This is an optimization exercise on Yosys and OpenROAD, whose aim is small area, a short achievable clock period and few clock cycles, not a production implementation. Only simulation tests tie the RTL to the original design; equivalence was not proved. Not every run is shown, and edits may drop behaviour that the tests do not exercise.

Run 1, logic cells by family:
The bar under the picture is 100 microns long.
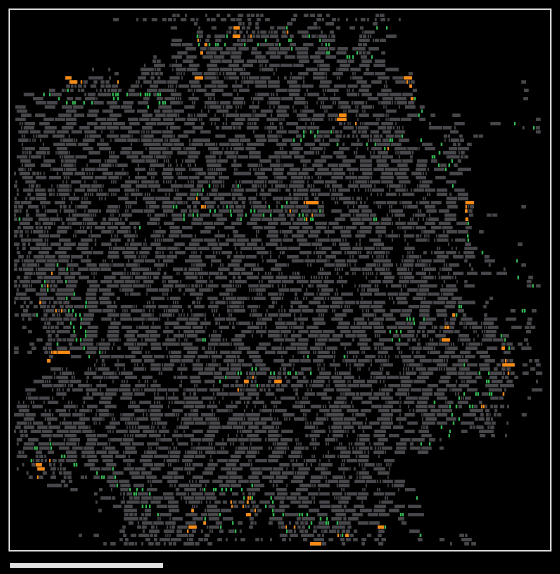
Run 1, signal wires on met2:
The bar under the picture is 100 microns long.
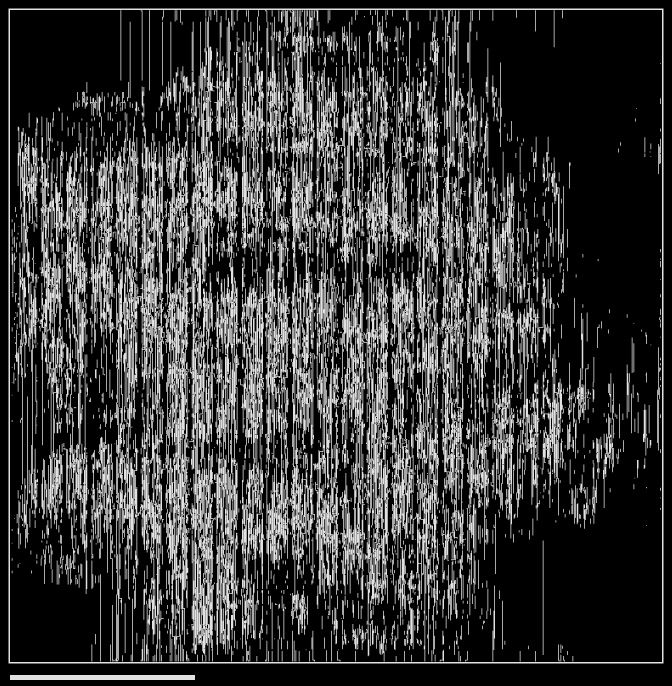
Run 1, routed metal, one colour a layer:
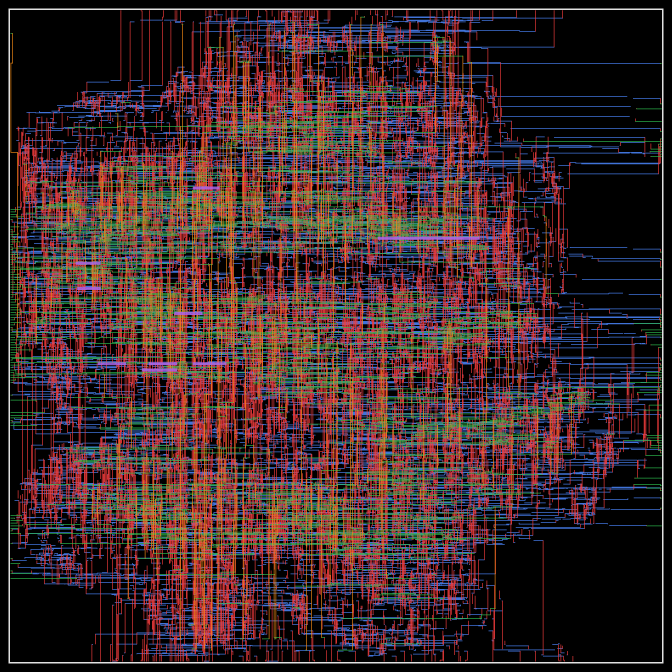
Run 1, routed metal per tile:
The die is cut into 35 by 35 equal tiles; dark purple is low, yellow is high, scaled to the fullest tile. Values are wire area over tile area, all layers added.
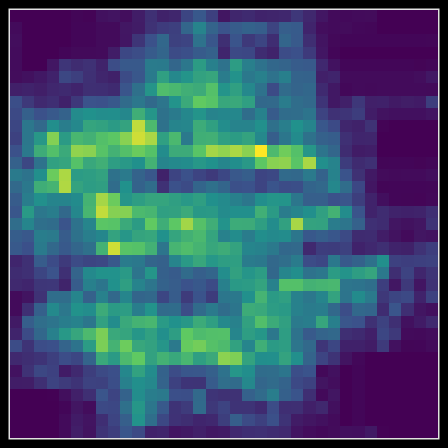
--- flow/design.v: outline only ---
// module mmult: 4814 lines
// module mmult_fa: 4 lines
// module mmult_ha: 4 lines
// module mmult_ho: 4 lines
module mmult#(parameter MATRIX_SIZE = 3,
              parameter INPUT_UNIT_LEN = 8,
              parameter OUTPUT_UNIT_LEN = INPUT_UNIT_LEN*2+1)
             (input clk,
              input reset_n,
              input enable,
              input [0:9*INPUT_UNIT_LEN-1] A_mat,
              input [0:9*INPUT_UNIT_LEN-1] B_mat,
              output valid,
              output wire [0:9*OUTPUT_UNIT_LEN-1] C_mat);
  // ...
==> flow/run.sh <==
#!/bin/bash
# synth_recipe.tcl (not shown) runs the flow's synth.tcl, then flattens the netlist and writes it again
# the make line also repeats each setting of config.mk as NAME=value (left out here)
make -C /OpenROAD-flow-scripts/flow DESIGN_CONFIG=/design/flow/config.mk WORK_HOME=/design/flow/orfs CLKGATE_MAP_FILE= SYNTH_SCRIPT=/design/flow/synth_recipe.tcl finish
==> flow/config.mk <==
export PLATFORM = sky130hd
export DESIGN_NAME = mmult
export DESIGN_NICKNAME = mmult
export VERILOG_FILES = /design/flow/design.v
export SDC_FILE = /design/flow/constraint.sdc
export NUM_CORES = 4
export LEC_CHECK = 0
export CAP_MARGIN = 30
export CORE_MARGIN = 2
export CORE_UTILIZATION = 40
export SETUP_SLACK_MARGIN = 3.5
export SLEW_MARGIN = 45
export SYNTH_HIERARCHICAL = 1
==> flow/constraint.sdc <==
create_clock -name core_clock -period 8.0 [get_ports {clk}]
set_input_delay 1.6000 -clock core_clock [delete_from_list [all_inputs] [get_ports {clk}]]
set_output_delay 1.6000 -clock core_clock [all_outputs]
set_load 0.01 [all_outputs]
==> results.yml, run 1 <==
min_path:
  hp-class: "input pin to register"
sta:
  max_clock_freq_ghz: 0.207
  setup_violations: 0
  slew-limit-headroom_pct: 62.7
  rsz0062_at_grt: "true"
global_route:
  grt_overflow: 0
  grt_max_degree: 25
  grtUsageTotal_pct: 29.9
  grt_pass1_vias: 42300
yosys:
  synth_ff_type: "dfxtp_1"
  yosysTopAreaCell: "fa_1"
  avgSynthCellArea_sq_um: 10.4
  syn-cell-area_sq_um: 48700
  async_flop_share_pct: 0
  synth_edf_count: 0
  synth.distinct_cells: 61
worst_setup_path:
  critical_path_class: "register to output port"
  arrival_ps: 3230
  critPathLaunchType: "register"
floorplan:
  start_util_pct: 40.2
  io_pins: 301
  num_rows: 128
  die_w_microns: 353
cts:
  cts_made_buffers: 42
  cts-root-buf: "clkbuf_16"
  clock_path_buffers: 3
  cts.reportedPaths.clkPinSlew_ps: 60
  htree_num_levels: 2
final_layout:
  fin_util_pct: 48.8
  fin_cells: 6544
  stdcell_area_sq_um: 59300
  areaGrowthSynthToFinish_pct: 21.6
  finalNetCount: 6644
run:
  cap_viol_max_count: 0
drt:
  top_layer_used: "met5"
  met1_length_microns: 66700
  ant_nets: 0
  drtIter0Drc: 3600
  wl_met2_microns: 80800
  vias_per_cell: 5.71
outcome:
  status: "timing/DRC/antenna clean"
place:
  dpl.hpwl_microns: 120000
Testbench counts for the RTL of run 1, summed over its fixed seeds: cycles 320.
-- 'logic cells by family' (at the start) --
legend:
  orange:
    family: NOR gates
    cells: 78
    where: spread over the die
  green:
    family: inverters
    cells: 274
    where: spread over the die

-- 'signal wires on met2' (at the start) --
nets with wire on the layer: 5936
share of all routed wire: 44%
main direction: vertical
longest straight run: 99.3 microns

-- 'routed metal, one colour a layer' (at the start) --
legend:
  green:
    layer: met3
    wire_length: 23.7 mm
  purple:
    layer: met5
    wire_length: 165 microns
  orange:
    layer: met4
    wire_length: 11500 microns
  blue:
    layer: met1
    wire_length: 66.7 mm
  red:
    layer: met2
    wire_length: 80.8 mm

-- 'routed metal per tile' (at the start) --
mean over tiles: 0.26
nearly empty tiles: 13%
tiles over half the peak: 22%

-- run 1: synthesized netlist by cell type (22+ instances only) --
cell type and count:
ha_1 126, xnor2_1 75, xor2_1 34, dfxtp_1 280, fa_1 1485, o21ai_0 25
inv_1 274, a21o_1 22, a21oi_1 61, nand2_1 1778, clkbuf_1 289, nor2_1 41
-- run 1: critical path, cell delays in order, from the launching register on --
cell	delay, ps
dfxtp_2	320
fa_1	580
inv_2	60
ha_4	270
and4_1	190
a221oi_2	60
buf_4	170
nand3b_1	260
buf_6	190
o21ai_4	180
xnor2_4	170
buf_2	180
-- run 1: repair_timing --
action                                  CTS  global route
resized for setup                       645           228
setup buffers                            35            24
hold endpoints to repair                  0             0
pin swaps                                87            79
gates cloned                             36             2
endpoints found under the setup margin  263           132
hold buffers                              0             0
-- run 1: area by class of cell --
type / count / area, sq um
timing repair buffer: 464 / 5190
inverter: 274 / 1030
sequential: 280 / 5620
fill: 11100 / 62100
multi-input combinational: 3824 / 43900
antenna: 2 / 5.00
clock inverter: 20 / 246
clock buffer: 55 / 1210
tap: 1625 / 2030
-- run 1: cell families after synthesis --
| family | count (synthesis) | share of synthesized area [%] |
|---|---|---|
| AND/OR/NAND/NOR | 1913 | 15.4 |
| adder cells (fa/ha/maj) | 1611 | 64.2 |
| multiplexers | 1 | 0.0205 |
| AO/OA/AOI/OAI | 190 | 2.59 |
| buffers and inverters | 563 | 4.34 |
| flip-flops | 280 | 11.5 |
| XOR/XNOR | 109 | 1.96 |
-- run 1: layer usage --
metal / vias up / global-route usage, %
met5: - / 0.566
met3: 676 / 9.67
met1: 19600 / 38.6
met4: 19 / 14.8
li1: 14500 / -
met2: 2609 / 45.4
-- run 1: stage by stage --
stage               hold slack [ps]  worst slack (ps)
floorplan                      1720              3410
global placement               2170              1900
detailed placement             2170              2100
CTS                            1490              3140
global route                   1500              3070
finish                         1490              3170
Run 1, the whole layout, all layers:
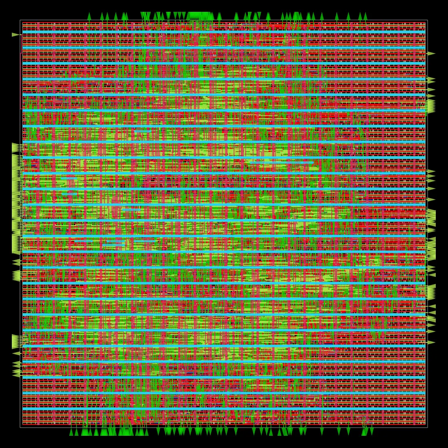

==> run 2: changes to the inputs <==
--- a/flow/config.mk
+++ b/flow/config.mk
@@ -11,3 +11,4 @@
 export SETUP_SLACK_MARGIN = 3.5
 export SLEW_MARGIN = 45
 export SYNTH_HIERARCHICAL = 1
+export TNS_END_PERCENT = 5
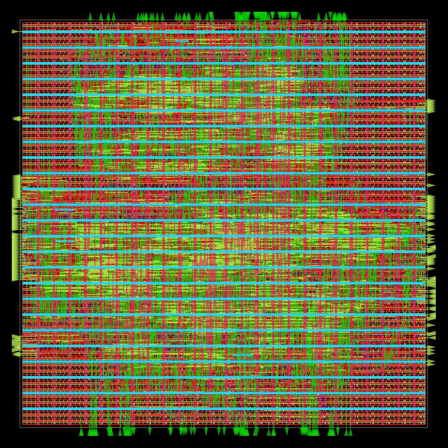
Run 2: the whole layout, all layers
design area: 57500 sq um
Die Y: 353 microns
final core occ: 47.4%

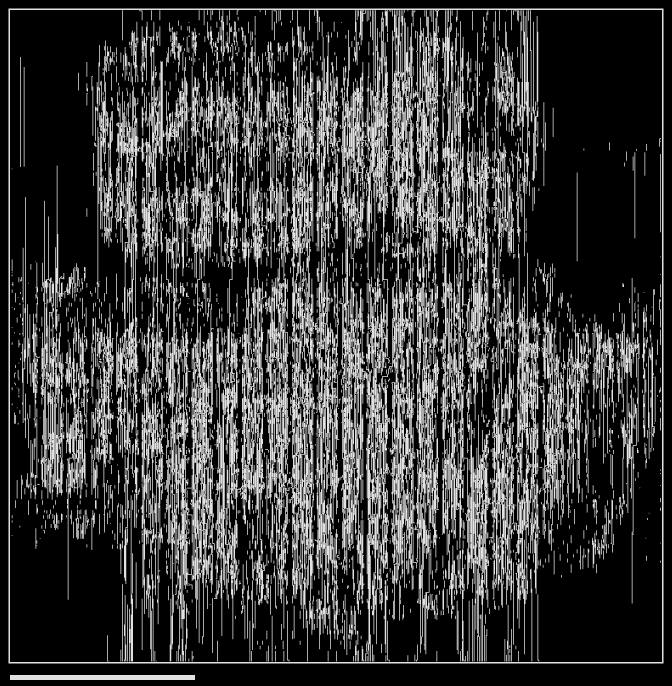
Run 2: signal wires on met2
The bar under the picture is 100 microns long.
wire length on this layer: 83.1 mm
nets with wire on the layer: 5962
main direction: vertical

==> run 2 against run 1 <==
Compared with the run above:
- flip-flop and latch count stayed put
- cell count fell by 0.44%
- setup slack better by 22 ps
- die area is the same
- sequential share of layout area grew 0.27 points
- area after synthesis is the same
- synthesized cell count unchanged
- cell area is 2.9% lower
- critical path type unchanged
- largest cell class unchanged
==> results.yml, run 2 <==
outcome:
  status: "timing/DRC/antenna clean"
floorplan:
  io_pins: 301
  num_rows: 128
  start_util_pct: 40.2
  die_w_microns: 353
worst_setup_path:
  cpMostUsedCell: "buf_4"
  cp_slowest_cell: "fa_2"
  crit_cells: 11
  crit_chain: "fa_2 > inv_2 > ha_4 > o211ai_1 > buf_4 > buf_4 > o21ai_4 > o21ai_2 > or4b_4 > o311ai_2 > buf_2"
  critical-path-top-delay-family: "adder cells"
  critical_path_class: "register to output port"
  cp_num_buf_inv: 4
  critPathLaunchType: "register"
global_route:
  grtUsageTotal_pct: 27.9
  grt_max_degree: 25
  grt_pass1_vias: 41900
final_layout:
  multiInputGateArea_sq_um: 42500
  regArea_sq_um: 5610
  finalNetCount: 6615
  n_fill_cell: 11200
  areaGrowthSynthToFinish_pct: 18.0
sta:
  slew-limit-headroom_pct: 47.0
  setup_violations: 0
  finalSetupTns_ps: 0
  rsz0062_at_grt: "true"
  max_clock_freq_ghz: 0.208
place:
  dpl.hpwl_microns: 121000
cts:
  htree_num_levels: 2
  cts_made_buffers: 39
  cts-root-buf: "clkbuf_16"
  postCtsHoldBufs: 0
  clock_path_buffers: 3
  cts.reportedPaths.clkPinSlew_ps: 60
  cts_sinks: 280
yosys:
  synth_edf_count: 0
  synth_ff_type: "dfxtp_1"
  synth_top_cells_by_count: "nand2_1 (1778), fa_1 (1485), clkbuf_1 (289), dfxtp_1 (280), inv_1 (274)"
  async_flop_share_pct: 0
  yosysTopAreaCell: "fa_1"
  synth.distinct_cells: 61
  avgSynthCellArea_sq_um: 10.4
  yosysMostFrequentCell: "nand2_1"
  syn-cell-area_sq_um: 48700
drt:
  vias_per_cell: 5.76
  ant_nets: 0
  drtIter0Drc: 3554
run:
  cap_viol_max_count: 0
-- run 2: cells by family after synthesis --
family	share of synthesized area, %
AO/OA/AOI/OAI	2.59
XOR/XNOR	1.96
adder cells (fa/ha/maj)	64.2
buffers and inverters	4.34
flip-flops	11.5
multiplexers	0.0205
AND/OR/NAND/NOR	15.4
-- run 2: cell type report --
type	instances	share of cell area (%)
Timing Repair Buffer	438	8.66
Antenna cell	5	0.0218
Tap cell	1625	3.54
Clock buffer	52	1.84
Sequential cell	280	9.76
Clock inverter	17	0.418
Multi-Input combinational cell	3824	74.0
Inverter	274	1.79
-- run 2: what timing repair did --
| action | CTS | global route |
|---|---|---|
| cloned | 0 | 40 |
| pin swaps | 44 | 4 |
| gates resized for setup | 235 | 298 |
| endpoints found under the setup margin | 252 | 248 |
| buffers inserted | 20 | 1 |
-- run 2: routing by layer --
layer,global-route usage [%],vias up,wire [microns]
met5,0,-,51
met4,11.6,8,12700
met3,6.96,701,25300
met2,45.4,2899,83100
met1,35.6,19500,64400
li1,-,14400,-
-- run 2: stage by stage --
| step | setup slack (ps) | instances | hold WS [ps] | util, % | area (sq um) |
|---|---|---|---|---|---|
| after floorplan | 3400 | 4667 | 1720 | - | 50800 |
| after global placement | 1820 | 6375 | 2170 | 44.2 | 53700 |
| after detailed placement | 2160 | 6380 | 2180 | 44.3 | 53800 |
| after CTS | 3190 | 6469 | 1540 | 46.1 | 55900 |
| after global routing | 3070 | 6510 | 1500 | 47.4 | 57500 |
| final | 3190 | 6515 | 1490 | 47.4 | 57500 |
Run 2, routed metal per tile:
The die is cut into 35 by 35 equal tiles; dark purple is low, yellow is high, scaled to the fullest tile. Values are wire area over tile area, all layers added.
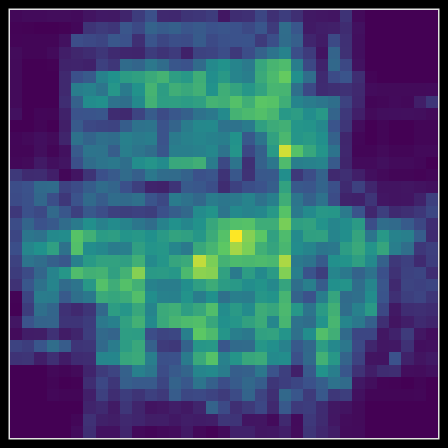

==> run 3: changes to the inputs <==
--- a/flow/config.mk
+++ b/flow/config.mk
@@ -7,7 +7,7 @@
 export LEC_CHECK = 0
 export CAP_MARGIN = 30
 export CORE_MARGIN = 2
-export CORE_UTILIZATION = 40
+export CORE_UTILIZATION = 55
 export SETUP_SLACK_MARGIN = 3.5
 export SLEW_MARGIN = 45
 export SYNTH_HIERARCHICAL = 1
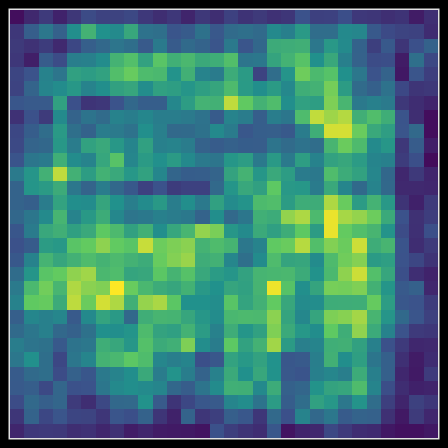
Run 3: routed metal per tile
The die is cut into 30 by 30 equal tiles; dark purple is low, yellow is high, scaled to the fullest tile. Values are wire area over tile area, all layers added.
tiles over half the peak: 41%
mean over tiles: 0.36
fullest tile: 0.81

==> run 3 against run 2 <==
Compared with the run above:
- maximum frequency is 0.76% lower
- area after synthesis stayed put
- die area is 27% lower
- critical endpoint is now C_mat[91]
- still clean
- critical path type unchanged
- global-route usage is 13 points higher
==> results.yml, run 3 <==
yosys:
  synth.distinct_cells: 61
  synth_top_family_by_area: "adder cells"
  synth-xor-area-share_pct: 1.96
  synthAdderAreaFrac_pct: 64.2
  synth_edf_count: 0
  synth_ff_type: "dfxtp_1"
  synth-simple-area-share_pct: 15.4
  avgSynthCellArea_sq_um: 10.4
  muxShareOfSynthArea_pct: 0.0205
  async_flop_share_pct: 0
  synth_compound_area_share_pct: 2.59
  synth_top_cells_by_count: "nand2_1 (1778), fa_1 (1485), clkbuf_1 (289), dfxtp_1 (280), inv_1 (274)"
floorplan:
  die_w_microns: 302
  start_util_pct: 55.3
  io_pins: 301
min_path:
  hp-class: "input pin to register"
cts:
  postCtsHoldBufs: 0
  cts_made_buffers: 40
  clock_path_buffers: 3
  htree_num_levels: 2
  cts_sinks: 280
  cts.reportedPaths.clkPinSlew_ps: 60
outcome:
  status: "timing/DRC/antenna clean"
drt:
  ant_nets: 0
  vias_per_cell: 6.18
run:
  cap_viol_max_count: 0
sta:
  rsz0062_at_grt: "true"
  max_clock_freq_ghz: 0.206
  fin_ws_ps: 3160
  setup_violations: 0
global_route:
  grt_max_degree: 25
  grt_pass1_vias: 41300
  grtUsageTotal_pct: 41.1
final_layout:
  areaGrowthSynthToFinish_pct: 17.6
worst_setup_path:
  critPathLaunchType: "register"
  arrival_ps: 3240
place:
  dpl.hpwl_microns: 117000
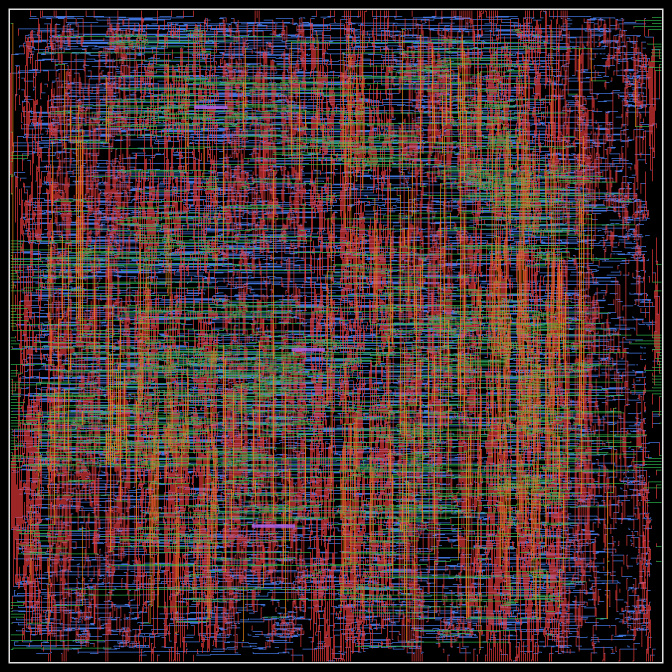
Run 3: routed metal, one colour a layer
legend:
  red:
    layer: met2
    wire_length: 81.9 mm
  orange:
    layer: met4
    wire_length: 12300 microns
  green:
    layer: met3
    wire_length: 26.4 mm
  blue:
    layer: met1
    wire_length: 64.0 mm
  purple:
    layer: met5
    wire_length: 46.0 microns

-- run 3: worst max-delay path: stages, from the launching register on --
cell and delay [ps]:
dfxtp_1 320, fa_1 600, nor3_4 320, nand4_1 260, nand2_1 150, xor2_1 380, clkdlybuf4s50_1 630
-- run 3: cell type report --
type / instances / area (sq um)
Antenna cell: 1 / 2.50
Clock buffer: 54 / 1150
Clock inverter: 19 / 136
Fill cell: 7123 / 30800
Inverter: 274 / 1030
Multi-Input combinational cell: 3824 / 42500
Sequential cell: 280 / 5610
Tap cell: 1165 / 1460
Timing Repair Buffer: 449 / 5500
-- run 3: through the flow --
stage	cells	hold WS, ps	util (%)	area, sq um
2_1_floorplan	4667	1720	-	50800
6_report	6066	1550	65.1	57300
5_1_grt	6065	1570	65.1	57300
3_5_place_dp	5922	2180	60.4	53200
4_1_cts	6039	1520	64.2	56600
3_3_place_gp	5917	2170	60.3	53100
-- run 3: kinds of logic (layout without fill, tap and decap cells) --
kind of cell / Yosys count / count (layout)
other: 0 / 1
AO/OA/AOI/OAI: 190 / 190
XOR/XNOR: 109 / 109
AND/OR/NAND/NOR: 1913 / 1913
multiplexers: 1 / 1
flip-flops: 280 / 280
adder cells (fa/ha/maj): 1611 / 1611
buffers and inverters: 563 / 796
-- run 3: per-layer routing --
| metal | track usage (%) | routed length, microns | up-vias |
|---|---|---|---|
| li1 | - | - | 14400 |
| met1 | 54.0 | 64000 | 19500 |
| met2 | 63.5 | 81900 | 2887 |
| met3 | 12.6 | 26400 | 684 |
| met4 | 18.1 | 12300 | 6 |
| met5 | 0 | 46 | - |
-- run 3: timing repair --
item | CTS | global route
pin swaps | 29 | 11
hold endpoints to repair | 0 | 0
buffers inserted | 14 | 8
cloned | 30 | 16
resized for setup | 444 | 139
endpoints found under the setup margin | 261 | 223
Run 3, logic cells by family:
The bar under the picture is 100 microns long.
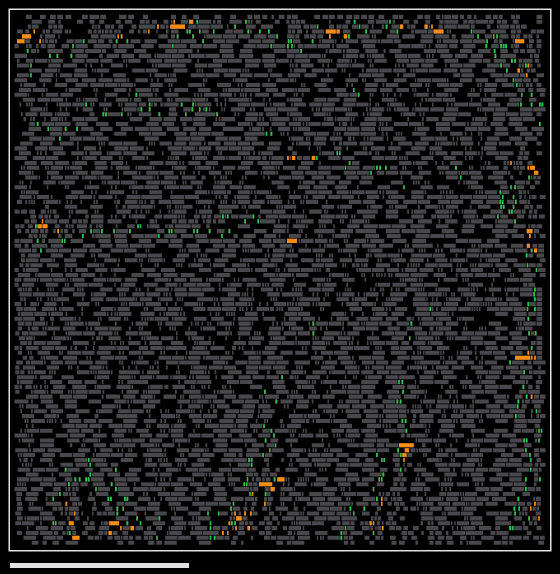

==> run 4: changes to the inputs <==
--- a/flow/config.mk
+++ b/flow/config.mk
@@ -7,8 +7,7 @@
 export LEC_CHECK = 0
 export CAP_MARGIN = 30
 export CORE_MARGIN = 2
-export CORE_UTILIZATION = 55
-export SETUP_SLACK_MARGIN = 3.5
+export CORE_UTILIZATION = 40
+export SETUP_SLACK_MARGIN = 4.0
 export SLEW_MARGIN = 45
 export SYNTH_HIERARCHICAL = 1
-export TNS_END_PERCENT = 5
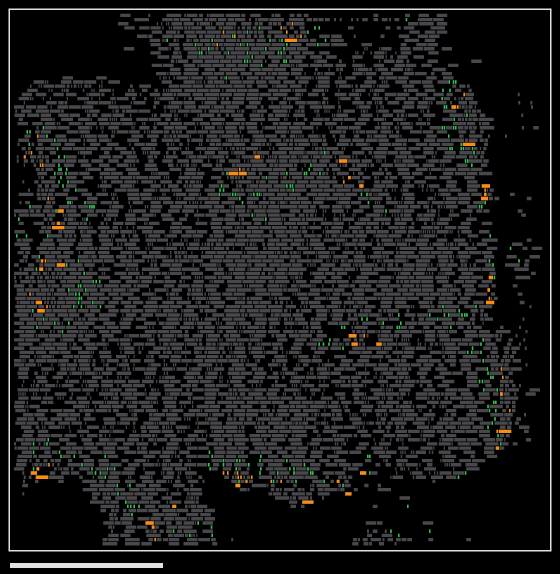
Run 4: logic cells by family
The bar under the picture is 100 microns long.
legend:
  orange:
    family: NOR gates
    cells: 78
    where: spread over the die
  green:
    family: inverters
    cells: 274
    where: spread over the die

==> run 4 against run 3 <==
Compared with the run above:
- still clean on timing, DRC and antenna
- first-iteration DRC count up 3.0%
- non-clock buffer count up 447
- utilization down 6.4 points
- via count up 10%
- hold slack worse by 120 ps
- maximum frequency up 1.5%
- sequential share of layout area down 1.8 points
- area after synthesis unchanged
- global-route usage down 5.9 points
- critical endpoint is now C_mat[70]
- largest cell class unchanged
==> results.yml, run 4 <==
outcome:
  status: "timing/DRC/antenna clean"
floorplan:
  io_pins: 301
  fp.dieH_microns: 353
  num_rows: 128
  die_w_microns: 353
  start_util_pct: 40.2
sta:
  setup_violations: 0
  rsz0062_at_grt: "true"
  slew_viol_final: 0
  finalSetupTns_ps: 0
  worstMarginPinSlew_ps: 454
  max_clock_freq_ghz: 0.209
  slew-limit-headroom_pct: 69.6
min_path:
  hp-class: "input pin to register"
drt:
  vias_per_cell: 5.94
  ant_nets: 0
  drtIter0Drc: 4146
run:
  cap_viol_max_count: 0
final_layout:
  n_fill_cell: 9451
  finalNetCount: 7073
  fin_util_pct: 58.7
  fin_cells: 6970
  areaGrowthSynthToFinish_pct: 46.1
yosys:
  synth_fp_nets: 6425
  synth_top_cells_by_count: "nand2_1 (1778), fa_1 (1485), clkbuf_1 (289), dfxtp_1 (280), inv_1 (274)"
  yosys-top-cells-area: "fa_1 (61%), nand2_1 (14%), dfxtp_1 (12%), ha_1 (3.2%), clkbuf_1 (2.2%)"
  async_flop_share_pct: 0
  yosysTopAreaCell: "fa_1"
  avgSynthCellArea_sq_um: 10.4
  syn-cell-area_sq_um: 48700
  synth_edf_count: 0
  synth.distinct_cells: 61
  yosysMostFrequentCell: "nand2_1"
  synth_ff_type: "dfxtp_1"
global_route:
  grt_overflow: 0
  grt_max_degree: 25
  grt_pass1_vias: 45300
  grtUsageTotal_pct: 35.2
worst_setup_path:
  critical-path-top-delay-family: "adder cells"
  crit_cells: 9
  end_kind: "output port"
  critPathLaunchType: "register"
  cp_max_fo: 4
  max_stage_delay_ps: 560
  critical_path_class: "register to output port"
  arrival_ps: 3170
  cp_slowest_cell: "fa_1"
  cp_num_buf_inv: 3
  crit_chain: "fa_1 > inv_2 > ha_4 > nand4_1 > a21oi_2 > buf_4 > o41ai_2 > xnor2_2 > buf_2"
place:
  dpl.hpwl_microns: 121000
  dp.cells: 6392
cts:
  clock_path_buffers: 3
  cts.reportedPaths.clkPinSlew_ps: 60
  cts-root-buf: "clkbuf_16"
  htree_num_levels: 2
  cts_made_buffers: 39
  cts_sinks: 280
  cts_tree: "done"
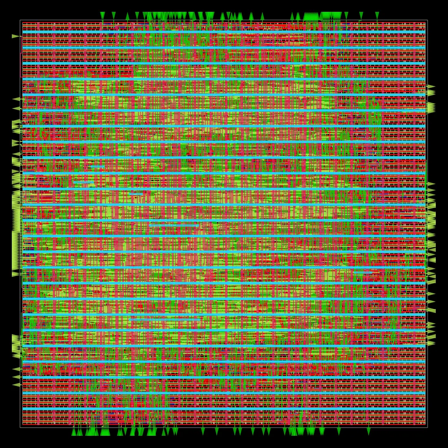
Run 4: the whole layout, all layers
design area: 71200 sq um
drt total wl: 226000 microns

-- run 4: logic make-up after synthesis --
logic type | count (synthesis) | share of synthesized area [%]
AND/OR/NAND/NOR | 1913 | 15.4
adder cells (fa/ha/maj) | 1611 | 64.2
buffers and inverters | 563 | 4.34
flip-flops | 280 | 11.5
AO/OA/AOI/OAI | 190 | 2.59
XOR/XNOR | 109 | 1.96
multiplexers | 1 | 0.0205
-- run 4: repair_timing --
item                                    in CTS  in global routing
gates cloned                               116                 15
pin swaps                                  524                403
endpoints found under the setup margin     338                229
resized for setup                         1973                450
hold buffers                                 0                  0
setup buffers                              250                126
-- run 4: per-stage QoR --
stage / setup slack [ps] / cell area, sq um / hold slack, ps
after floorplan: 3400 / 56000 / 1720
after global placement: 1830 / 56000 / 2170
after detailed placement: 1980 / 56100 / 2170
after CTS: 3320 / 67800 / 1400
after global routing: 3170 / 71200 / 1440
final: 3230 / 71200 / 1430
-- run 4: metal layers --
layer	vias up	wire length, microns	GRT usage [%]
li1	15400	-	-
met1	21300	74000	42.1
met2	3476	95100	51.7
met3	1233	33800	14.3
met4	12	22500	24.8
met5	-	150	0
-- run 4: tightest hold or removal path, stage by stage --
cell and delay [ps]:
buf_12 140, nand2_1 90, fa_2 190
-- run 4: cell type report --
cell class              count  area (sq um)  share of cell area (%)
multi-input cells        3824         47300                    66.5
repair buffers            896         13800                    19.4
flip-flops and latches    280          5660                    7.95
well taps                1625          2030                    2.86
clock buffers              47          1080                    1.51
inverters                 274          1030                    1.44
clock inverters            21           238                   0.334
diodes                      3          7.51                  0.0105
Run 4, routed metal per tile:
The die is cut into 35 by 35 equal tiles; dark purple is low, yellow is high, scaled to the fullest tile. Values are wire area over tile area, all layers added.
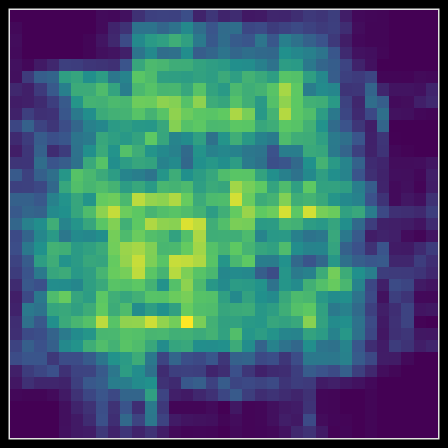

==> run 5: changes to the inputs <==
==> flow/flow/run.sh (new file) <==
#!/bin/bash
# The standard layout (standard.sh, synthesis unchanged), except that
# the port buffers are a stronger buffer than the one buffer_ports picks on
# its own: every input and output port still gets exactly one buffer.
set -euo pipefail
export BUFFER_PORTS_ARGS="-buffer_cell sky130_fd_sc_hd__buf_4"
bash standard.sh finish > standard.log 2>&1
==> flow/standard.sh (new file) <==
#!/bin/bash
# synth_recipe.tcl (not shown) runs the flow's synth.tcl, then flattens the netlist and writes it again
# the make line also repeats each setting of config.mk as NAME=value (left out here)
make -C /OpenROAD-flow-scripts/flow DESIGN_CONFIG=/design/flow/config.mk WORK_HOME=/design/flow/orfs CLKGATE_MAP_FILE= SYNTH_SCRIPT=/design/flow/synth_recipe.tcl "${@:-finish}"
--- a/flow/config.mk
+++ b/flow/config.mk
@@ -8,6 +8,5 @@
 export CAP_MARGIN = 30
 export CORE_MARGIN = 2
 export CORE_UTILIZATION = 40
-export SETUP_SLACK_MARGIN = 4.0
 export SLEW_MARGIN = 45
 export SYNTH_HIERARCHICAL = 1
removed: flow/run.sh
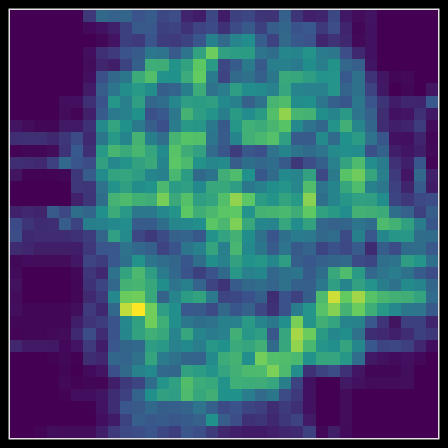
Run 5: routed metal per tile
The die is cut into 35 by 35 equal tiles; dark purple is low, yellow is high, scaled to the fullest tile. Values are wire area over tile area, all layers added.
tiles over half the peak: 23%
nearly empty tiles: 18%
fullest tile: 0.78

==> run 5 against run 4 <==
Compared with the run above:
- via count fell by 13%
- clock-buffer cell count did not move
- highest routed layer unchanged
- non-clock buffer count fell by 595
- area after synthesis did not move
==> results.yml, run 5 <==
worst_setup_path:
  crit_cells: 9
  critical-path-top-delay-family: "compound AO/OA/AOI/OAI gates"
  cpMostUsedCell: "buf_4"
  end_kind: "output port"
  arrival_ps: 3650
  critical_path_class: "register to output port"
global_route:
  grtUsageTotal_pct: 27.8
  grt_max_degree: 25
  grt_util_met2_pct: 45.0
  grt_pass1_vias: 41100
  gr-usage-met3_pct: 7.32
  busiest_layer: "met2"
  grt_overflow: 0
floorplan:
  die_w_microns: 353
  start_util_pct: 40.2
sta:
  setup_violations: 0
  slew_viol_final: 0
final_layout:
  finalNetCount: 6477
  regArea_sq_um: 5610
  multiInputGateArea_sq_um: 41000
  areaGrowthSynthToFinish_pct: 9.28
drt:
  vias_per_cell: 5.67
  wirelength_microns: 167000
  drtIter0Drc: 3260
  ant_nets: 0
yosys:
  syn-cell-area_sq_um: 48700
  yosysMostFrequentCell: "nand2_1"
  avgSynthCellArea_sq_um: 10.4
  synth.distinct_cells: 61
min_path:
  hp-class: "input pin to register"
cts:
  cts_tree: "done"
  cts-root-buf: "clkbuf_16"
  postCtsHoldBufs: 0
  post_cts_resized: 0
  cts_setup_buffers: 0
run:
  cap_viol_max_count: 0
outcome:
  status: "timing/DRC/antenna clean"
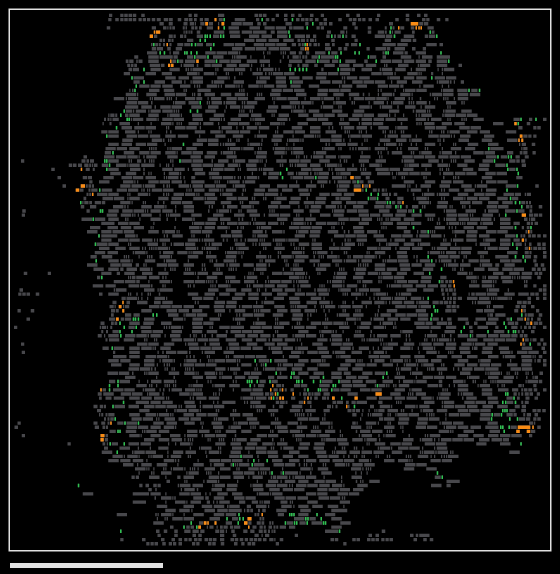
Run 5: logic cells by family
The bar under the picture is 100 microns long.
legend:
  orange:
    family: NOR gates
    cells: 78
    where: spread over the die
  green:
    family: inverters
    cells: 274
    where: spread over the die

## run 5: cell counts after synthesis
No cell type changed its count.
## run 5: cell families after synthesis
family,share of synthesized area (%)
xor+xnor,1.96
simple gates,15.4
mux,0.0205
fa+ha+maj,64.2
flops,11.5
buf+inv,4.34
compound gates,2.59
## run 5: metal layers
layer / vias to the layer above / part of all wire, %
met5: - / 0.038
met4: 12 / 5.1
met3: 565 / 11
met2: 2443 / 47
met1: 19000 / 36
li1: 14100 / -
## run 5: cell type report
type / instances / area share (%)
Clock buffer: 47 / 2.00
Timing Repair Buffer: 301 / 4.24
Tap cell: 1625 / 3.82
Clock inverter: 21 / 0.451
Inverter: 274 / 1.93
Antenna cell: 4 / 0.0188
Sequential cell: 280 / 10.5
Multi-Input combinational cell: 3824 / 77.0
## run 5: through the flow
| step | instance area (sq um) | hold WS, ps | cells |
|---|---|---|---|
| 3_3_place_gp | 51900 | 1800 | 6304 |
| 2_1_floorplan | 48700 | 1720 | 4667 |
| 6_report | 53300 | 1210 | 6376 |
| 3_5_place_dp | 51900 | 1800 | 6304 |
| 4_1_cts | 53300 | 1170 | 6372 |
| 5_1_grt | 53300 | 1190 | 6372 |
Run 5, routed metal, one colour a layer:
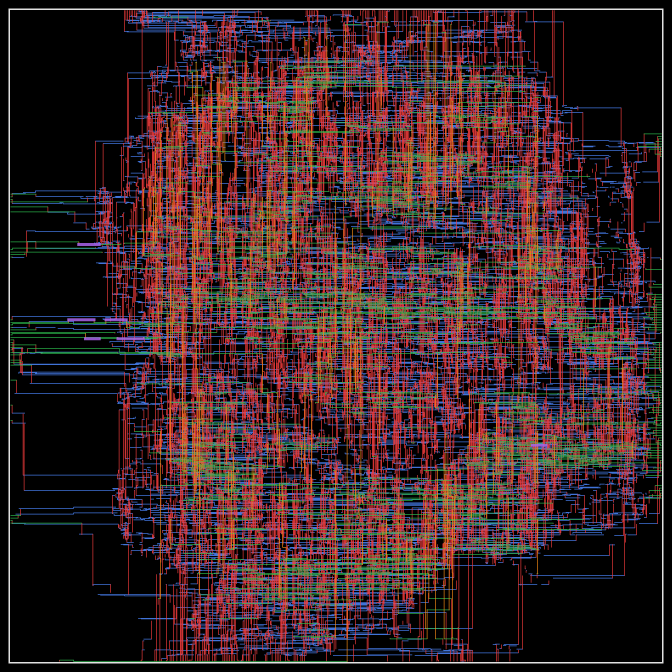

==> run 6: changes to the inputs <==
--- a/flow/config.mk
+++ b/flow/config.mk
@@ -8,5 +8,7 @@
 export CAP_MARGIN = 30
 export CORE_MARGIN = 2
 export CORE_UTILIZATION = 40
+export SETUP_SLACK_MARGIN = 3.5
 export SLEW_MARGIN = 45
 export SYNTH_HIERARCHICAL = 1
+export TNS_END_PERCENT = 5
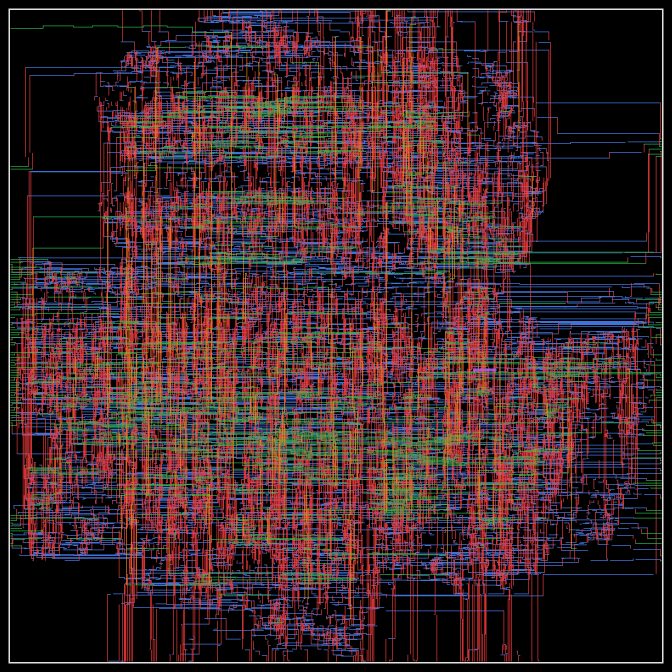
Run 6: routed metal, one colour a layer
legend:
  orange:
    layer: met4
    wire_length: 8430 microns
  red:
    layer: met2
    wire_length: 79.3 mm
  purple:
    layer: met5
    wire_length: 11.0 microns
  blue:
    layer: met1
    wire_length: 62.3 mm
  green:
    layer: met3
    wire_length: 17900 microns

==> run 6 against run 5 <==
Compared with the run above:
- routed wire length increased by 0.46%
- cell count increased by 0.11%
- setup slack gained 480 ps
- clock-buffer cell count grew 8
==> results.yml, run 6 <==
cts:
  htree_num_levels: 2
  cts-root-buf: "clkbuf_16"
  cts_tree: "done"
  cts_made_buffers: 40
  cts.reportedPaths.clkPinSlew_ps: 60
  clock_path_buffers: 3
sta:
  holdWs_ps: 1170
  setup_violations: 0
  max_clock_freq_ghz: 0.210
  rsz0062_at_grt: "true"
  slew_viol_final: 0
floorplan:
  die_w_microns: 353
  fp.dieH_microns: 353
worst_setup_path:
  end_kind: "output port"
  critical_path_class: "register to output port"
drt:
  wl_met2_microns: 79300
  vias_per_cell: 5.64
  wirelength_microns: 168000
run:
  cap_viol_max_count: 0
global_route:
  grt_overflow: 0
  grtUsageTotal_pct: 28.0
  grt_pass1_vias: 40900
min_path:
  hp-class: "input pin to register"
yosys:
  syn-cell-area_sq_um: 48700
  synth-simple-area-share_pct: 15.4
  synth_top_cells_by_count: "nand2_1 (1778), fa_1 (1485), clkbuf_1 (289), dfxtp_1 (280), inv_1 (274)"
  muxShareOfSynthArea_pct: 0.0205
  synth_edf_count: 0
  synth_compound_area_share_pct: 2.59
  async_flop_share_pct: 0
outcome:
  status: "timing/DRC/antenna clean"
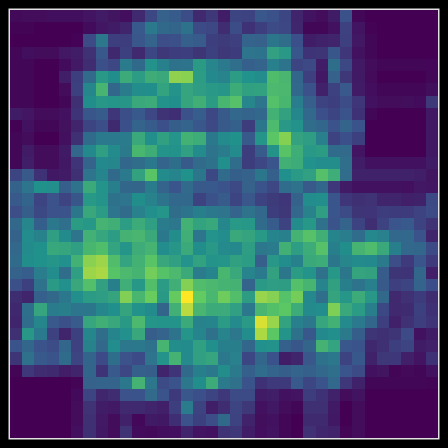
Run 6: routed metal per tile
The die is cut into 35 by 35 equal tiles; dark purple is low, yellow is high, scaled to the fullest tile. Values are wire area over tile area, all layers added.
emptiest ninth of the die: top right
tiles over half the peak: 22%
mean over tiles: 0.23

## run 6: layout make-up
class	instances	area, sq um
fill	11500	67000
antenna	3	7.51
inverter	274	1030
tap	1625	2030
clock buffer	55	1110
timing repair buffer	305	2290
sequential	280	5610
multi-input combinational	3824	42100
clock inverter	17	165
## run 6: through the flow
stage / util (%) / cell area [sq um] / std cells / setup slack [ps]
floorplan: - / 50800 / 4667 / 3400
global placement: 43.5 / 52800 / 6303 / 2900
detailed placement: 43.5 / 52800 / 6303 / 2880
CTS: 44.7 / 54300 / 6379 / 3220
global route: 44.8 / 54400 / 6381 / 3140
finish: 44.8 / 54400 / 6383 / 3230
## run 6: cells by family (layout without fill, tap and decap cells)
kind of cell | count (synthesis) | after routing
simple gates | 1913 | 1913
fa+ha+maj | 1611 | 1611
buf+inv | 563 | 651
flops | 280 | 280
compound gates | 190 | 190
xor+xnor | 109 | 109
mux | 1 | 1
other cells | 0 | 3
## run 6: critical path, stage by stage (launching register included)
cell	delay (ps)
dfxtp_2	320
fa_2	600
inv_2	50
ha_4	220
o211ai_1	280
o21ai_1	140
o21ai_1	180
or4b_4	500
o311ai_4	100
buf_4	160
## run 6: metal layers
metal	GRT usage, %	vias up
li1	-	14100
met1	35.8	19100
met2	45.2	2242
met3	6.66	489
met4	12.4	2
met5	0.151	-
## run 6: what timing repair did
item,CTS,global route
resized for setup,45,11
setup endpoints to repair,45,72
setup buffers,4,1
pin swaps,16,9
hold buffers,0,0
Run 6, the whole layout, all layers:
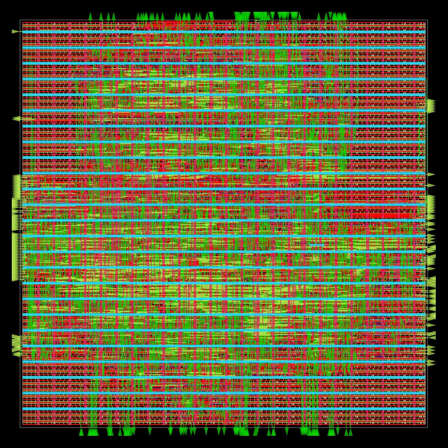

==> run 7: changes to the inputs <==
--- a/flow/config.mk
+++ b/flow/config.mk
@@ -8,6 +8,7 @@
 export CAP_MARGIN = 30
 export CORE_MARGIN = 2
 export CORE_UTILIZATION = 40
+export CTS_BUF_LIST = sky130_fd_sc_hd__clkbuf_4 sky130_fd_sc_hd__clkbuf_8
 export SETUP_SLACK_MARGIN = 3.5
 export SLEW_MARGIN = 45
 export SYNTH_HIERARCHICAL = 1
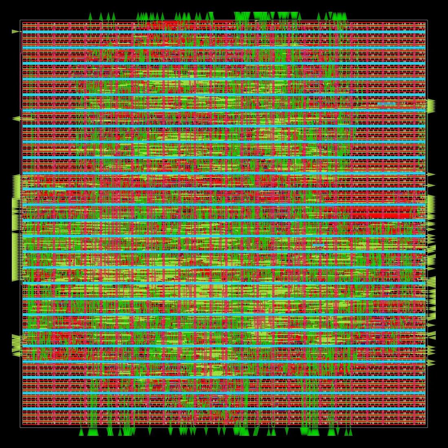
Run 7: the whole layout, all layers
final std cells w/o fill: 6417
row count: 128
final core occ: 44.9%
drt total wl: 169000 microns

==> run 7 against run 6 <==
Compared with the run above:
- hold slack got worse by 110 ps
- cell area increased by 0.26%
- setup slack got worse by 160 ps
- flip-flop and latch count unchanged
- via count increased by 0.48%
- global-route usage about the same
- clock-buffer cell count increased by 29
- non-clock buffer count increased by 1
==> results.yml, run 7 <==
yosys:
  synth_fp_nets: 6425
  async_flop_share_pct: 0
  syn-cell-area_sq_um: 48700
  yosysMostFrequentCell: "nand2_1"
  synth_ff_type: "dfxtp_1"
  yosysTopAreaCell: "fa_1"
  synth_top_cells_by_count: "nand2_1 (1778), fa_1 (1485), clkbuf_1 (289), dfxtp_1 (280), inv_1 (274)"
  yosys-top-cells-area: "fa_1 (61%), nand2_1 (14%), dfxtp_1 (12%), ha_1 (3.2%), clkbuf_1 (2.2%)"
  synth_edf_count: 0
sta:
  setup_violations: 0
  slew-limit-headroom_pct: 60.9
  rsz0062_at_grt: "true"
  holdWs_ps: 1060
  slew_viol_final: 0
  max_clock_freq_ghz: 0.203
  worstMarginPinSlew_ps: 583
  finalSetupTns_ps: 0
outcome:
  status: "timing/DRC/antenna clean"
worst_setup_path:
  critPathLaunchType: "register"
  critical_path_class: "register to output port"
  arrival_ps: 3330
  cp_max_fo: 4
  end_kind: "output port"
cts:
  postCtsHoldBufs: 0
  cts-root-buf: "clkbuf_8"
  clock_path_buffers: 3
  cts_sinks: 280
  cts.reportedPaths.clkPinSlew_ps: 60
  cts_made_buffers: 58
global_route:
  grt_overflow: 0
  grtUsageTotal_pct: 28.0
  grt_pass1_vias: 41100
drt:
  vias_per_cell: 5.63
  ant_nets: 0
run:
  cap_viol_max_count: 0
floorplan:
  fp.dieH_microns: 353
  io_pins: 301
final_layout:
  areaGrowthSynthToFinish_pct: 11.8
  finalNetCount: 6502
min_path:
  hp-class: "input pin to register"
place:
  dpl.hpwl_microns: 119000
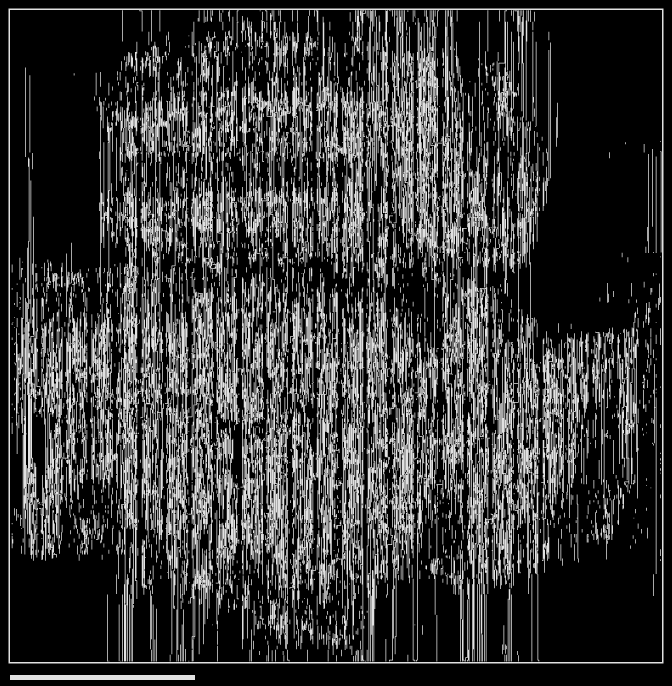
Run 7: signal wires on met2
The bar under the picture is 100 microns long.
main direction: vertical
wire length on this layer: 79.0 mm

==> run 7: timing repair <==
item	CTS	global route
setup buffers	5	1
gates resized for setup	42	24
pin swaps	17	11
endpoints found under the setup margin	56	60
==> run 7: kinds of logic (layout without fill, tap and decap cells) <==
group / count (synthesis) / after routing / synth area share, %
compound gates: 190 / 190 / 2.59
xor+xnor: 109 / 109 / 1.96
fa+ha+maj: 1611 / 1611 / 64.2
buf+inv: 563 / 684 / 4.34
flops: 280 / 280 / 11.5
mux: 1 / 1 / 0.0205
other cells: 0 / 4 / 0
simple gates: 1913 / 1913 / 15.4
==> run 7: final cells by class <==
| class | count | area (sq um) |
|---|---|---|
| clock buffers | 84 | 1070 |
| flip-flops and latches | 280 | 5610 |
| diodes | 4 | 10.0 |
| multi-input cells | 3824 | 42200 |
| repair buffers | 306 | 2300 |
| clock inverters | 20 | 270 |
| well taps | 1625 | 2030 |
| inverters | 274 | 1030 |
| fillers | 11500 | 66900 |
==> run 7: layer usage <==
layer | routed length (microns) | up-vias | share of wire (%) | global-route usage (%)
li1 | - | 14200 | - | -
met1 | 61700 | 19100 | 37 | 35.5
met2 | 79000 | 2367 | 47 | 44.9
met3 | 19500 | 515 | 12 | 7.65
met4 | 8470 | 4 | 5.0 | 12.3
met5 | 22 | - | 0.013 | 0.151
==> run 7: metrics by stage <==
| stage | setup slack (ps) | instance area, sq um |
|---|---|---|
| after floorplan | 3400 | 50800 |
| after global placement | 2900 | 52800 |
| after detailed placement | 2880 | 52800 |
| after CTS | 3050 | 54400 |
| after global routing | 2960 | 54500 |
| final | 3070 | 54500 |
==> run 7: worst max-delay path, cell delays in order, from the launching register on <==
cell      delay (ps)
dfxtp_2          320
fa_2             600
inv_2             50
ha_4             220
o211ai_1         280
o21ai_1          140
o21ai_1          180
or4b_4           500
o311ai_4         100
buf_4            170
Run 7, logic cells by family:
The bar under the picture is 100 microns long.
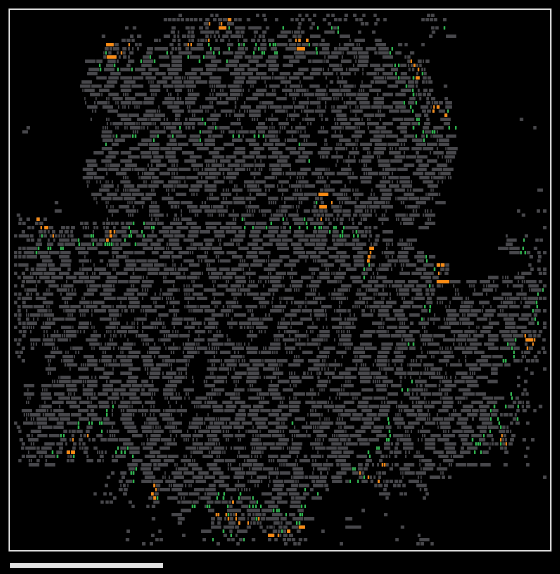

--- run 8: outline of the changes from run 7 ---
flow/design.v: 4827 -> 5758 lines; modules unchanged: 1
  mmult: edited, 4814 -> 5741 lines
  mmult_xor: new, 3 lines
  mmult_xnor: new, 3 lines
  mmult_or: new, 3 lines
  mmult_nor: new, 3 lines
  removed: mmult_ha, mmult_ho
==> module mmult_nor as of run 8 <==
module mmult_nor(input a, input b, output y);
    assign y = ~(a | b);
endmodule
==> module mmult_or as of run 8 <==
module mmult_or(input a, input b, output y);
    assign y = a | b;
endmodule
==> module mmult_xnor as of run 8 <==
module mmult_xnor(input a, input b, output y);
    assign y = ~(a ^ b);
endmodule
==> module mmult_xor as of run 8 <==
module mmult_xor(input a, input b, output y);
    assign y = a ^ b;
endmodule
--- a/flow/config.mk
+++ b/flow/config.mk
@@ -9,6 +9,5 @@
 export CORE_MARGIN = 2
 export CORE_UTILIZATION = 40
-export CTS_BUF_LIST = sky130_fd_sc_hd__clkbuf_4 sky130_fd_sc_hd__clkbuf_8
-export SETUP_SLACK_MARGIN = 3.5
+export SETUP_SLACK_MARGIN = 3.3
 export SLEW_MARGIN = 45
 export SYNTH_HIERARCHICAL = 1
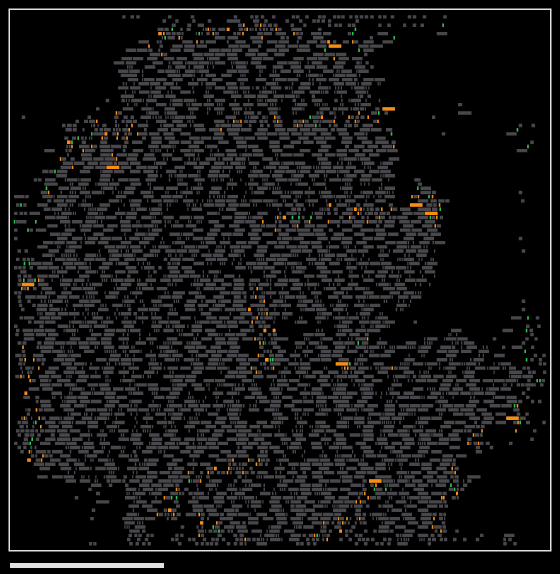
Run 8: logic cells by family
The bar under the picture is 100 microns long.
legend:
  green:
    family: inverters
    cells: 61
    where: spread over the die
  orange:
    family: NOR gates
    cells: 172
    where: spread over the die

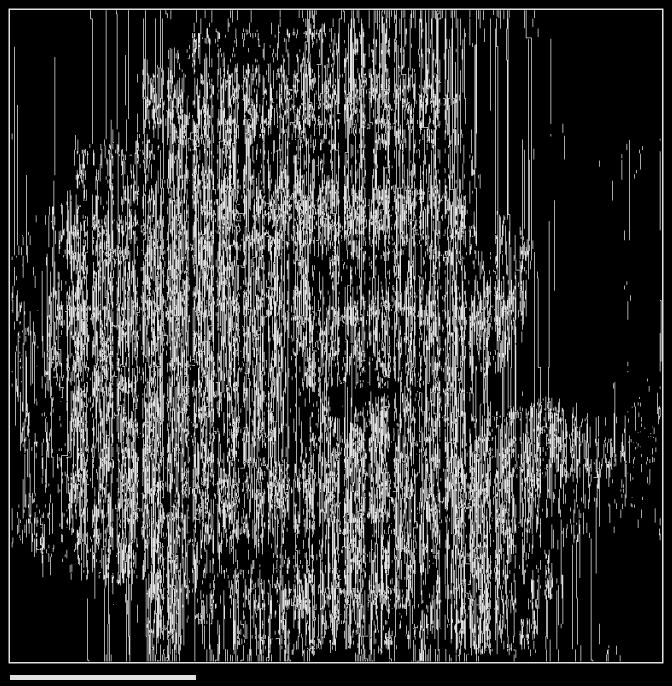
Run 8: signal wires on met2
The bar under the picture is 100 microns long.
longest straight run: 129 microns
wire length on this layer: 78.9 mm
share of all routed wire: 47%
main direction: vertical

==> run 8 against run 7 <==
Compared with the run above:
- clock-buffer cell count shrank 33
- highest routed layer unchanged
- critical path depth shrank 1
- die area shrank 1.0%
- area after synthesis shrank 1.0%
- still clean
- largest cell class unchanged
==> results.yml, run 8 <==
global_route:
  grt_max_degree: 25
  grt_overflow: 0
  grt_pass1_vias: 39800
final_layout:
  finalNetCount: 6248
  multiInputGateArea_sq_um: 41400
  areaGrowthSynthToFinish_pct: 9.80
  n_fill_cell: 11300
worst_setup_path:
  critical-path-top-delay-family: "compound AO/OA/AOI/OAI gates"
  cp_num_buf_inv: 1
  end_kind: "output port"
  cp_slowest_cell: "fa_2"
  arrival_ps: 3150
  critPathLaunchType: "register"
  critical_path_class: "register to output port"
  crit_cells: 8
  cp_max_fo: 4
  crit_chain: "fa_2 > xor2_4 > a2111o_1 > a21oi_2 > nand2b_4 > o21ai_4 > a211oi_4 > buf_4"
  max_stage_delay_ps: 630
drt:
  wirelength_microns: 168000
  vias_per_cell: 5.66
  ant_nets: 0
  drtIter0Drc: 3117
run:
  cap_viol_max_count: 0
floorplan:
  num_rows: 127
  start_util_pct: 40.3
  die_w_microns: 351
sta:
  max_clock_freq_ghz: 0.210
  worstMarginPinSlew_ps: 803
  slew_viol_final: 0
  setup_violations: 0
  slew-limit-headroom_pct: 46.1
yosys:
  synth_fp_nets: 6216
  yosys-top-cells-area: "fa_1 (62%), nand2_1 (14%), dfxtp_1 (12%), clkbuf_1 (2.2%), xor2_1 (2.1%)"
  synth_edf_count: 0
  syn-cell-area_sq_um: 48200
  yosysTopAreaCell: "fa_1"
  yosysMostFrequentCell: "nand2_1"
  synth.distinct_cells: 43
  async_flop_share_pct: 0
  synth_ff_type: "dfxtp_1"
cts:
  htree_num_levels: 2
  cts.reportedPaths.clkPinSlew_ps: 60
  clock_path_buffers: 3
  cts_made_buffers: 40
place:
  dpl.hpwl_microns: 121000
  dp.cells: 6154
outcome:
  status: "timing/DRC/antenna clean"
min_path:
  hp-class: "input pin to register"
Testbench counts for the RTL of run 8, summed over its fixed seeds: cycles 320.
==> run 8: cell families (layout without fill, tap and decap cells) <==
kind of cell / after synthesis / count (layout) / share of synthesized area (%)
buffers and inverters: 376 / 440 / 3.14
adders and majority gates: 1512 / 1512 / 62.3
DFF: 280 / 280 / 11.6
xor gates and xnor gates: 191 / 191 / 3.47
other: 0 / 3 / 0
AOI/OAI and AO/OA: 174 / 174 / 2.69
and+or+nand+nor: 2024 / 2024 / 16.7
==> run 8: metal layers <==
| metal | vias to the layer above | global-route usage, % | part of all wire (%) |
|---|---|---|---|
| met5 | - | 0.392 | 0.11 |
| met4 | 24 | 12.6 | 5.4 |
| met3 | 531 | 8.80 | 12 |
| met2 | 2229 | 46.0 | 47 |
| met1 | 18700 | 34.9 | 35 |
| li1 | 13800 | - | - |
==> run 8: layout make-up <==
| type | count | area share (%) |
|---|---|---|
| diodes | 3 | 0.0142 |
| clock buffers | 51 | 2.12 |
| clock inverters | 23 | 0.541 |
| inverters | 61 | 0.432 |
| multi-input cells | 3901 | 78.2 |
| flip-flops and latches | 280 | 10.6 |
| well taps | 1612 | 3.81 |
| repair buffers | 305 | 4.33 |
==> run 8: repair_timing <==
| action | 4_1_cts | 5_1_grt |
|---|---|---|
| buffers inserted | 2 | 3 |
| pin swaps | 1 | 11 |
| resized for setup | 10 | 22 |
| hold buffers | 0 | 0 |
| cloned | 0 | 0 |
| setup endpoints to repair | 18 | 37 |
==> run 8: metrics by stage <==
stage / area [sq um] / setup WS (ps) / hold slack [ps] / utilization (%)
after global routing: 53000 / 3160 / 1170 / 44.2
after detailed placement: 51300 / 2800 / 1810 / 42.8
after global placement: 51300 / 2840 / 1800 / 42.8
final: 53000 / 3250 / 1180 / 44.2
after floorplan: 48800 / 3280 / 1720 / -
after CTS: 52800 / 3150 / 1150 / 44.0
Run 8, the whole layout, all layers:
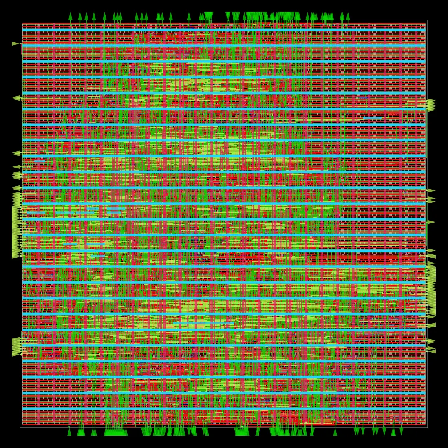

==> run 9: changes to the inputs <==
--- a/flow/config.mk
+++ b/flow/config.mk
@@ -8,6 +8,7 @@
 export CAP_MARGIN = 30
 export CORE_MARGIN = 2
 export CORE_UTILIZATION = 40
+export PLACE_DENSITY = 0.75
 export SETUP_SLACK_MARGIN = 3.3
 export SLEW_MARGIN = 45
 export SYNTH_HIERARCHICAL = 1
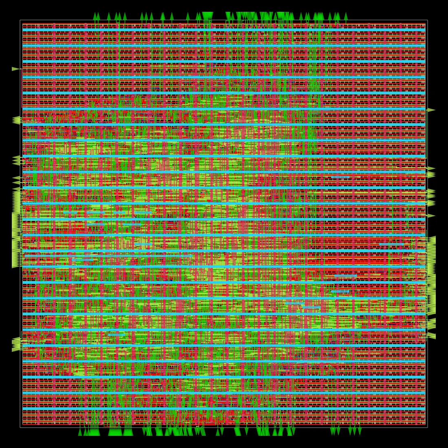
Run 9: the whole layout, all layers
Die W: 351 microns
design area: 52800 sq um
final std cells w/o fill: 6233

==> run 9 against run 8 <==
Compared with the run above:
- maximum frequency decreased by 1.6%
- clock-buffer cell count increased by 1
- die area unchanged
- cell count barely moved
- non-clock buffer count unchanged
- synthesized cell count unchanged
- setup slack worse by 79 ps
- critical path depth is the same
- utilization down 0.11 points
- first-iteration DRC count increased by 20%
- flip-flop and latch count is the same
- critical endpoint unchanged
- highest routed layer unchanged
==> results.yml, run 9 <==
global_route:
  grt_max_degree: 25
  grt_overflow: 0
  grtUsageTotal_pct: 27.3
  grt_pass1_vias: 41500
final_layout:
  areaGrowthSynthToFinish_pct: 9.54
  fin_util_pct: 44.1
  finalNetCount: 6247
sta:
  finalSetupTns_ps: 0
  slew_viol_final: 0
  rsz0062_at_grt: "true"
  period_needed_ps: 4830
  slew-limit-headroom_pct: 47.9
  setup_violations: 0
cts:
  cts.reportedPaths.clkPinSlew_ps: 60
  clock_path_buffers: 3
  cts_tree: "done"
  cts-root-buf: "clkbuf_16"
  htree_num_levels: 2
  cts_sinks: 280
  postCtsHoldBufs: 0
  cts_made_buffers: 39
worst_setup_path:
  end_kind: "output port"
  cp_max_fo: 4
  arrival_ps: 3230
  critPathLaunchType: "register"
  critical_path_class: "register to output port"
  required_ps: 6400
drt:
  vias_per_cell: 5.81
  drtIter0Drc: 3748
  ant_nets: 0
  wirelength_microns: 163000
floorplan:
  dieArea_sq_um: 123000
  start_util_pct: 40.3
  num_rows: 127
  io_pins: 301
yosys:
  yosysSeqAreaShare_pct: 11.6
  synth_edf_count: 0
  synth.distinct_cells: 43
  async_flop_share_pct: 0
  synth_ff_type: "dfxtp_1"
  synth_top_cells_by_count: "nand2_1 (1774), fa_1 (1485), clkbuf_1 (288), dfxtp_1 (280), nor2_1 (147)"
  syn-cell-area_sq_um: 48200
  synth_fp_nets: 6216
  avgSynthCellArea_sq_um: 10.6
  yosysMostFrequentCell: "nand2_1"
  yosysTopAreaCell: "fa_1"
  yosys-top-cells-area: "fa_1 (62%), nand2_1 (14%), dfxtp_1 (12%), clkbuf_1 (2.2%), xor2_1 (2.1%)"
place:
  dpl.hpwl_microns: 121000
  placed_area_sq_um: 51300
outcome:
  status: "timing/DRC/antenna clean"
run:
  cap_viol_max_count: 0
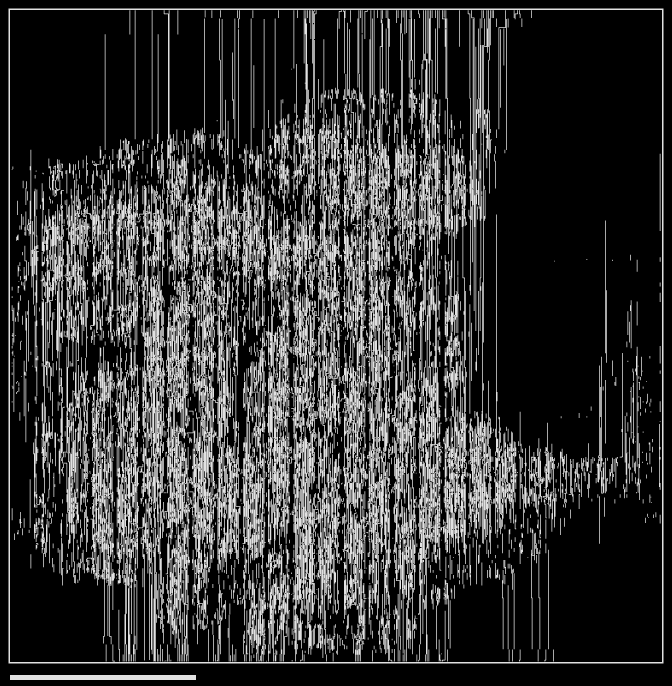
Run 9: signal wires on met2
The bar under the picture is 100 microns long.
nets with wire on the layer: 5676
share of all routed wire: 46%
main direction: vertical

==> run 9: cell count changes in the layout (fill, tap and decap cells not counted), sizes merged <==
| cell | delta |
|---|---|
| clkinv | -4 |
| inv | -3 |
| diode | +2 |
| bufinv | +1 |
| clkbuf | +1 |
==> run 9: kinds of logic (layout without fill, tap and decap cells) <==
| group | count (synthesis) | after routing | synth area share (%) |
|---|---|---|---|
| fa+ha+maj | 1512 | 1512 | 62.3 |
| compound gates | 174 | 174 | 2.69 |
| simple gates | 2024 | 2024 | 16.7 |
| buf+inv | 376 | 435 | 3.14 |
| xor+xnor | 191 | 191 | 3.47 |
| flops | 280 | 280 | 11.6 |
| other cells | 0 | 5 | 0 |
==> run 9: worst max-delay path: stages, from the launching register on <==
cell	delay, ps
dfxtp_2	320
fa_2	500
xor2_2	210
a2111o_1	440
a21oi_2	150
nand2b_4	190
o21ai_4	70
a211oi_4	500
buf_4	220
==> run 9: per-stage QoR <==
stage	cells	hold slack (ps)	setup slack, ps
6_report	6233	1180	3170
4_1_cts	6226	1150	3250
3_5_place_dp	6154	1810	2830
2_1_floorplan	4557	1720	3280
5_1_grt	6229	1170	3130
3_3_place_gp	6154	1810	2870
==> run 9: timing repair <==
action	in CTS	in global routing
buffers inserted	3	2
endpoints found under the setup margin	11	32
pin swaps	4	5
resized for setup	8	10
==> run 9: final cells by class <==
class | instances | area, sq um
clock buffer | 52 | 1090
sequential | 280 | 5610
antenna | 5 | 12.5
inverter | 61 | 229
tap | 1612 | 2020
clock inverter | 17 | 267
multi-input combinational | 3901 | 41300
fill | 11000 | 67000
timing repair buffer | 305 | 2290
==> run 9: routing by layer <==
metal,wire (microns),global-route usage (%),vias to the layer above
li1,-,-,13800
met1,52300,31.8,18500
met5,350,1.02,-
met2,74400,43.4,2968
met4,12000,16.5,32
met3,24200,9.86,939
Run 9, routed metal, one colour a layer:
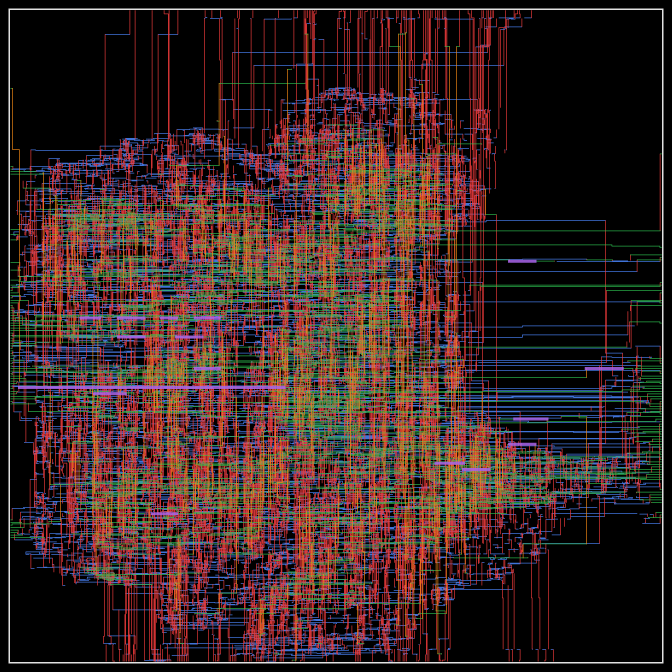

==> run 10: changes to the inputs <==
==> flow/flow/run.sh (replaced) <==
#!/bin/bash
# The standard layout (standard.sh, synthesis unchanged), except for
# the port buffers: every input and output port still gets exactly one
# buffer, but a buf_4 instead of the weak buffer buffer_ports picks on its
# own, and after global placement each port buffer is moved from beside its
# pin to the logic it serves (move_port_buffers.tcl); detailed placement
# then legalizes it.  make's output goes to standard.log; each step's log
# stays in orfs/logs.
set -euo pipefail
export BUFFER_PORTS_ARGS="-buffer_cell sky130_fd_sc_hd__buf_4"
export POST_GLOBAL_PLACE_TCL="$PWD/flow/move_port_buffers.tcl"
bash standard.sh finish > standard.log 2>&1
==> flow/flow/move_port_buffers.tcl (new file) <==
# Move each port buffer from beside its pin to the logic it serves: an
# input port's buffer to the middle of the cells it drives, an output
# port's buffer next to the cell that drives it.  The port itself drives,
# or is driven by, the longer wire to the pin instead of a small logic
# cell.  Detailed placement legalizes the moved buffers afterwards.
set block [ord::get_db_block]
set moved 0
foreach bterm [$block getBTerms] {
  set net [$bterm getNet]
  if { $net == "NULL" } { continue }
  if { [$net getSigType] != "SIGNAL" } { continue }
  set iterms [$net getITerms]
  if { [llength $iterms] != 1 } { continue }
  set buf [[lindex $iterms 0] getInst]
  set master [[$buf getMaster] getName]
  if { ![string match "sky130_fd_sc_hd__buf_*" $master] } { continue }
  # the buffer's other net
  set other "NULL"
  foreach it [$buf getITerms] {
    set n [$it getNet]
    if { $n == "NULL" || $n == $net } { continue }
    if { [$n getSigType] != "SIGNAL" } { continue }
    set other $n
  }
  if { $other == "NULL" } { continue }
  set xs 0; set ys 0; set cnt 0
  foreach it [$other getITerms] {
    set i [$it getInst]
    if { $i == $buf } { continue }
    set loc [$i getLocation]
    incr xs [lindex $loc 0]; incr ys [lindex $loc 1]; incr cnt
  }
  if { $cnt == 0 } { continue }
  $buf setLocation [expr {$xs / $cnt}] [expr {$ys / $cnt}]
  $buf setPlacementStatus PLACED
  incr moved
}
puts "move_port_buffers: moved $moved port buffers"
--- a/flow/config.mk
+++ b/flow/config.mk
@@ -8,7 +8,6 @@
 export CAP_MARGIN = 30
 export CORE_MARGIN = 2
 export CORE_UTILIZATION = 40
-export PLACE_DENSITY = 0.75
 export SETUP_SLACK_MARGIN = 3.3
 export SLEW_MARGIN = 45
 export SYNTH_HIERARCHICAL = 1
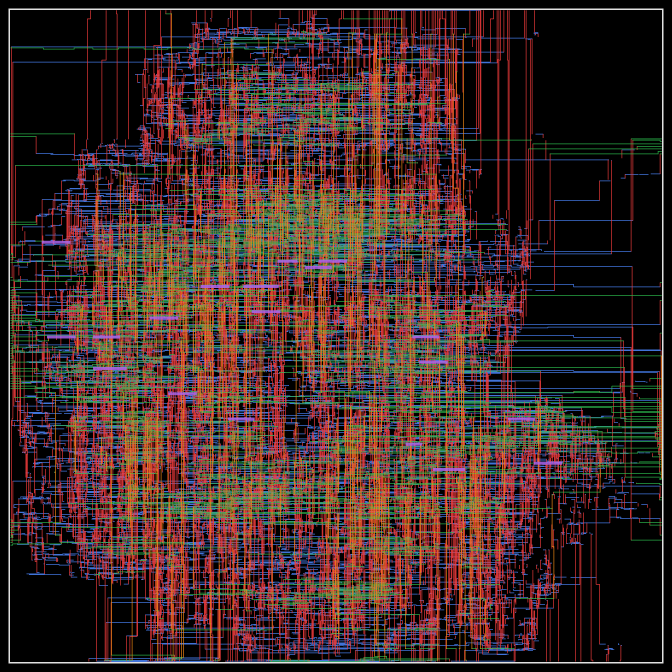
Run 10: routed metal, one colour a layer
legend:
  orange:
    layer: met4
    wire_length: 15900 microns
  blue:
    layer: met1
    wire_length: 61.1 mm
  red:
    layer: met2
    wire_length: 82.2 mm
  purple:
    layer: met5
    wire_length: 255 microns
  green:
    layer: met3
    wire_length: 27.2 mm

==> run 10 against run 9 <==
Compared with the run above:
- largest cell class unchanged
- setup slack better by 130 ps
- critical path type unchanged
- non-clock buffer count is 2 lower
- via count is 0.41% higher
==> results.yml, run 10 <==
outcome:
  status: "timing/DRC/antenna clean"
final_layout:
  regArea_sq_um: 5610
  areaGrowthSynthToFinish_pct: 9.90
  n_fill_cell: 11300
  multiInputGateArea_sq_um: 41200
worst_setup_path:
  required_ps: 6400
  cp_max_fo: 3
  cpMostUsedCell: "buf_4"
  critical-path-top-delay-family: "adder cells"
  critical_path_class: "register to output port"
  max_stage_delay_ps: 630
  cp_slowest_cell: "fa_1"
  crit_cells: 8
  arrival_ps: 3100
  critPathLaunchType: "register"
drt:
  vias_per_cell: 5.77
  top_layer_used: "met5"
  drtIter0Drc: 3373
  met1_length_microns: 61100
floorplan:
  fp.dieH_microns: 351
  die_w_microns: 351
  num_rows: 127
  dieArea_sq_um: 123000
sta:
  slew-limit-headroom_pct: 57.0
  slew_viol_final: 0
  period_needed_ps: 4700
cts:
  cts-root-buf: "clkbuf_16"
  clock_path_buffers: 3
  postCtsHoldBufs: 0
  cts_tree: "done"
yosys:
  synth_ff_type: "dfxtp_1"
  yosysSeqAreaShare_pct: 11.6
  yosysMostFrequentCell: "nand2_1"
  async_flop_share_pct: 0
run:
  cap_viol_max_count: 0
place:
  dpl.hpwl_microns: 139000
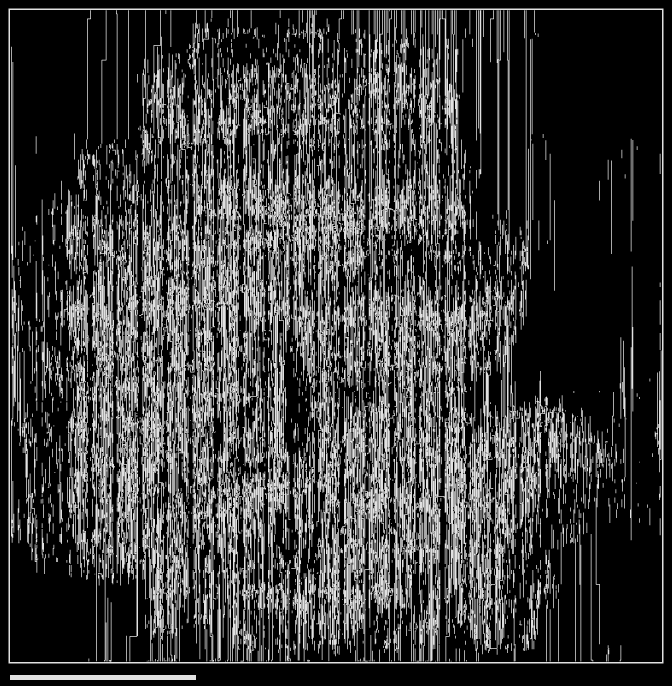
Run 10: signal wires on met2
The bar under the picture is 100 microns long.
wire length on this layer: 82.2 mm
share of all routed wire: 44%
main direction: vertical

[run 10: changes by cell type in the layout (fill, tap and decap cells not counted), moves of 3 or more]
| cell | delta |
|---|---|
| diode_2 | +58 |
| xnor2_1 | +5 |
| clkbuf_1 | -4 |
| clkinvlp_4 | +4 |
| xnor2_2 | -4 |
| bufinv_16 | +3 |
| clkbuf_16 | +3 |
[run 10: layout make-up]
class,count,share of cell area (%)
Clock inverter,25,0.725
Clock buffer,50,2.14
Antenna cell,63,0.297
Sequential cell,280,10.6
Inverter,61,0.432
Timing Repair Buffer,303,4.29
Tap cell,1612,3.80
Multi-Input combinational cell,3901,77.7
[run 10: through the flow]
step | hold WS [ps] | cell area (sq um) | cells | setup slack (ps)
2_1_floorplan | 1720 | 48800 | 4557 | 3280
4_1_cts | 1150 | 52800 | 6232 | 3310
6_report | 1180 | 53000 | 6295 | 3300
3_5_place_dp | 1810 | 51300 | 6154 | 2820
3_3_place_gp | 1800 | 51300 | 6154 | 2840
5_1_grt | 1180 | 53000 | 6285 | 3210
[run 10: logic make-up after synthesis]
| logic type | Yosys count | share of synthesized area (%) |
|---|---|---|
| compound gates | 174 | 2.69 |
| buf+inv | 376 | 3.14 |
| flops | 280 | 11.6 |
| fa+ha+maj | 1512 | 62.3 |
| simple gates | 2024 | 16.7 |
| xor+xnor | 191 | 3.47 |
[run 10: timing repair]
action | CTS | global route
pin swaps | 1 | 0
resized for setup | 0 | 5
setup buffers | 3 | 0
endpoints found under the setup margin | 4 | 26
gates cloned | 0 | 0
hold endpoints to repair | 0 | 0
[run 10: layer usage]
metal / global-route usage, % / up-vias
met5: 0 / -
met1: 36.2 / 18900
met2: 47.4 / 2735
met4: 21.4 / 38
li1: - / 13900
met3: 13.0 / 795
Run 10, logic cells by family:
The bar under the picture is 100 microns long.
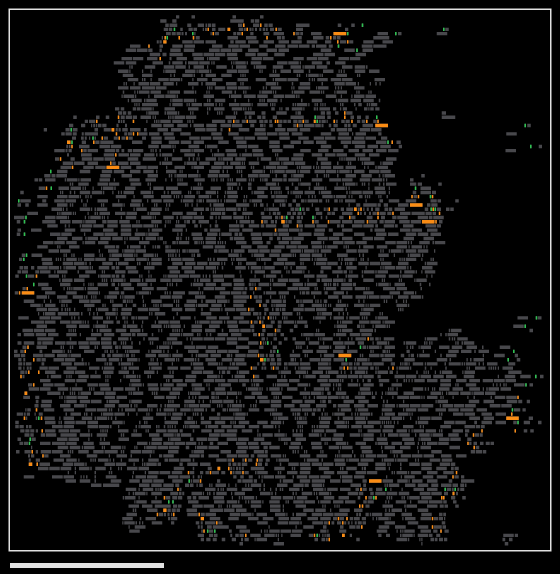

==> run 11: changes to the inputs <==
--- a/flow/config.mk
+++ b/flow/config.mk
@@ -7,7 +7,7 @@
 export LEC_CHECK = 0
 export CAP_MARGIN = 30
 export CORE_MARGIN = 2
-export CORE_UTILIZATION = 40
+export CORE_UTILIZATION = 45
 export SETUP_SLACK_MARGIN = 3.3
 export SLEW_MARGIN = 45
 export SYNTH_HIERARCHICAL = 1
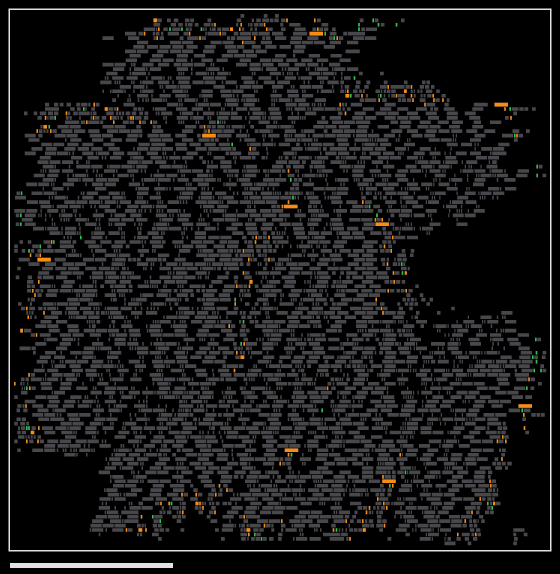
Run 11: logic cells by family
The bar under the picture is 100 microns long.
legend:
  green:
    family: inverters
    cells: 61
    where: spread over the die
  orange:
    family: NOR gates
    cells: 172
    where: spread over the die

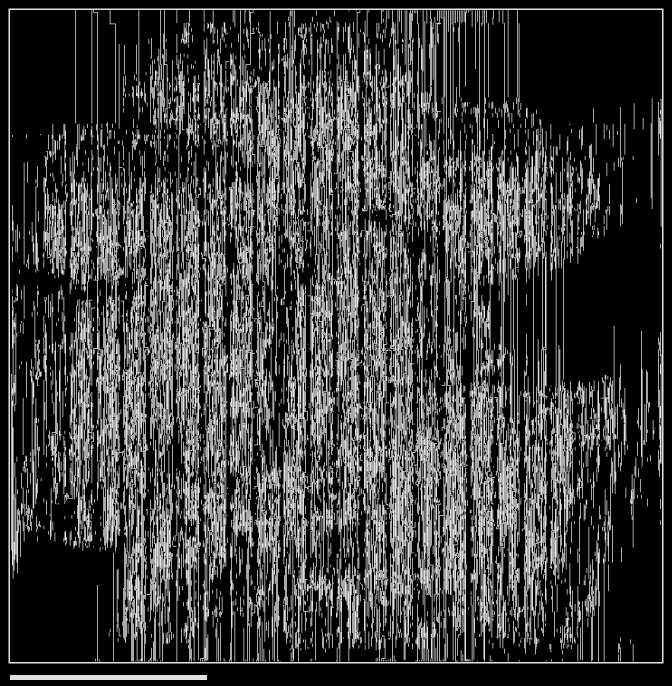
Run 11: signal wires on met2
The bar under the picture is 100 microns long.
nets with wire on the layer: 5499
main direction: vertical
share of all routed wire: 45%
wire length on this layer: 79.8 mm

==> run 11 against run 10 <==
Compared with the run above:
- sequential share of layout area up 0.067 points
- clock-buffer cell count is the same
- first-iteration DRC count rose by 0.30%
- critical endpoint is now C_mat[137]
==> results.yml, run 11 <==
sta:
  period_needed_ps: 4610
  rsz0062_at_grt: "true"
  holdWs_ps: 1190
  slew-limit-headroom_pct: 60.8
  setup_violations: 0
  max_clock_freq_ghz: 0.217
  finalSetupTns_ps: 0
yosys:
  async_flop_share_pct: 0
  yosys-top-cells-area: "fa_1 (62%), nand2_1 (14%), dfxtp_1 (12%), clkbuf_1 (2.2%), xor2_1 (2.1%)"
  syn-cell-area_sq_um: 48200
  synth_top_cells_by_count: "nand2_1 (1774), fa_1 (1485), clkbuf_1 (288), dfxtp_1 (280), nor2_1 (147)"
  avgSynthCellArea_sq_um: 10.6
  synth.distinct_cells: 43
  synth_edf_count: 0
  yosysMostFrequentCell: "nand2_1"
  yosysSeqAreaShare_pct: 11.6
worst_setup_path:
  cp_num_buf_inv: 1
  cp_slowest_cell: "fa_1"
  critical_path_class: "register to output port"
  critical-path-top-delay-family: "compound AO/OA/AOI/OAI gates"
  crit_cells: 8
  cp_max_fo: 6
place:
  dpl.hpwl_microns: 133000
  placed_area_sq_um: 51000
cts:
  clock_path_buffers: 3
  cts.reportedPaths.clkPinSlew_ps: 60
  cts_tree: "done"
  cts_made_buffers: 39
  postCtsHoldBufs: 0
  htree_num_levels: 2
  cts_sinks: 280
final_layout:
  n_fill_cell: 9686
  stdcell_area_sq_um: 52700
  areaGrowthSynthToFinish_pct: 9.22
  finalNetCount: 6242
min_path:
  hp-class: "input pin to register"
drt:
  ant_nets: 0
  wirelength_microns: 178000
  met1_length_microns: 59400
  wl_met2_microns: 79800
  drtIter0Drc: 3383
global_route:
  grtUsageTotal_pct: 33.5
  grt_pass1_vias: 40300
  grt_overflow: 0
floorplan:
  io_pins: 301
  die_w_microns: 331
  start_util_pct: 45.2
run:
  cap_viol_max_count: 0
outcome:
  status: "timing/DRC/antenna clean"
==> run 11: cell counts after synthesis <==
Identical to the previous run, type by type.
==> run 11: area by class of cell <==
class / count / area, sq um / share of cell area, %
clock buffers: 50 / 1130 / 2.14
repair buffers: 300 / 2250 / 4.28
multi-input cells: 3901 / 41200 / 78.2
well taps: 1403 / 1760 / 3.33
diodes: 70 / 175 / 0.333
inverters: 61 / 229 / 0.435
clock inverters: 19 / 314 / 0.596
flip-flops and latches: 280 / 5610 / 10.6
==> run 11: layer usage <==
metal | vias to the layer above | track usage, %
met2 | 2469 | 50.9
li1 | 13900 | -
met1 | 18700 | 39.0
met4 | 30 | 22.8
met3 | 710 | 13.5
met5 | - | 0
==> run 11: logic make-up (layout without fill, tap and decap cells) <==
| logic type | after synthesis | in the layout | synth area share (%) |
|---|---|---|---|
| AOI/OAI and AO/OA | 174 | 174 | 2.69 |
| other | 0 | 70 | 0 |
| and+or+nand+nor | 2024 | 2024 | 16.7 |
| xor gates and xnor gates | 191 | 191 | 3.47 |
| buffers and inverters | 376 | 430 | 3.14 |
| DFF | 280 | 280 | 11.6 |
| adders and majority gates | 1512 | 1512 | 62.3 |
==> run 11: per-stage QoR <==
step | std cells | setup WS (ps) | utilization [%]
final | 6084 | 3390 | 49.3
after global routing | 6079 | 3240 | 49.3
after CTS | 6014 | 3320 | 49.1
after detailed placement | 5945 | 2830 | 47.8
after global placement | 5945 | 2830 | 47.8
after floorplan | 4557 | 3280 | -
Run 11, routed metal per tile:
The die is cut into 33 by 33 equal tiles; dark purple is low, yellow is high, scaled to the fullest tile. Values are wire area over tile area, all layers added.
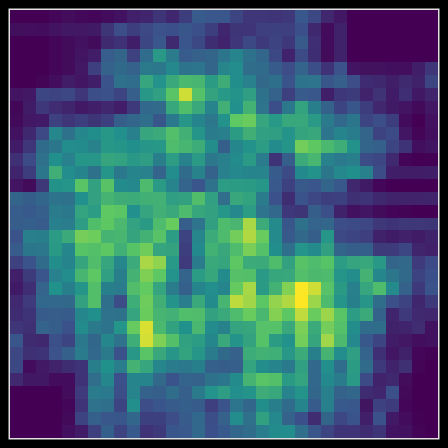

==> run 12: changes to the inputs <==
--- a/flow/config.mk
+++ b/flow/config.mk
@@ -7,7 +7,7 @@
 export LEC_CHECK = 0
 export CAP_MARGIN = 30
 export CORE_MARGIN = 2
-export CORE_UTILIZATION = 45
+export CORE_UTILIZATION = 50
 export SETUP_SLACK_MARGIN = 3.3
 export SLEW_MARGIN = 45
 export SYNTH_HIERARCHICAL = 1
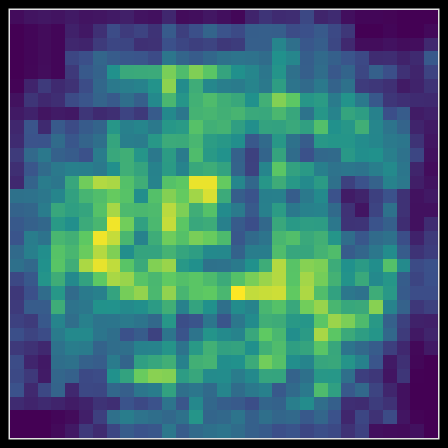
Run 12: routed metal per tile
The die is cut into 31 by 31 equal tiles; dark purple is low, yellow is high, scaled to the fullest tile. Values are wire area over tile area, all layers added.
fullest tile: 0.82
mean over tiles: 0.32
nearly empty tiles: 4.5%
tiles over half the peak: 31%

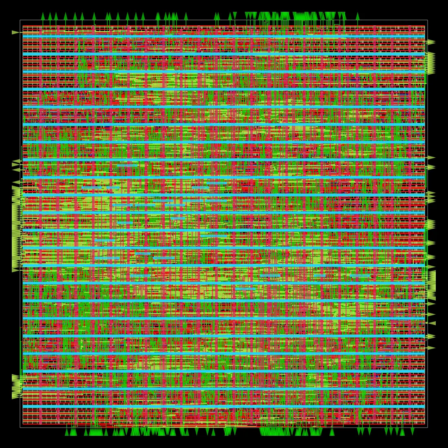
Run 12: the whole layout, all layers
final core occ: 55.0%
IO Pins: 301
design area: 52400 sq um
row count: 113

==> run 12 against run 11 <==
Compared with the run above:
- die area decreased by 9.9%
- non-clock buffer count unchanged
- global-route usage increased by 2.9 points
- hold slack got worse by 31 ps
- largest cell class unchanged
- first-iteration DRC count increased by 1.4%
- synthesized cell count unchanged
- routed wire length decreased by 3.2%
- maximum frequency decreased by 0.67%
- area after synthesis unchanged
- still clean
- critical path depth unchanged
==> results.yml, run 12 <==
cts:
  cts.reportedPaths.clkPinSlew_ps: 60
  postCtsHoldBufs: 0
  htree_num_levels: 2
  cts_setup_buffers: 0
  cts_made_buffers: 41
  cts_sinks: 280
  clock_path_buffers: 3
  cts-root-buf: "clkbuf_16"
  cts_tree: "done"
drt:
  vias_per_cell: 6.00
  ant_nets: 0
  drtIter0Drc: 3429
  wirelength_microns: 173000
final_layout:
  regArea_sq_um: 5610
  n_fill_cell: 8364
  finalNetCount: 6244
  multiInputGateArea_sq_um: 41200
floorplan:
  fp.dieH_microns: 315
  dieArea_sq_um: 99000
  die_w_microns: 315
  start_util_pct: 50.6
worst_setup_path:
  cpMostUsedCell: "a21oi_1"
  crit_cells: 8
  arrival_ps: 3040
  crit_chain: "fa_1 > xor2_2 > a21oi_1 > a21oi_1 > nand2b_4 > o211a_1 > a211oi_2 > buf_4"
  cp_max_fo: 6
  cp_slowest_cell: "fa_1"
  critical-path-top-delay-family: "compound AO/OA/AOI/OAI gates"
  critPathLaunchType: "register"
  required_ps: 6400
  max_stage_delay_ps: 620
sta:
  period_needed_ps: 4640
  fin_ws_ps: 3360
  holdWs_ps: 1150
  slew_viol_final: 0
  rsz0062_at_grt: "true"
  finalSetupTns_ps: 0
  slew-limit-headroom_pct: 61.8
  setup_violations: 0
  max_clock_freq_ghz: 0.216
yosys:
  syn-cell-area_sq_um: 48200
  async_flop_share_pct: 0
  avgSynthCellArea_sq_um: 10.6
  synth_top_cells_by_count: "nand2_1 (1774), fa_1 (1485), clkbuf_1 (288), dfxtp_1 (280), nor2_1 (147)"
  yosysSeqAreaShare_pct: 11.6
place:
  post-place-ws_ps: 2820
  placed_area_sq_um: 50800
outcome:
  status: "timing/DRC/antenna clean"
global_route:
  grt_pass1_vias: 39400
  grtUsageTotal_pct: 36.4
  grt_max_degree: 25
min_path:
  hp-class: "input pin to register"
run:
  cap_viol_max_count: 0
[run 12: layout make-up]
class	instances	area share (%)
diodes	56	0.267
inverters	61	0.437
flip-flops and latches	280	10.7
repair buffers	300	4.30
multi-input cells	3901	78.6
clock buffers	54	2.19
clock inverters	21	0.485
well taps	1265	3.02
[run 12: kinds of logic (layout without fill, tap and decap cells)]
| family | Yosys count | after routing | share of synthesized area, % |
|---|---|---|---|
| adder cells (fa/ha/maj) | 1512 | 1512 | 62.3 |
| XOR/XNOR | 191 | 191 | 3.47 |
| AND/OR/NAND/NOR | 2024 | 2024 | 16.7 |
| flip-flops | 280 | 280 | 11.6 |
| other | 0 | 56 | 0 |
| AO/OA/AOI/OAI | 174 | 174 | 2.69 |
| buffers and inverters | 376 | 436 | 3.14 |
[run 12: per-layer routing]
metal	track usage (%)	routed length (microns)	share of wire [%]	vias to the layer above
met3	14.3	24300	14	610
met4	22.1	11600	6.7	46
li1	-	-	-	13800
met5	0	300	0.17	-
met1	44.5	58900	34	18700
met2	54.7	77600	45	2461
[run 12: per-stage QoR]
step                util, %  cells
floorplan                 -   4557
global placement       53.4   5807
detailed placement     53.4   5807
CTS                    54.8   5882
global route           55.0   5932
finish                 55.0   5938
[run 12: what timing repair did]
action | CTS | global route
hold endpoints to repair | 0 | 0
endpoints found under the setup margin | 2 | 26
resized for setup | 1 | 5
Run 12, signal wires on met2:
The bar under the picture is 100 microns long.
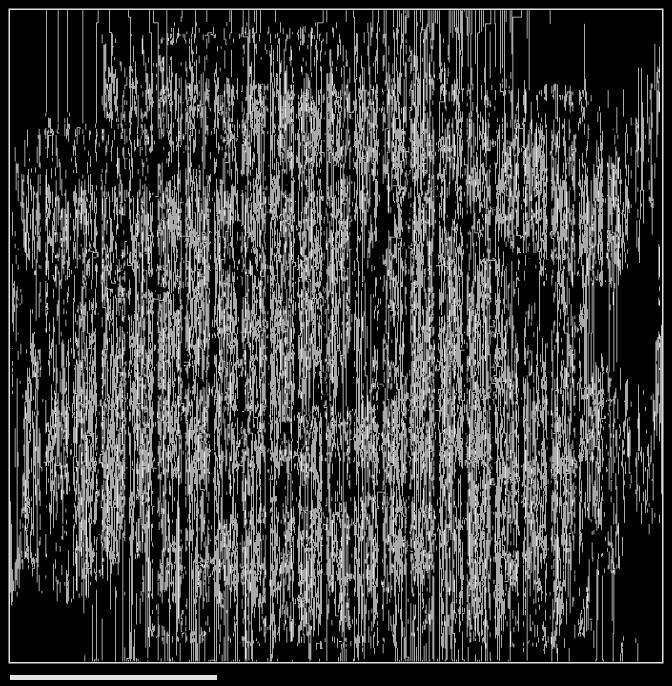

==> run 13: changes to the inputs <==
--- a/flow/config.mk
+++ b/flow/config.mk
@@ -7,7 +7,7 @@
 export LEC_CHECK = 0
 export CAP_MARGIN = 30
 export CORE_MARGIN = 2
-export CORE_UTILIZATION = 50
+export CORE_UTILIZATION = 60
 export SETUP_SLACK_MARGIN = 3.3
 export SLEW_MARGIN = 45
 export SYNTH_HIERARCHICAL = 1
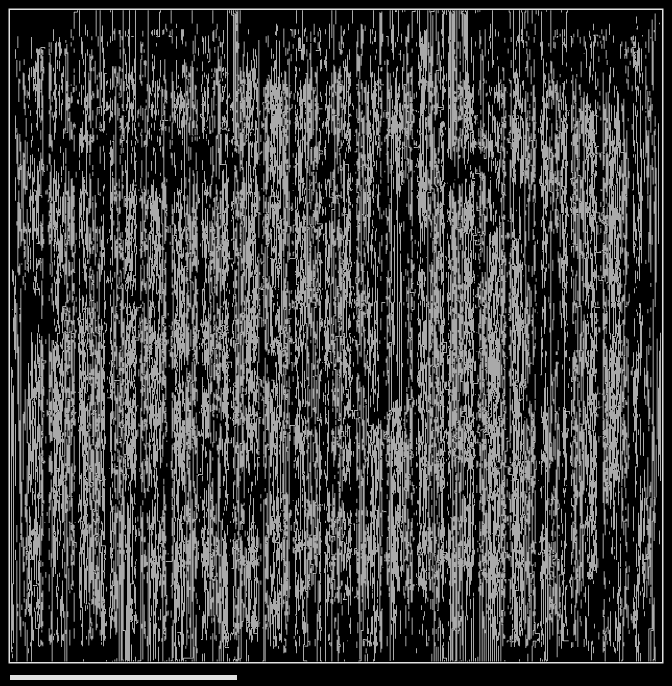
Run 13: signal wires on met2
The bar under the picture is 100 microns long.
main direction: vertical
longest straight run: 126 microns
wire length on this layer: 75.4 mm
nets with wire on the layer: 5559

==> run 13 against run 12 <==
Compared with the run above:
- clock-buffer cell count fell by 2
- first-iteration DRC count rose by 6.8%
- global-route usage rose by 6.9 points
- cell area fell by 0.80%
- synthesized cell count did not move
- routed wire length fell by 1.2%
- cell count fell by 3.7%
- die area fell by 16%
- utilization rose by 11 points
- via count rose by 1.7%
==> results.yml, run 13 <==
cts:
  cts_sinks: 280
  clock_path_buffers: 3
  htree_num_levels: 2
  cts.reportedPaths.clkPinSlew_ps: 60
  cts_tree: "done"
yosys:
  synth_ff_type: "dfxtp_1"
  yosysSeqAreaShare_pct: 11.6
  synth_top_cells_by_count: "nand2_1 (1774), fa_1 (1485), clkbuf_1 (288), dfxtp_1 (280), nor2_1 (147)"
  synth.distinct_cells: 43
  avgSynthCellArea_sq_um: 10.6
floorplan:
  fp.dieH_microns: 288
  start_util_pct: 60.9
  dieArea_sq_um: 82700
drt:
  vias_per_cell: 6.34
  top_layer_used: "met5"
  wirelength_microns: 171000
sta:
  slew-limit-headroom_pct: 55.8
  setup_violations: 0
  worstMarginPinSlew_ps: 660
  slew_viol_final: 0
  period_needed_ps: 4610
  finalSetupTns_ps: 0
  rsz0062_at_grt: "true"
global_route:
  grtUsageTotal_pct: 43.3
  grt_overflow: 0
  grt_max_degree: 25
worst_setup_path:
  cpMostUsedCell: "a21oi_1"
  cp_max_fo: 6
  crit_chain: "fa_1 > xor2_1 > a21oi_1 > a21oi_1 > nand2b_4 > o211a_1 > a211oi_2 > buf_4"
outcome:
  status: "timing/DRC/antenna clean"
place:
  post-place-ws_ps: 2830
run:
  cap_viol_max_count: 0
final_layout:
  n_fill_cell: 6257
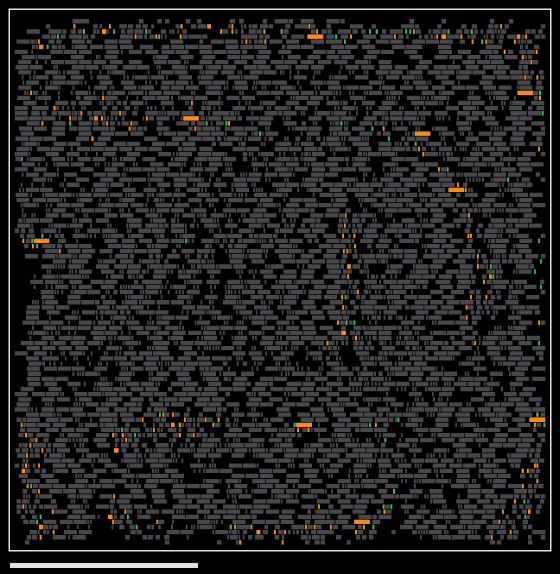
Run 13: logic cells by family
The bar under the picture is 100 microns long.
legend:
  green:
    family: inverters
    cells: 61
    where: spread over the die
  orange:
    family: NOR gates
    cells: 172
    where: spread over the die

run 13: layout make-up:
type / instances / area share [%]
multi-input cells: 3901 / 79.2
flip-flops and latches: 280 / 10.8
repair buffers: 300 / 4.33
well taps: 1050 / 2.53
clock buffers: 52 / 2.12
inverters: 61 / 0.440
clock inverters: 16 / 0.325
diodes: 57 / 0.274
run 13: per-stage QoR:
stage | instances | area (sq um)
global placement | 5592 | 50600
floorplan | 4557 | 48800
CTS | 5660 | 51800
global route | 5708 | 52000
detailed placement | 5592 | 50600
finish | 5717 | 52000
run 13: logic make-up (layout without fill, tap and decap cells):
| kind of cell | after synthesis | in the layout | share of synthesized area (%) |
|---|---|---|---|
| simple gates | 2024 | 2024 | 16.7 |
| fa+ha+maj | 1512 | 1512 | 62.3 |
| buf+inv | 376 | 429 | 3.14 |
| flops | 280 | 280 | 11.6 |
| xor+xnor | 191 | 191 | 3.47 |
| compound gates | 174 | 174 | 2.69 |
| other cells | 0 | 57 | 0 |
run 13: layer usage:
layer | track usage (%) | vias to the layer above
met4 | 27.6 | 38
met3 | 19.0 | 794
met1 | 52.5 | 18800
li1 | - | 13800
met2 | 63.6 | 2754
met5 | 0 | -
run 13: repair_timing:
action | in CTS | in global routing
hold buffers | 0 | 0
gates resized for setup | 0 | 2
buffers inserted | 0 | 0
endpoints found under the setup margin | 0 | 17
Run 13, routed metal per tile:
The die is cut into 29 by 29 equal tiles; dark purple is low, yellow is high, scaled to the fullest tile. Values are wire area over tile area, all layers added.
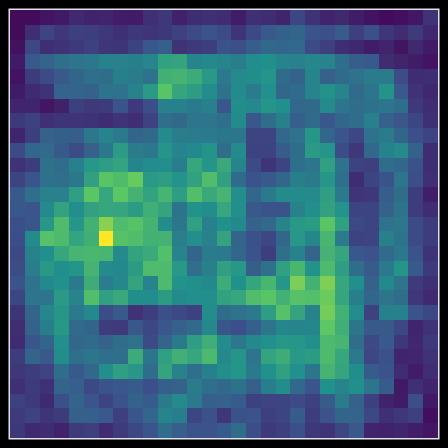

==> run 14: changes to the inputs <==
--- a/flow/config.mk
+++ b/flow/config.mk
@@ -8,6 +8,7 @@
 export CAP_MARGIN = 30
 export CORE_MARGIN = 2
 export CORE_UTILIZATION = 60
+export CTS_BUF_LIST = sky130_fd_sc_hd__clkbuf_8
 export SETUP_SLACK_MARGIN = 3.3
 export SLEW_MARGIN = 45
 export SYNTH_HIERARCHICAL = 1
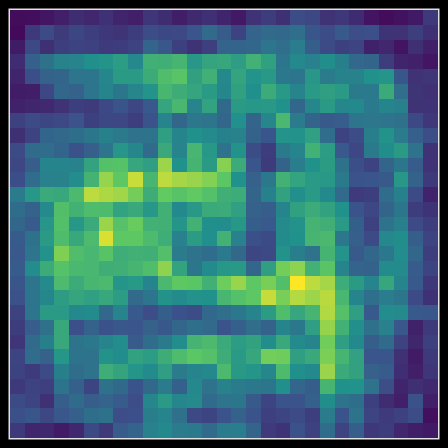
Run 14: routed metal per tile
The die is cut into 29 by 29 equal tiles; dark purple is low, yellow is high, scaled to the fullest tile. Values are wire area over tile area, all layers added.
fullest tile: 0.93
emptiest ninth of the die: top left
tiles over half the peak: 32%
mean over tiles: 0.38

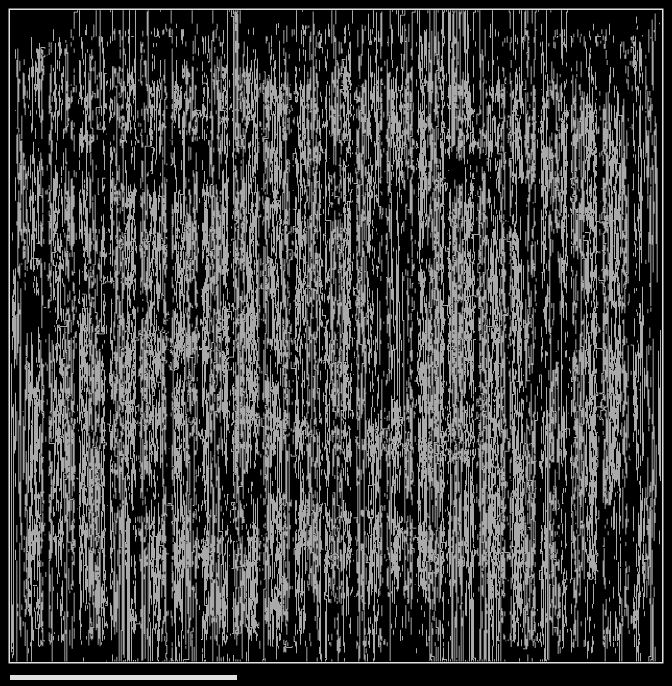
Run 14: signal wires on met2
The bar under the picture is 100 microns long.
longest straight run: 127 microns
main direction: vertical
share of all routed wire: 44%
nets with wire on the layer: 5586
wire length on this layer: 75.1 mm

==> run 14 against run 13 <==
Compared with the run above:
- still clean
- first-iteration DRC count up 1.4%
- global-route usage is essentially flat
- flip-flop and latch count stayed put
- clock-buffer cell count is 24 higher
- critical path type unchanged
- routed wire length is essentially flat
==> results.yml, run 14 <==
yosys:
  synth_ff_type: "dfxtp_1"
  synth_top_family_by_area: "adder cells"
  synth_top_cells_by_count: "nand2_1 (1774), fa_1 (1485), clkbuf_1 (288), dfxtp_1 (280), nor2_1 (147)"
  synth.distinct_cells: 43
  synth_fp_nets: 6216
  yosysSeqAreaShare_pct: 11.6
  synth-simple-area-share_pct: 16.7
run:
  cap_viol_max_count: 0
worst_setup_path:
  critical_path_class: "register to output port"
  critPathLaunchType: "register"
  cp_max_fo: 6
  required_ps: 6400
cts:
  clock_path_buffers: 3
  postCtsHoldBufs: 0
  cts_made_buffers: 58
  cts_tree: "done"
global_route:
  grt_pass1_vias: 40200
  grtUsageTotal_pct: 43.3
  grt_overflow: 0
drt:
  wirelength_microns: 171000
  ant_nets: 0
  vias_per_cell: 6.29
floorplan:
  num_rows: 103
  dieArea_sq_um: 82700
  die_w_microns: 288
place:
  dpl.hpwl_microns: 128000
outcome:
  status: "timing/DRC/antenna clean"
min_path:
  hp-class: "input pin to register"
sta:
  period_needed_ps: 4650
  rsz0062_at_grt: "true"
  finalSetupTns_ps: 0
final_layout:
  finalNetCount: 6265
## run 14: cell families after synthesis
logic type,after synthesis
buffers and inverters,376
adders and majority gates,1512
AOI/OAI and AO/OA,174
and+or+nand+nor,2024
DFF,280
xor gates and xnor gates,191
## run 14: final cells by class
type                    count  area (sq um)
multi-input cells        3901         41300
flip-flops and latches    280          5610
diodes                     58           145
repair buffers            304          2280
clock inverters            29           246
inverters                  61           229
well taps                1050          1310
clock buffers              76          1050
fillers                  6258         27100
## run 14: through the flow
step / util, % / worst slack [ps] / hold WS [ps] / cell area (sq um) / std cells
6_report: 65.8 / 3350 / 1090 / 52100 / 5759
5_1_grt: 65.7 / 3200 / 1090 / 52100 / 5752
4_1_cts: 65.5 / 3260 / 1040 / 51900 / 5697
3_5_place_dp: 63.8 / 2830 / 1810 / 50600 / 5592
3_3_place_gp: 63.8 / 2880 / 1800 / 50600 / 5592
2_1_floorplan: - / 3280 / 1720 / 48800 / 4557
## run 14: timing repair
action                     CTS  global route
resized for setup            3            12
gates cloned                 0             0
buffers inserted             0             4
pin swaps                    0             7
setup endpoints to repair    8            36
## run 14: layer usage
metal  part of all wire [%]  global-route usage (%)  vias up  routed length [microns]
li1                       -                       -    13900                        -
met1                     33                    53.0    18700                    56500
met2                     44                    63.6     2791                    75100
met3                     15                    18.8      750                    26200
met4                    7.3                    27.0       38                    12500
met5                   0.15                       0        -                      248
## run 14: critical path: stages (launching register included)
cell and delay [ps]:
dfxtp_1 310, fa_1 530, xor2_2 240, a2111o_1 450, a21oi_2 170, nand2b_4 200, o221ai_1 130, xor2_1 160
buf_4 150
Run 14, the whole layout, all layers:
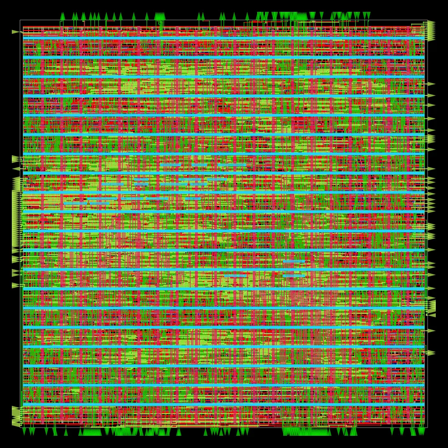

==> run 15: changes to the inputs <==
==> flow/config.mk (replaced) <==
export PLATFORM = sky130hd
export DESIGN_NAME = mmult
export DESIGN_NICKNAME = mmult
export VERILOG_FILES = /design/flow/design.v
export SDC_FILE = /design/flow/constraint.sdc
export NUM_CORES = 4
export LEC_CHECK = 0
export CAP_MARGIN = 30
export CORE_MARGIN = 2
export CORE_UTILIZATION = 40
export SETUP_SLACK_MARGIN = 3.5
export SLEW_MARGIN = 45
export SYNTH_HIERARCHICAL = 1
export TNS_END_PERCENT = 1
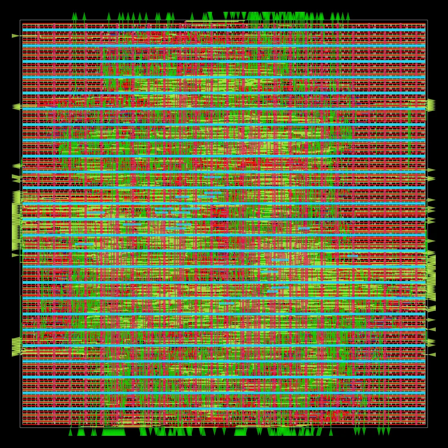
Run 15: the whole layout, all layers
row count: 127
full die area: 123000 sq um

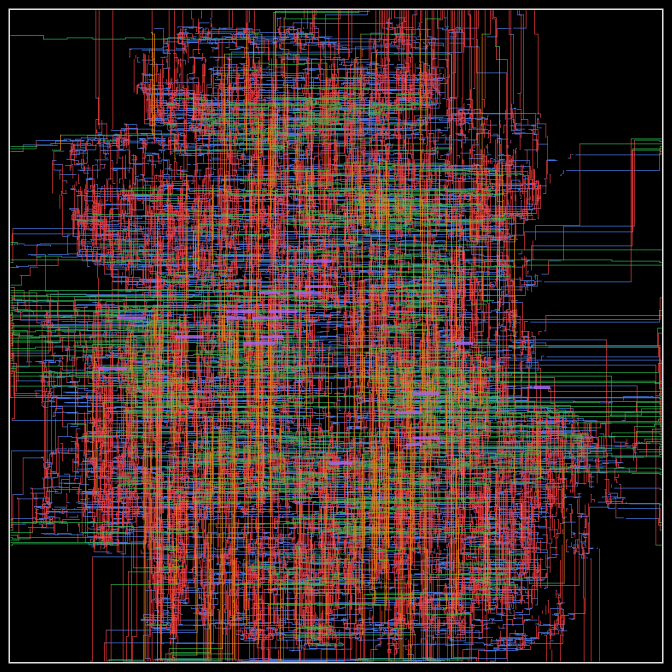
Run 15: routed metal, one colour a layer
legend:
  blue:
    layer: met1
    wire_length: 60.8 mm
  orange:
    layer: met4
    wire_length: 14200 microns
  green:
    layer: met3
    wire_length: 26.8 mm
  purple:
    layer: met5
    wire_length: 241 microns
  red:
    layer: met2
    wire_length: 82.7 mm

==> run 15 against run 14 <==
Compared with the run above:
- highest routed layer unchanged
- maximum frequency increased by 2.0%
- critical path depth is the same
- setup slack improved by 92 ps
- global-route usage down 13 points
- hold slack gained 94 ps
- first-iteration DRC count decreased by 6.8%
- routed wire length up 8.2%
- still clean
==> results.yml, run 15 <==
global_route:
  grt_max_degree: 25
  grt_pass1_vias: 40500
  grt_overflow: 0
min_path:
  hp-class: "input pin to register"
worst_setup_path:
  max_stage_delay_ps: 550
  required_ps: 8490
  arrival_ps: 5050
  crit_chain: "buf_4 > nand2_1 > fa_2 > fa_1 > fa_1 > fa_1 > fa_1 > fa_1"
  cp_slowest_cell: "fa_1"
  critPathLaunchType: "input pin"
  critical_path_class: "input pin to register"
yosys:
  synthAdderAreaFrac_pct: 62.3
  yosysMostFrequentCell: "nand2_1"
  yosys-top-cells-area: "fa_1 (62%), nand2_1 (14%), dfxtp_1 (12%), clkbuf_1 (2.2%), xor2_1 (2.1%)"
  muxShareOfSynthArea_pct: 0
  yosysSeqAreaShare_pct: 11.6
  synth-xor-area-share_pct: 3.47
  synth_edf_count: 0
  synth.distinct_cells: 43
  syn-cell-area_sq_um: 48200
  synth-simple-area-share_pct: 16.7
  synth_ff_type: "dfxtp_1"
drt:
  vias_per_cell: 5.77
  drtIter0Drc: 3457
place:
  dpl.hpwl_microns: 137000
floorplan:
  start_util_pct: 40.3
  io_pins: 301
  die_w_microns: 351
  fp.dieH_microns: 351
run:
  cap_viol_max_count: 0
sta:
  slew_viol_final: 0
  period_needed_ps: 4560
  worstMarginPinSlew_ps: 639
  max_clock_freq_ghz: 0.219
final_layout:
  n_fill_cell: 11300
  fin_util_pct: 44.8
  finalNetCount: 6260
  areaGrowthSynthToFinish_pct: 11.4
cts:
  clock_path_buffers: 3
  cts.reportedPaths.clkPinSlew_ps: 60
  cts_made_buffers: 40
  cts-root-buf: "clkbuf_16"
  cts_sinks: 280
outcome:
  status: "timing/DRC/antenna clean"
[run 15: cell count changes in the layout (fill, tap and decap cells not counted), sizes merged]
cell      change
inv           -9
bufinv        +1
diode         +5
clkinv        -5
clkbuf       -23
clkinvlp      +2
buf          +13
[run 15: kinds of logic after synthesis]
logic type / Yosys count
adders and majority gates: 1512
buffers and inverters: 376
DFF: 280
xor gates and xnor gates: 191
and+or+nand+nor: 2024
AOI/OAI and AO/OA: 174
[run 15: critical path, delay by kind of cell]
| family | cells | cell delay [ps] |
|---|---|---|
| fa+ha+maj | 6 | 2820 |
| simple gates | 1 | 170 |
| buf+inv | 1 | 460 |
[run 15: per-stage QoR]
step | instance area (sq um) | worst slack (ps) | hold WS [ps]
finish | 53700 | 3440 | 1180
global route | 53700 | 3400 | 1190
CTS | 53400 | 3480 | 1150
detailed placement | 51900 | 2880 | 1810
global placement | 51900 | 2900 | 1800
floorplan | 49900 | 3400 | 1720
[run 15: area by class of cell]
| cell class | instances | area (sq um) | area share (%) |
|---|---|---|---|
| timing repair buffer | 317 | 2380 | 4.44 |
| inverter | 61 | 229 | 0.426 |
| antenna | 63 | 158 | 0.294 |
| clock buffer | 53 | 1130 | 2.11 |
| sequential | 280 | 5610 | 10.4 |
| multi-input combinational | 3901 | 42000 | 78.1 |
| tap | 1612 | 2020 | 3.76 |
| clock inverter | 18 | 233 | 0.433 |
[run 15: repair_timing]
action | in CTS | in global routing
setup buffers | 12 | 5
resized for setup | 20 | 13
setup endpoints to repair | 31 | 64
pin swaps | 22 | 11
[run 15: layer usage]
layer | wire length [microns] | share of wire (%) | GRT usage [%] | vias to the layer above
li1 | - | - | - | 13900
met1 | 60800 | 33 | 35.7 | 19000
met2 | 82700 | 45 | 46.9 | 2733
met3 | 26800 | 14 | 12.5 | 743
met4 | 14200 | 7.7 | 20.7 | 40
met5 | 241 | 0.13 | 0 | -
Run 15, routed metal per tile:
The die is cut into 35 by 35 equal tiles; dark purple is low, yellow is high, scaled to the fullest tile. Values are wire area over tile area, all layers added.
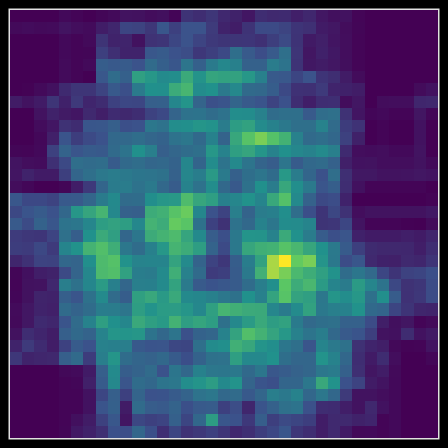

==> run 16: changes to the inputs <==
--- a/flow/config.mk
+++ b/flow/config.mk
@@ -7,7 +7,7 @@
 export LEC_CHECK = 0
 export CAP_MARGIN = 30
 export CORE_MARGIN = 2
-export CORE_UTILIZATION = 40
+export CORE_UTILIZATION = 45
 export SETUP_SLACK_MARGIN = 3.5
 export SLEW_MARGIN = 45
 export SYNTH_HIERARCHICAL = 1
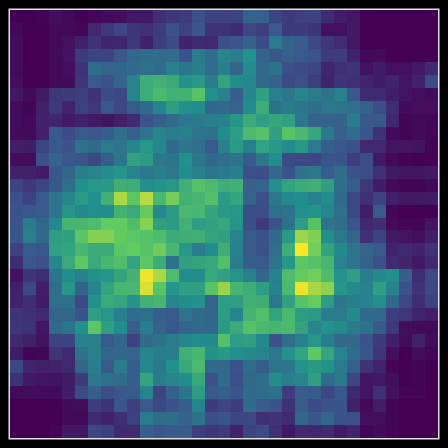
Run 16: routed metal per tile
The die is cut into 33 by 33 equal tiles; dark purple is low, yellow is high, scaled to the fullest tile. Values are wire area over tile area, all layers added.
mean over tiles: 0.30
tiles over half the peak: 21%
fullest tile: 0.96
nearly empty tiles: 8.6%

==> run 16 against run 15 <==
Compared with the run above:
- still clean
- cell count fell by 3.5%
- area after synthesis is the same
- routed wire length fell by 2.7%
- global-route usage rose by 2.7 points
- setup slack got worse by 11 ps
- critical path type unchanged
==> results.yml, run 16 <==
cts:
  clock_path_buffers: 3
  cts_tree: "done"
  cts-root-buf: "clkbuf_16"
  cts_sinks: 280
  htree_num_levels: 2
yosys:
  synthAdderAreaFrac_pct: 62.3
  yosysMostFrequentCell: "nand2_1"
  synth-xor-area-share_pct: 3.47
  yosysSeqAreaShare_pct: 11.6
worst_setup_path:
  required_ps: 8490
  arrival_ps: 5060
  critical_path_class: "input pin to register"
  cp_max_fo: 24
min_path:
  hp-class: "input pin to register"
sta:
  slew-limit-headroom_pct: 59.7
  period_needed_ps: 4570
  rsz0062_at_grt: "true"
final_layout:
  fin_cells: 6085
  multiInputGateArea_sq_um: 42000
floorplan:
  num_rows: 120
run:
  cap_viol_max_count: 0
outcome:
  status: "timing/DRC/antenna clean"
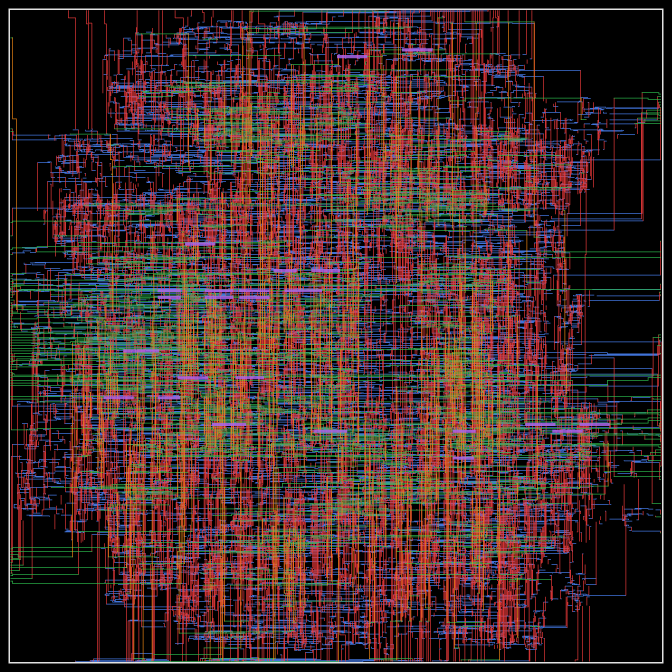
Run 16: routed metal, one colour a layer
legend:
  green:
    layer: met3
    wire_length: 26.1 mm
  purple:
    layer: met5
    wire_length: 314 microns
  orange:
    layer: met4
    wire_length: 13100 microns
  blue:
    layer: met1
    wire_length: 60.0 mm
  red:
    layer: met2
    wire_length: 80.1 mm

## run 16: cell counts after synthesis
Identical to the previous run, type by type.
## run 16: logic make-up after synthesis
group                    Yosys count
AND/OR/NAND/NOR                 2024
adder cells (fa/ha/maj)         1512
buffers and inverters            376
flip-flops                       280
XOR/XNOR                         191
AO/OA/AOI/OAI                    174
## run 16: metal layers
metal	vias to the layer above	global-route usage (%)	share of wire [%]
li1	13900	-	-
met1	18800	39.3	33
met2	2650	50.5	45
met3	733	14.1	15
met4	48	21.6	7.3
met5	-	0.564	0.17
## run 16: metrics by stage
step | worst slack [ps] | hold WS [ps] | utilization [%]
after floorplan | 3400 | 1720 | -
after detailed placement | 2880 | 1810 | 48.4
after CTS | 3440 | 1160 | 49.7
final | 3430 | 1190 | 50.0
after global routing | 3370 | 1190 | 50.0
after global placement | 2900 | 1810 | 48.4
## run 16: area by class of cell
type,count,area share (%)
flip-flops and latches,280,10.5
inverters,61,0.429
repair buffers,315,4.44
clock buffers,54,2.07
diodes,58,0.272
clock inverters,13,0.377
multi-input cells,3901,78.6
well taps,1403,3.29
## run 16: what timing repair did
item / CTS / global route
resized for setup: 16 / 21
setup endpoints to repair: 29 / 70
hold endpoints to repair: 0 / 0
pin swaps: 5 / 26
hold buffers: 0 / 0
buffers inserted: 2 / 13
## run 16: worst max-delay path: stages
cell and delay, ps:
buf_4 420, nand2_1 170, fa_1 460, fa_1 430, fa_1 560, fa_1 440, fa_1 530, fa_1 420

==> notes/layouts.md <==
Pictures saved along the way, in no particular order.

Routed metal, one colour a layer.
(a)
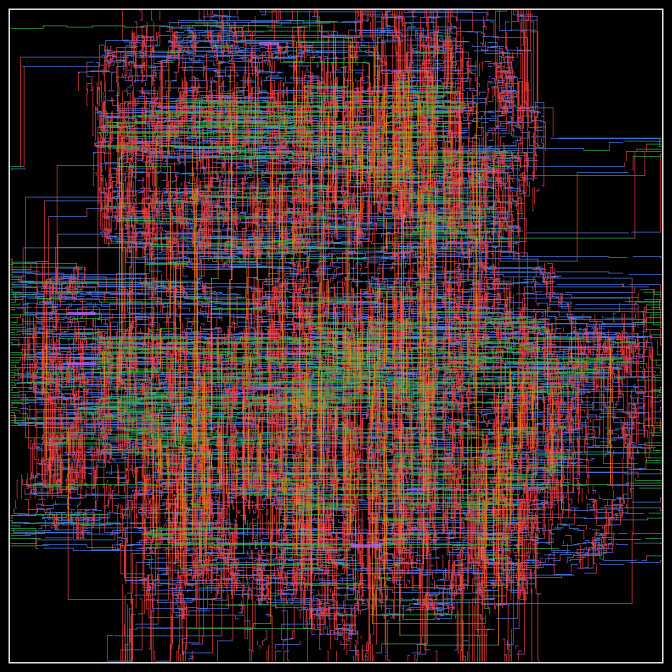
(b)
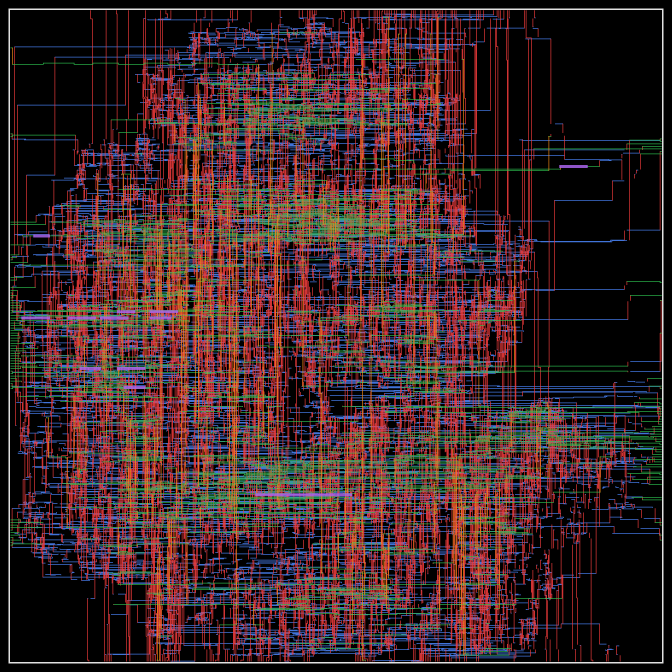
(c)
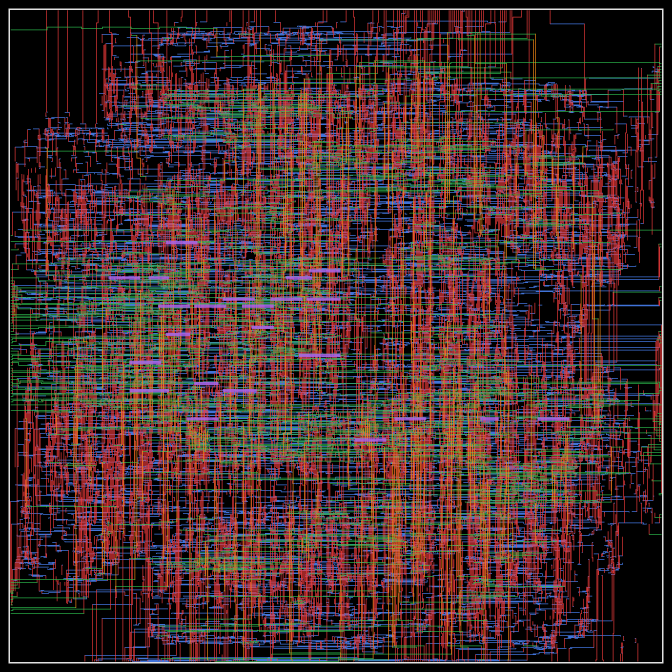
(d)
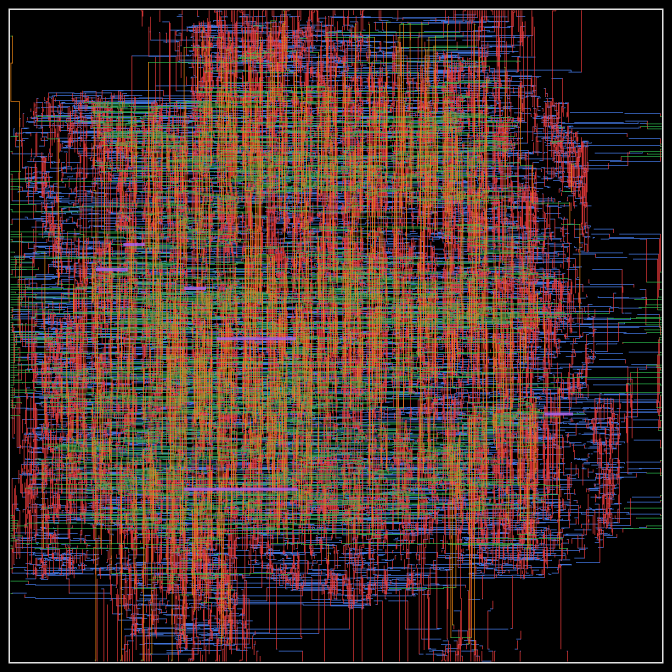
(e)
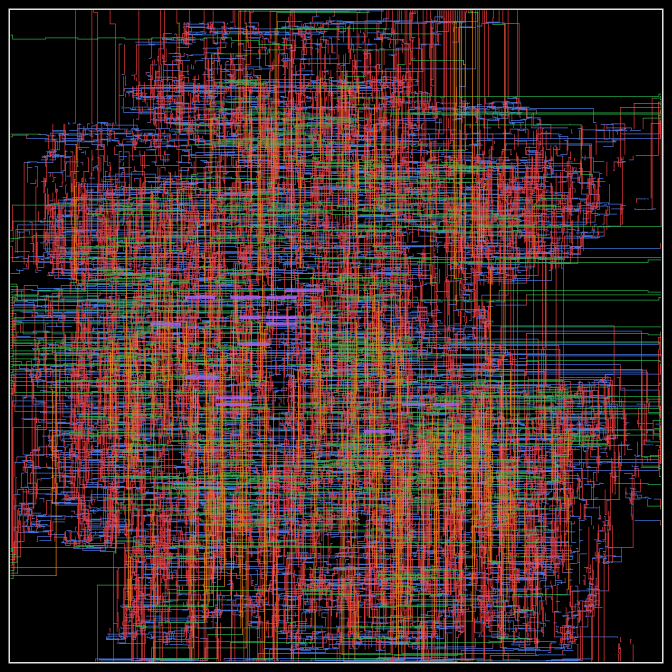
run 11: (e)
run 2: (a)
run 12: (c)
run 8: (b)
run 4: (d)

Key to (b):
legend:
  green:
    layer: met3
    wire_length: 20.2 mm
  purple:
    layer: met5
    wire_length: 179 microns
  orange:
    layer: met4
    wire_length: 9110 microns
  red:
    layer: met2
    wire_length: 78.9 mm
  blue:
    layer: met1
    wire_length: 59.4 mm

port drivers added, routing unchanged:
No port has a modelled driver above. Below, the same layouts with a new extraction and two added sets of constraints.
Step 1 (the two cells are an assumption about what drives the block):
set clk [get_ports {clk}]
set_driving_cell -lib_cell sky130_fd_sc_hd__clkbuf_16 $clk
set_driving_cell -lib_cell sky130_fd_sc_hd__buf_2 [delete_from_list [all_inputs] $clk]
Step 2, shift: input delay + t, output delay - t, t = (earliest + latest rising clock arrival at the registers) / 2. This alone moves slack from input paths to output paths.
Slacks: no drivers / after step 1 / after step 2; pairs: no drivers / after step 1.
run | t, ns | slack for setup (ns) | worst setup path at the end
run 1 | 0.702 | 3.170 / 3.092 / 2.821 | input to register
run 2 | 0.688 | 3.193 / 3.112 / 2.581 | input to register
run 3 | 0.650 | 3.156 / 3.086 / 2.681 | input to register
run 4 | 0.706 | 3.225 / 3.144 / 2.871 | input to register
run 5 | 0.667 | 2.749 / 2.676 / 2.730 | input to register
run 6 | 0.682 | 3.230 / 3.153 / 2.836 | input to register
run 7 | 0.819 | 3.073 / 3.000 / 2.829 | input to register
run 8 | 0.692 | 3.247 / 3.172 / 2.682 | input to register
run 9 | 0.696 | 3.167 / 3.092 / 2.616 | input to register
run 10 | 0.708 | 3.298 / 3.217 / 2.557 | input to register
run 11 | 0.696 | 3.394 / 3.309 / 2.614 | input to register
run 12 | 0.703 | 3.363 / 3.287 / 2.609 | input to register
run 13 | 0.653 | 3.390 / 3.246 / 2.593 | input to register
run 14 | 0.780 | 3.350 / 3.280 / 2.572 | input to register
run 15 | 0.692 | 3.442 / 3.289 / 2.597 | input to register
run 16 | 0.680 | 3.431 / 3.282 / 2.602 | input to register
After both steps every run listed still meets setup and hold. The setup slack of run 15, which loses most, moves by -0.153 ns with the drivers and by -0.845 ns with both steps.
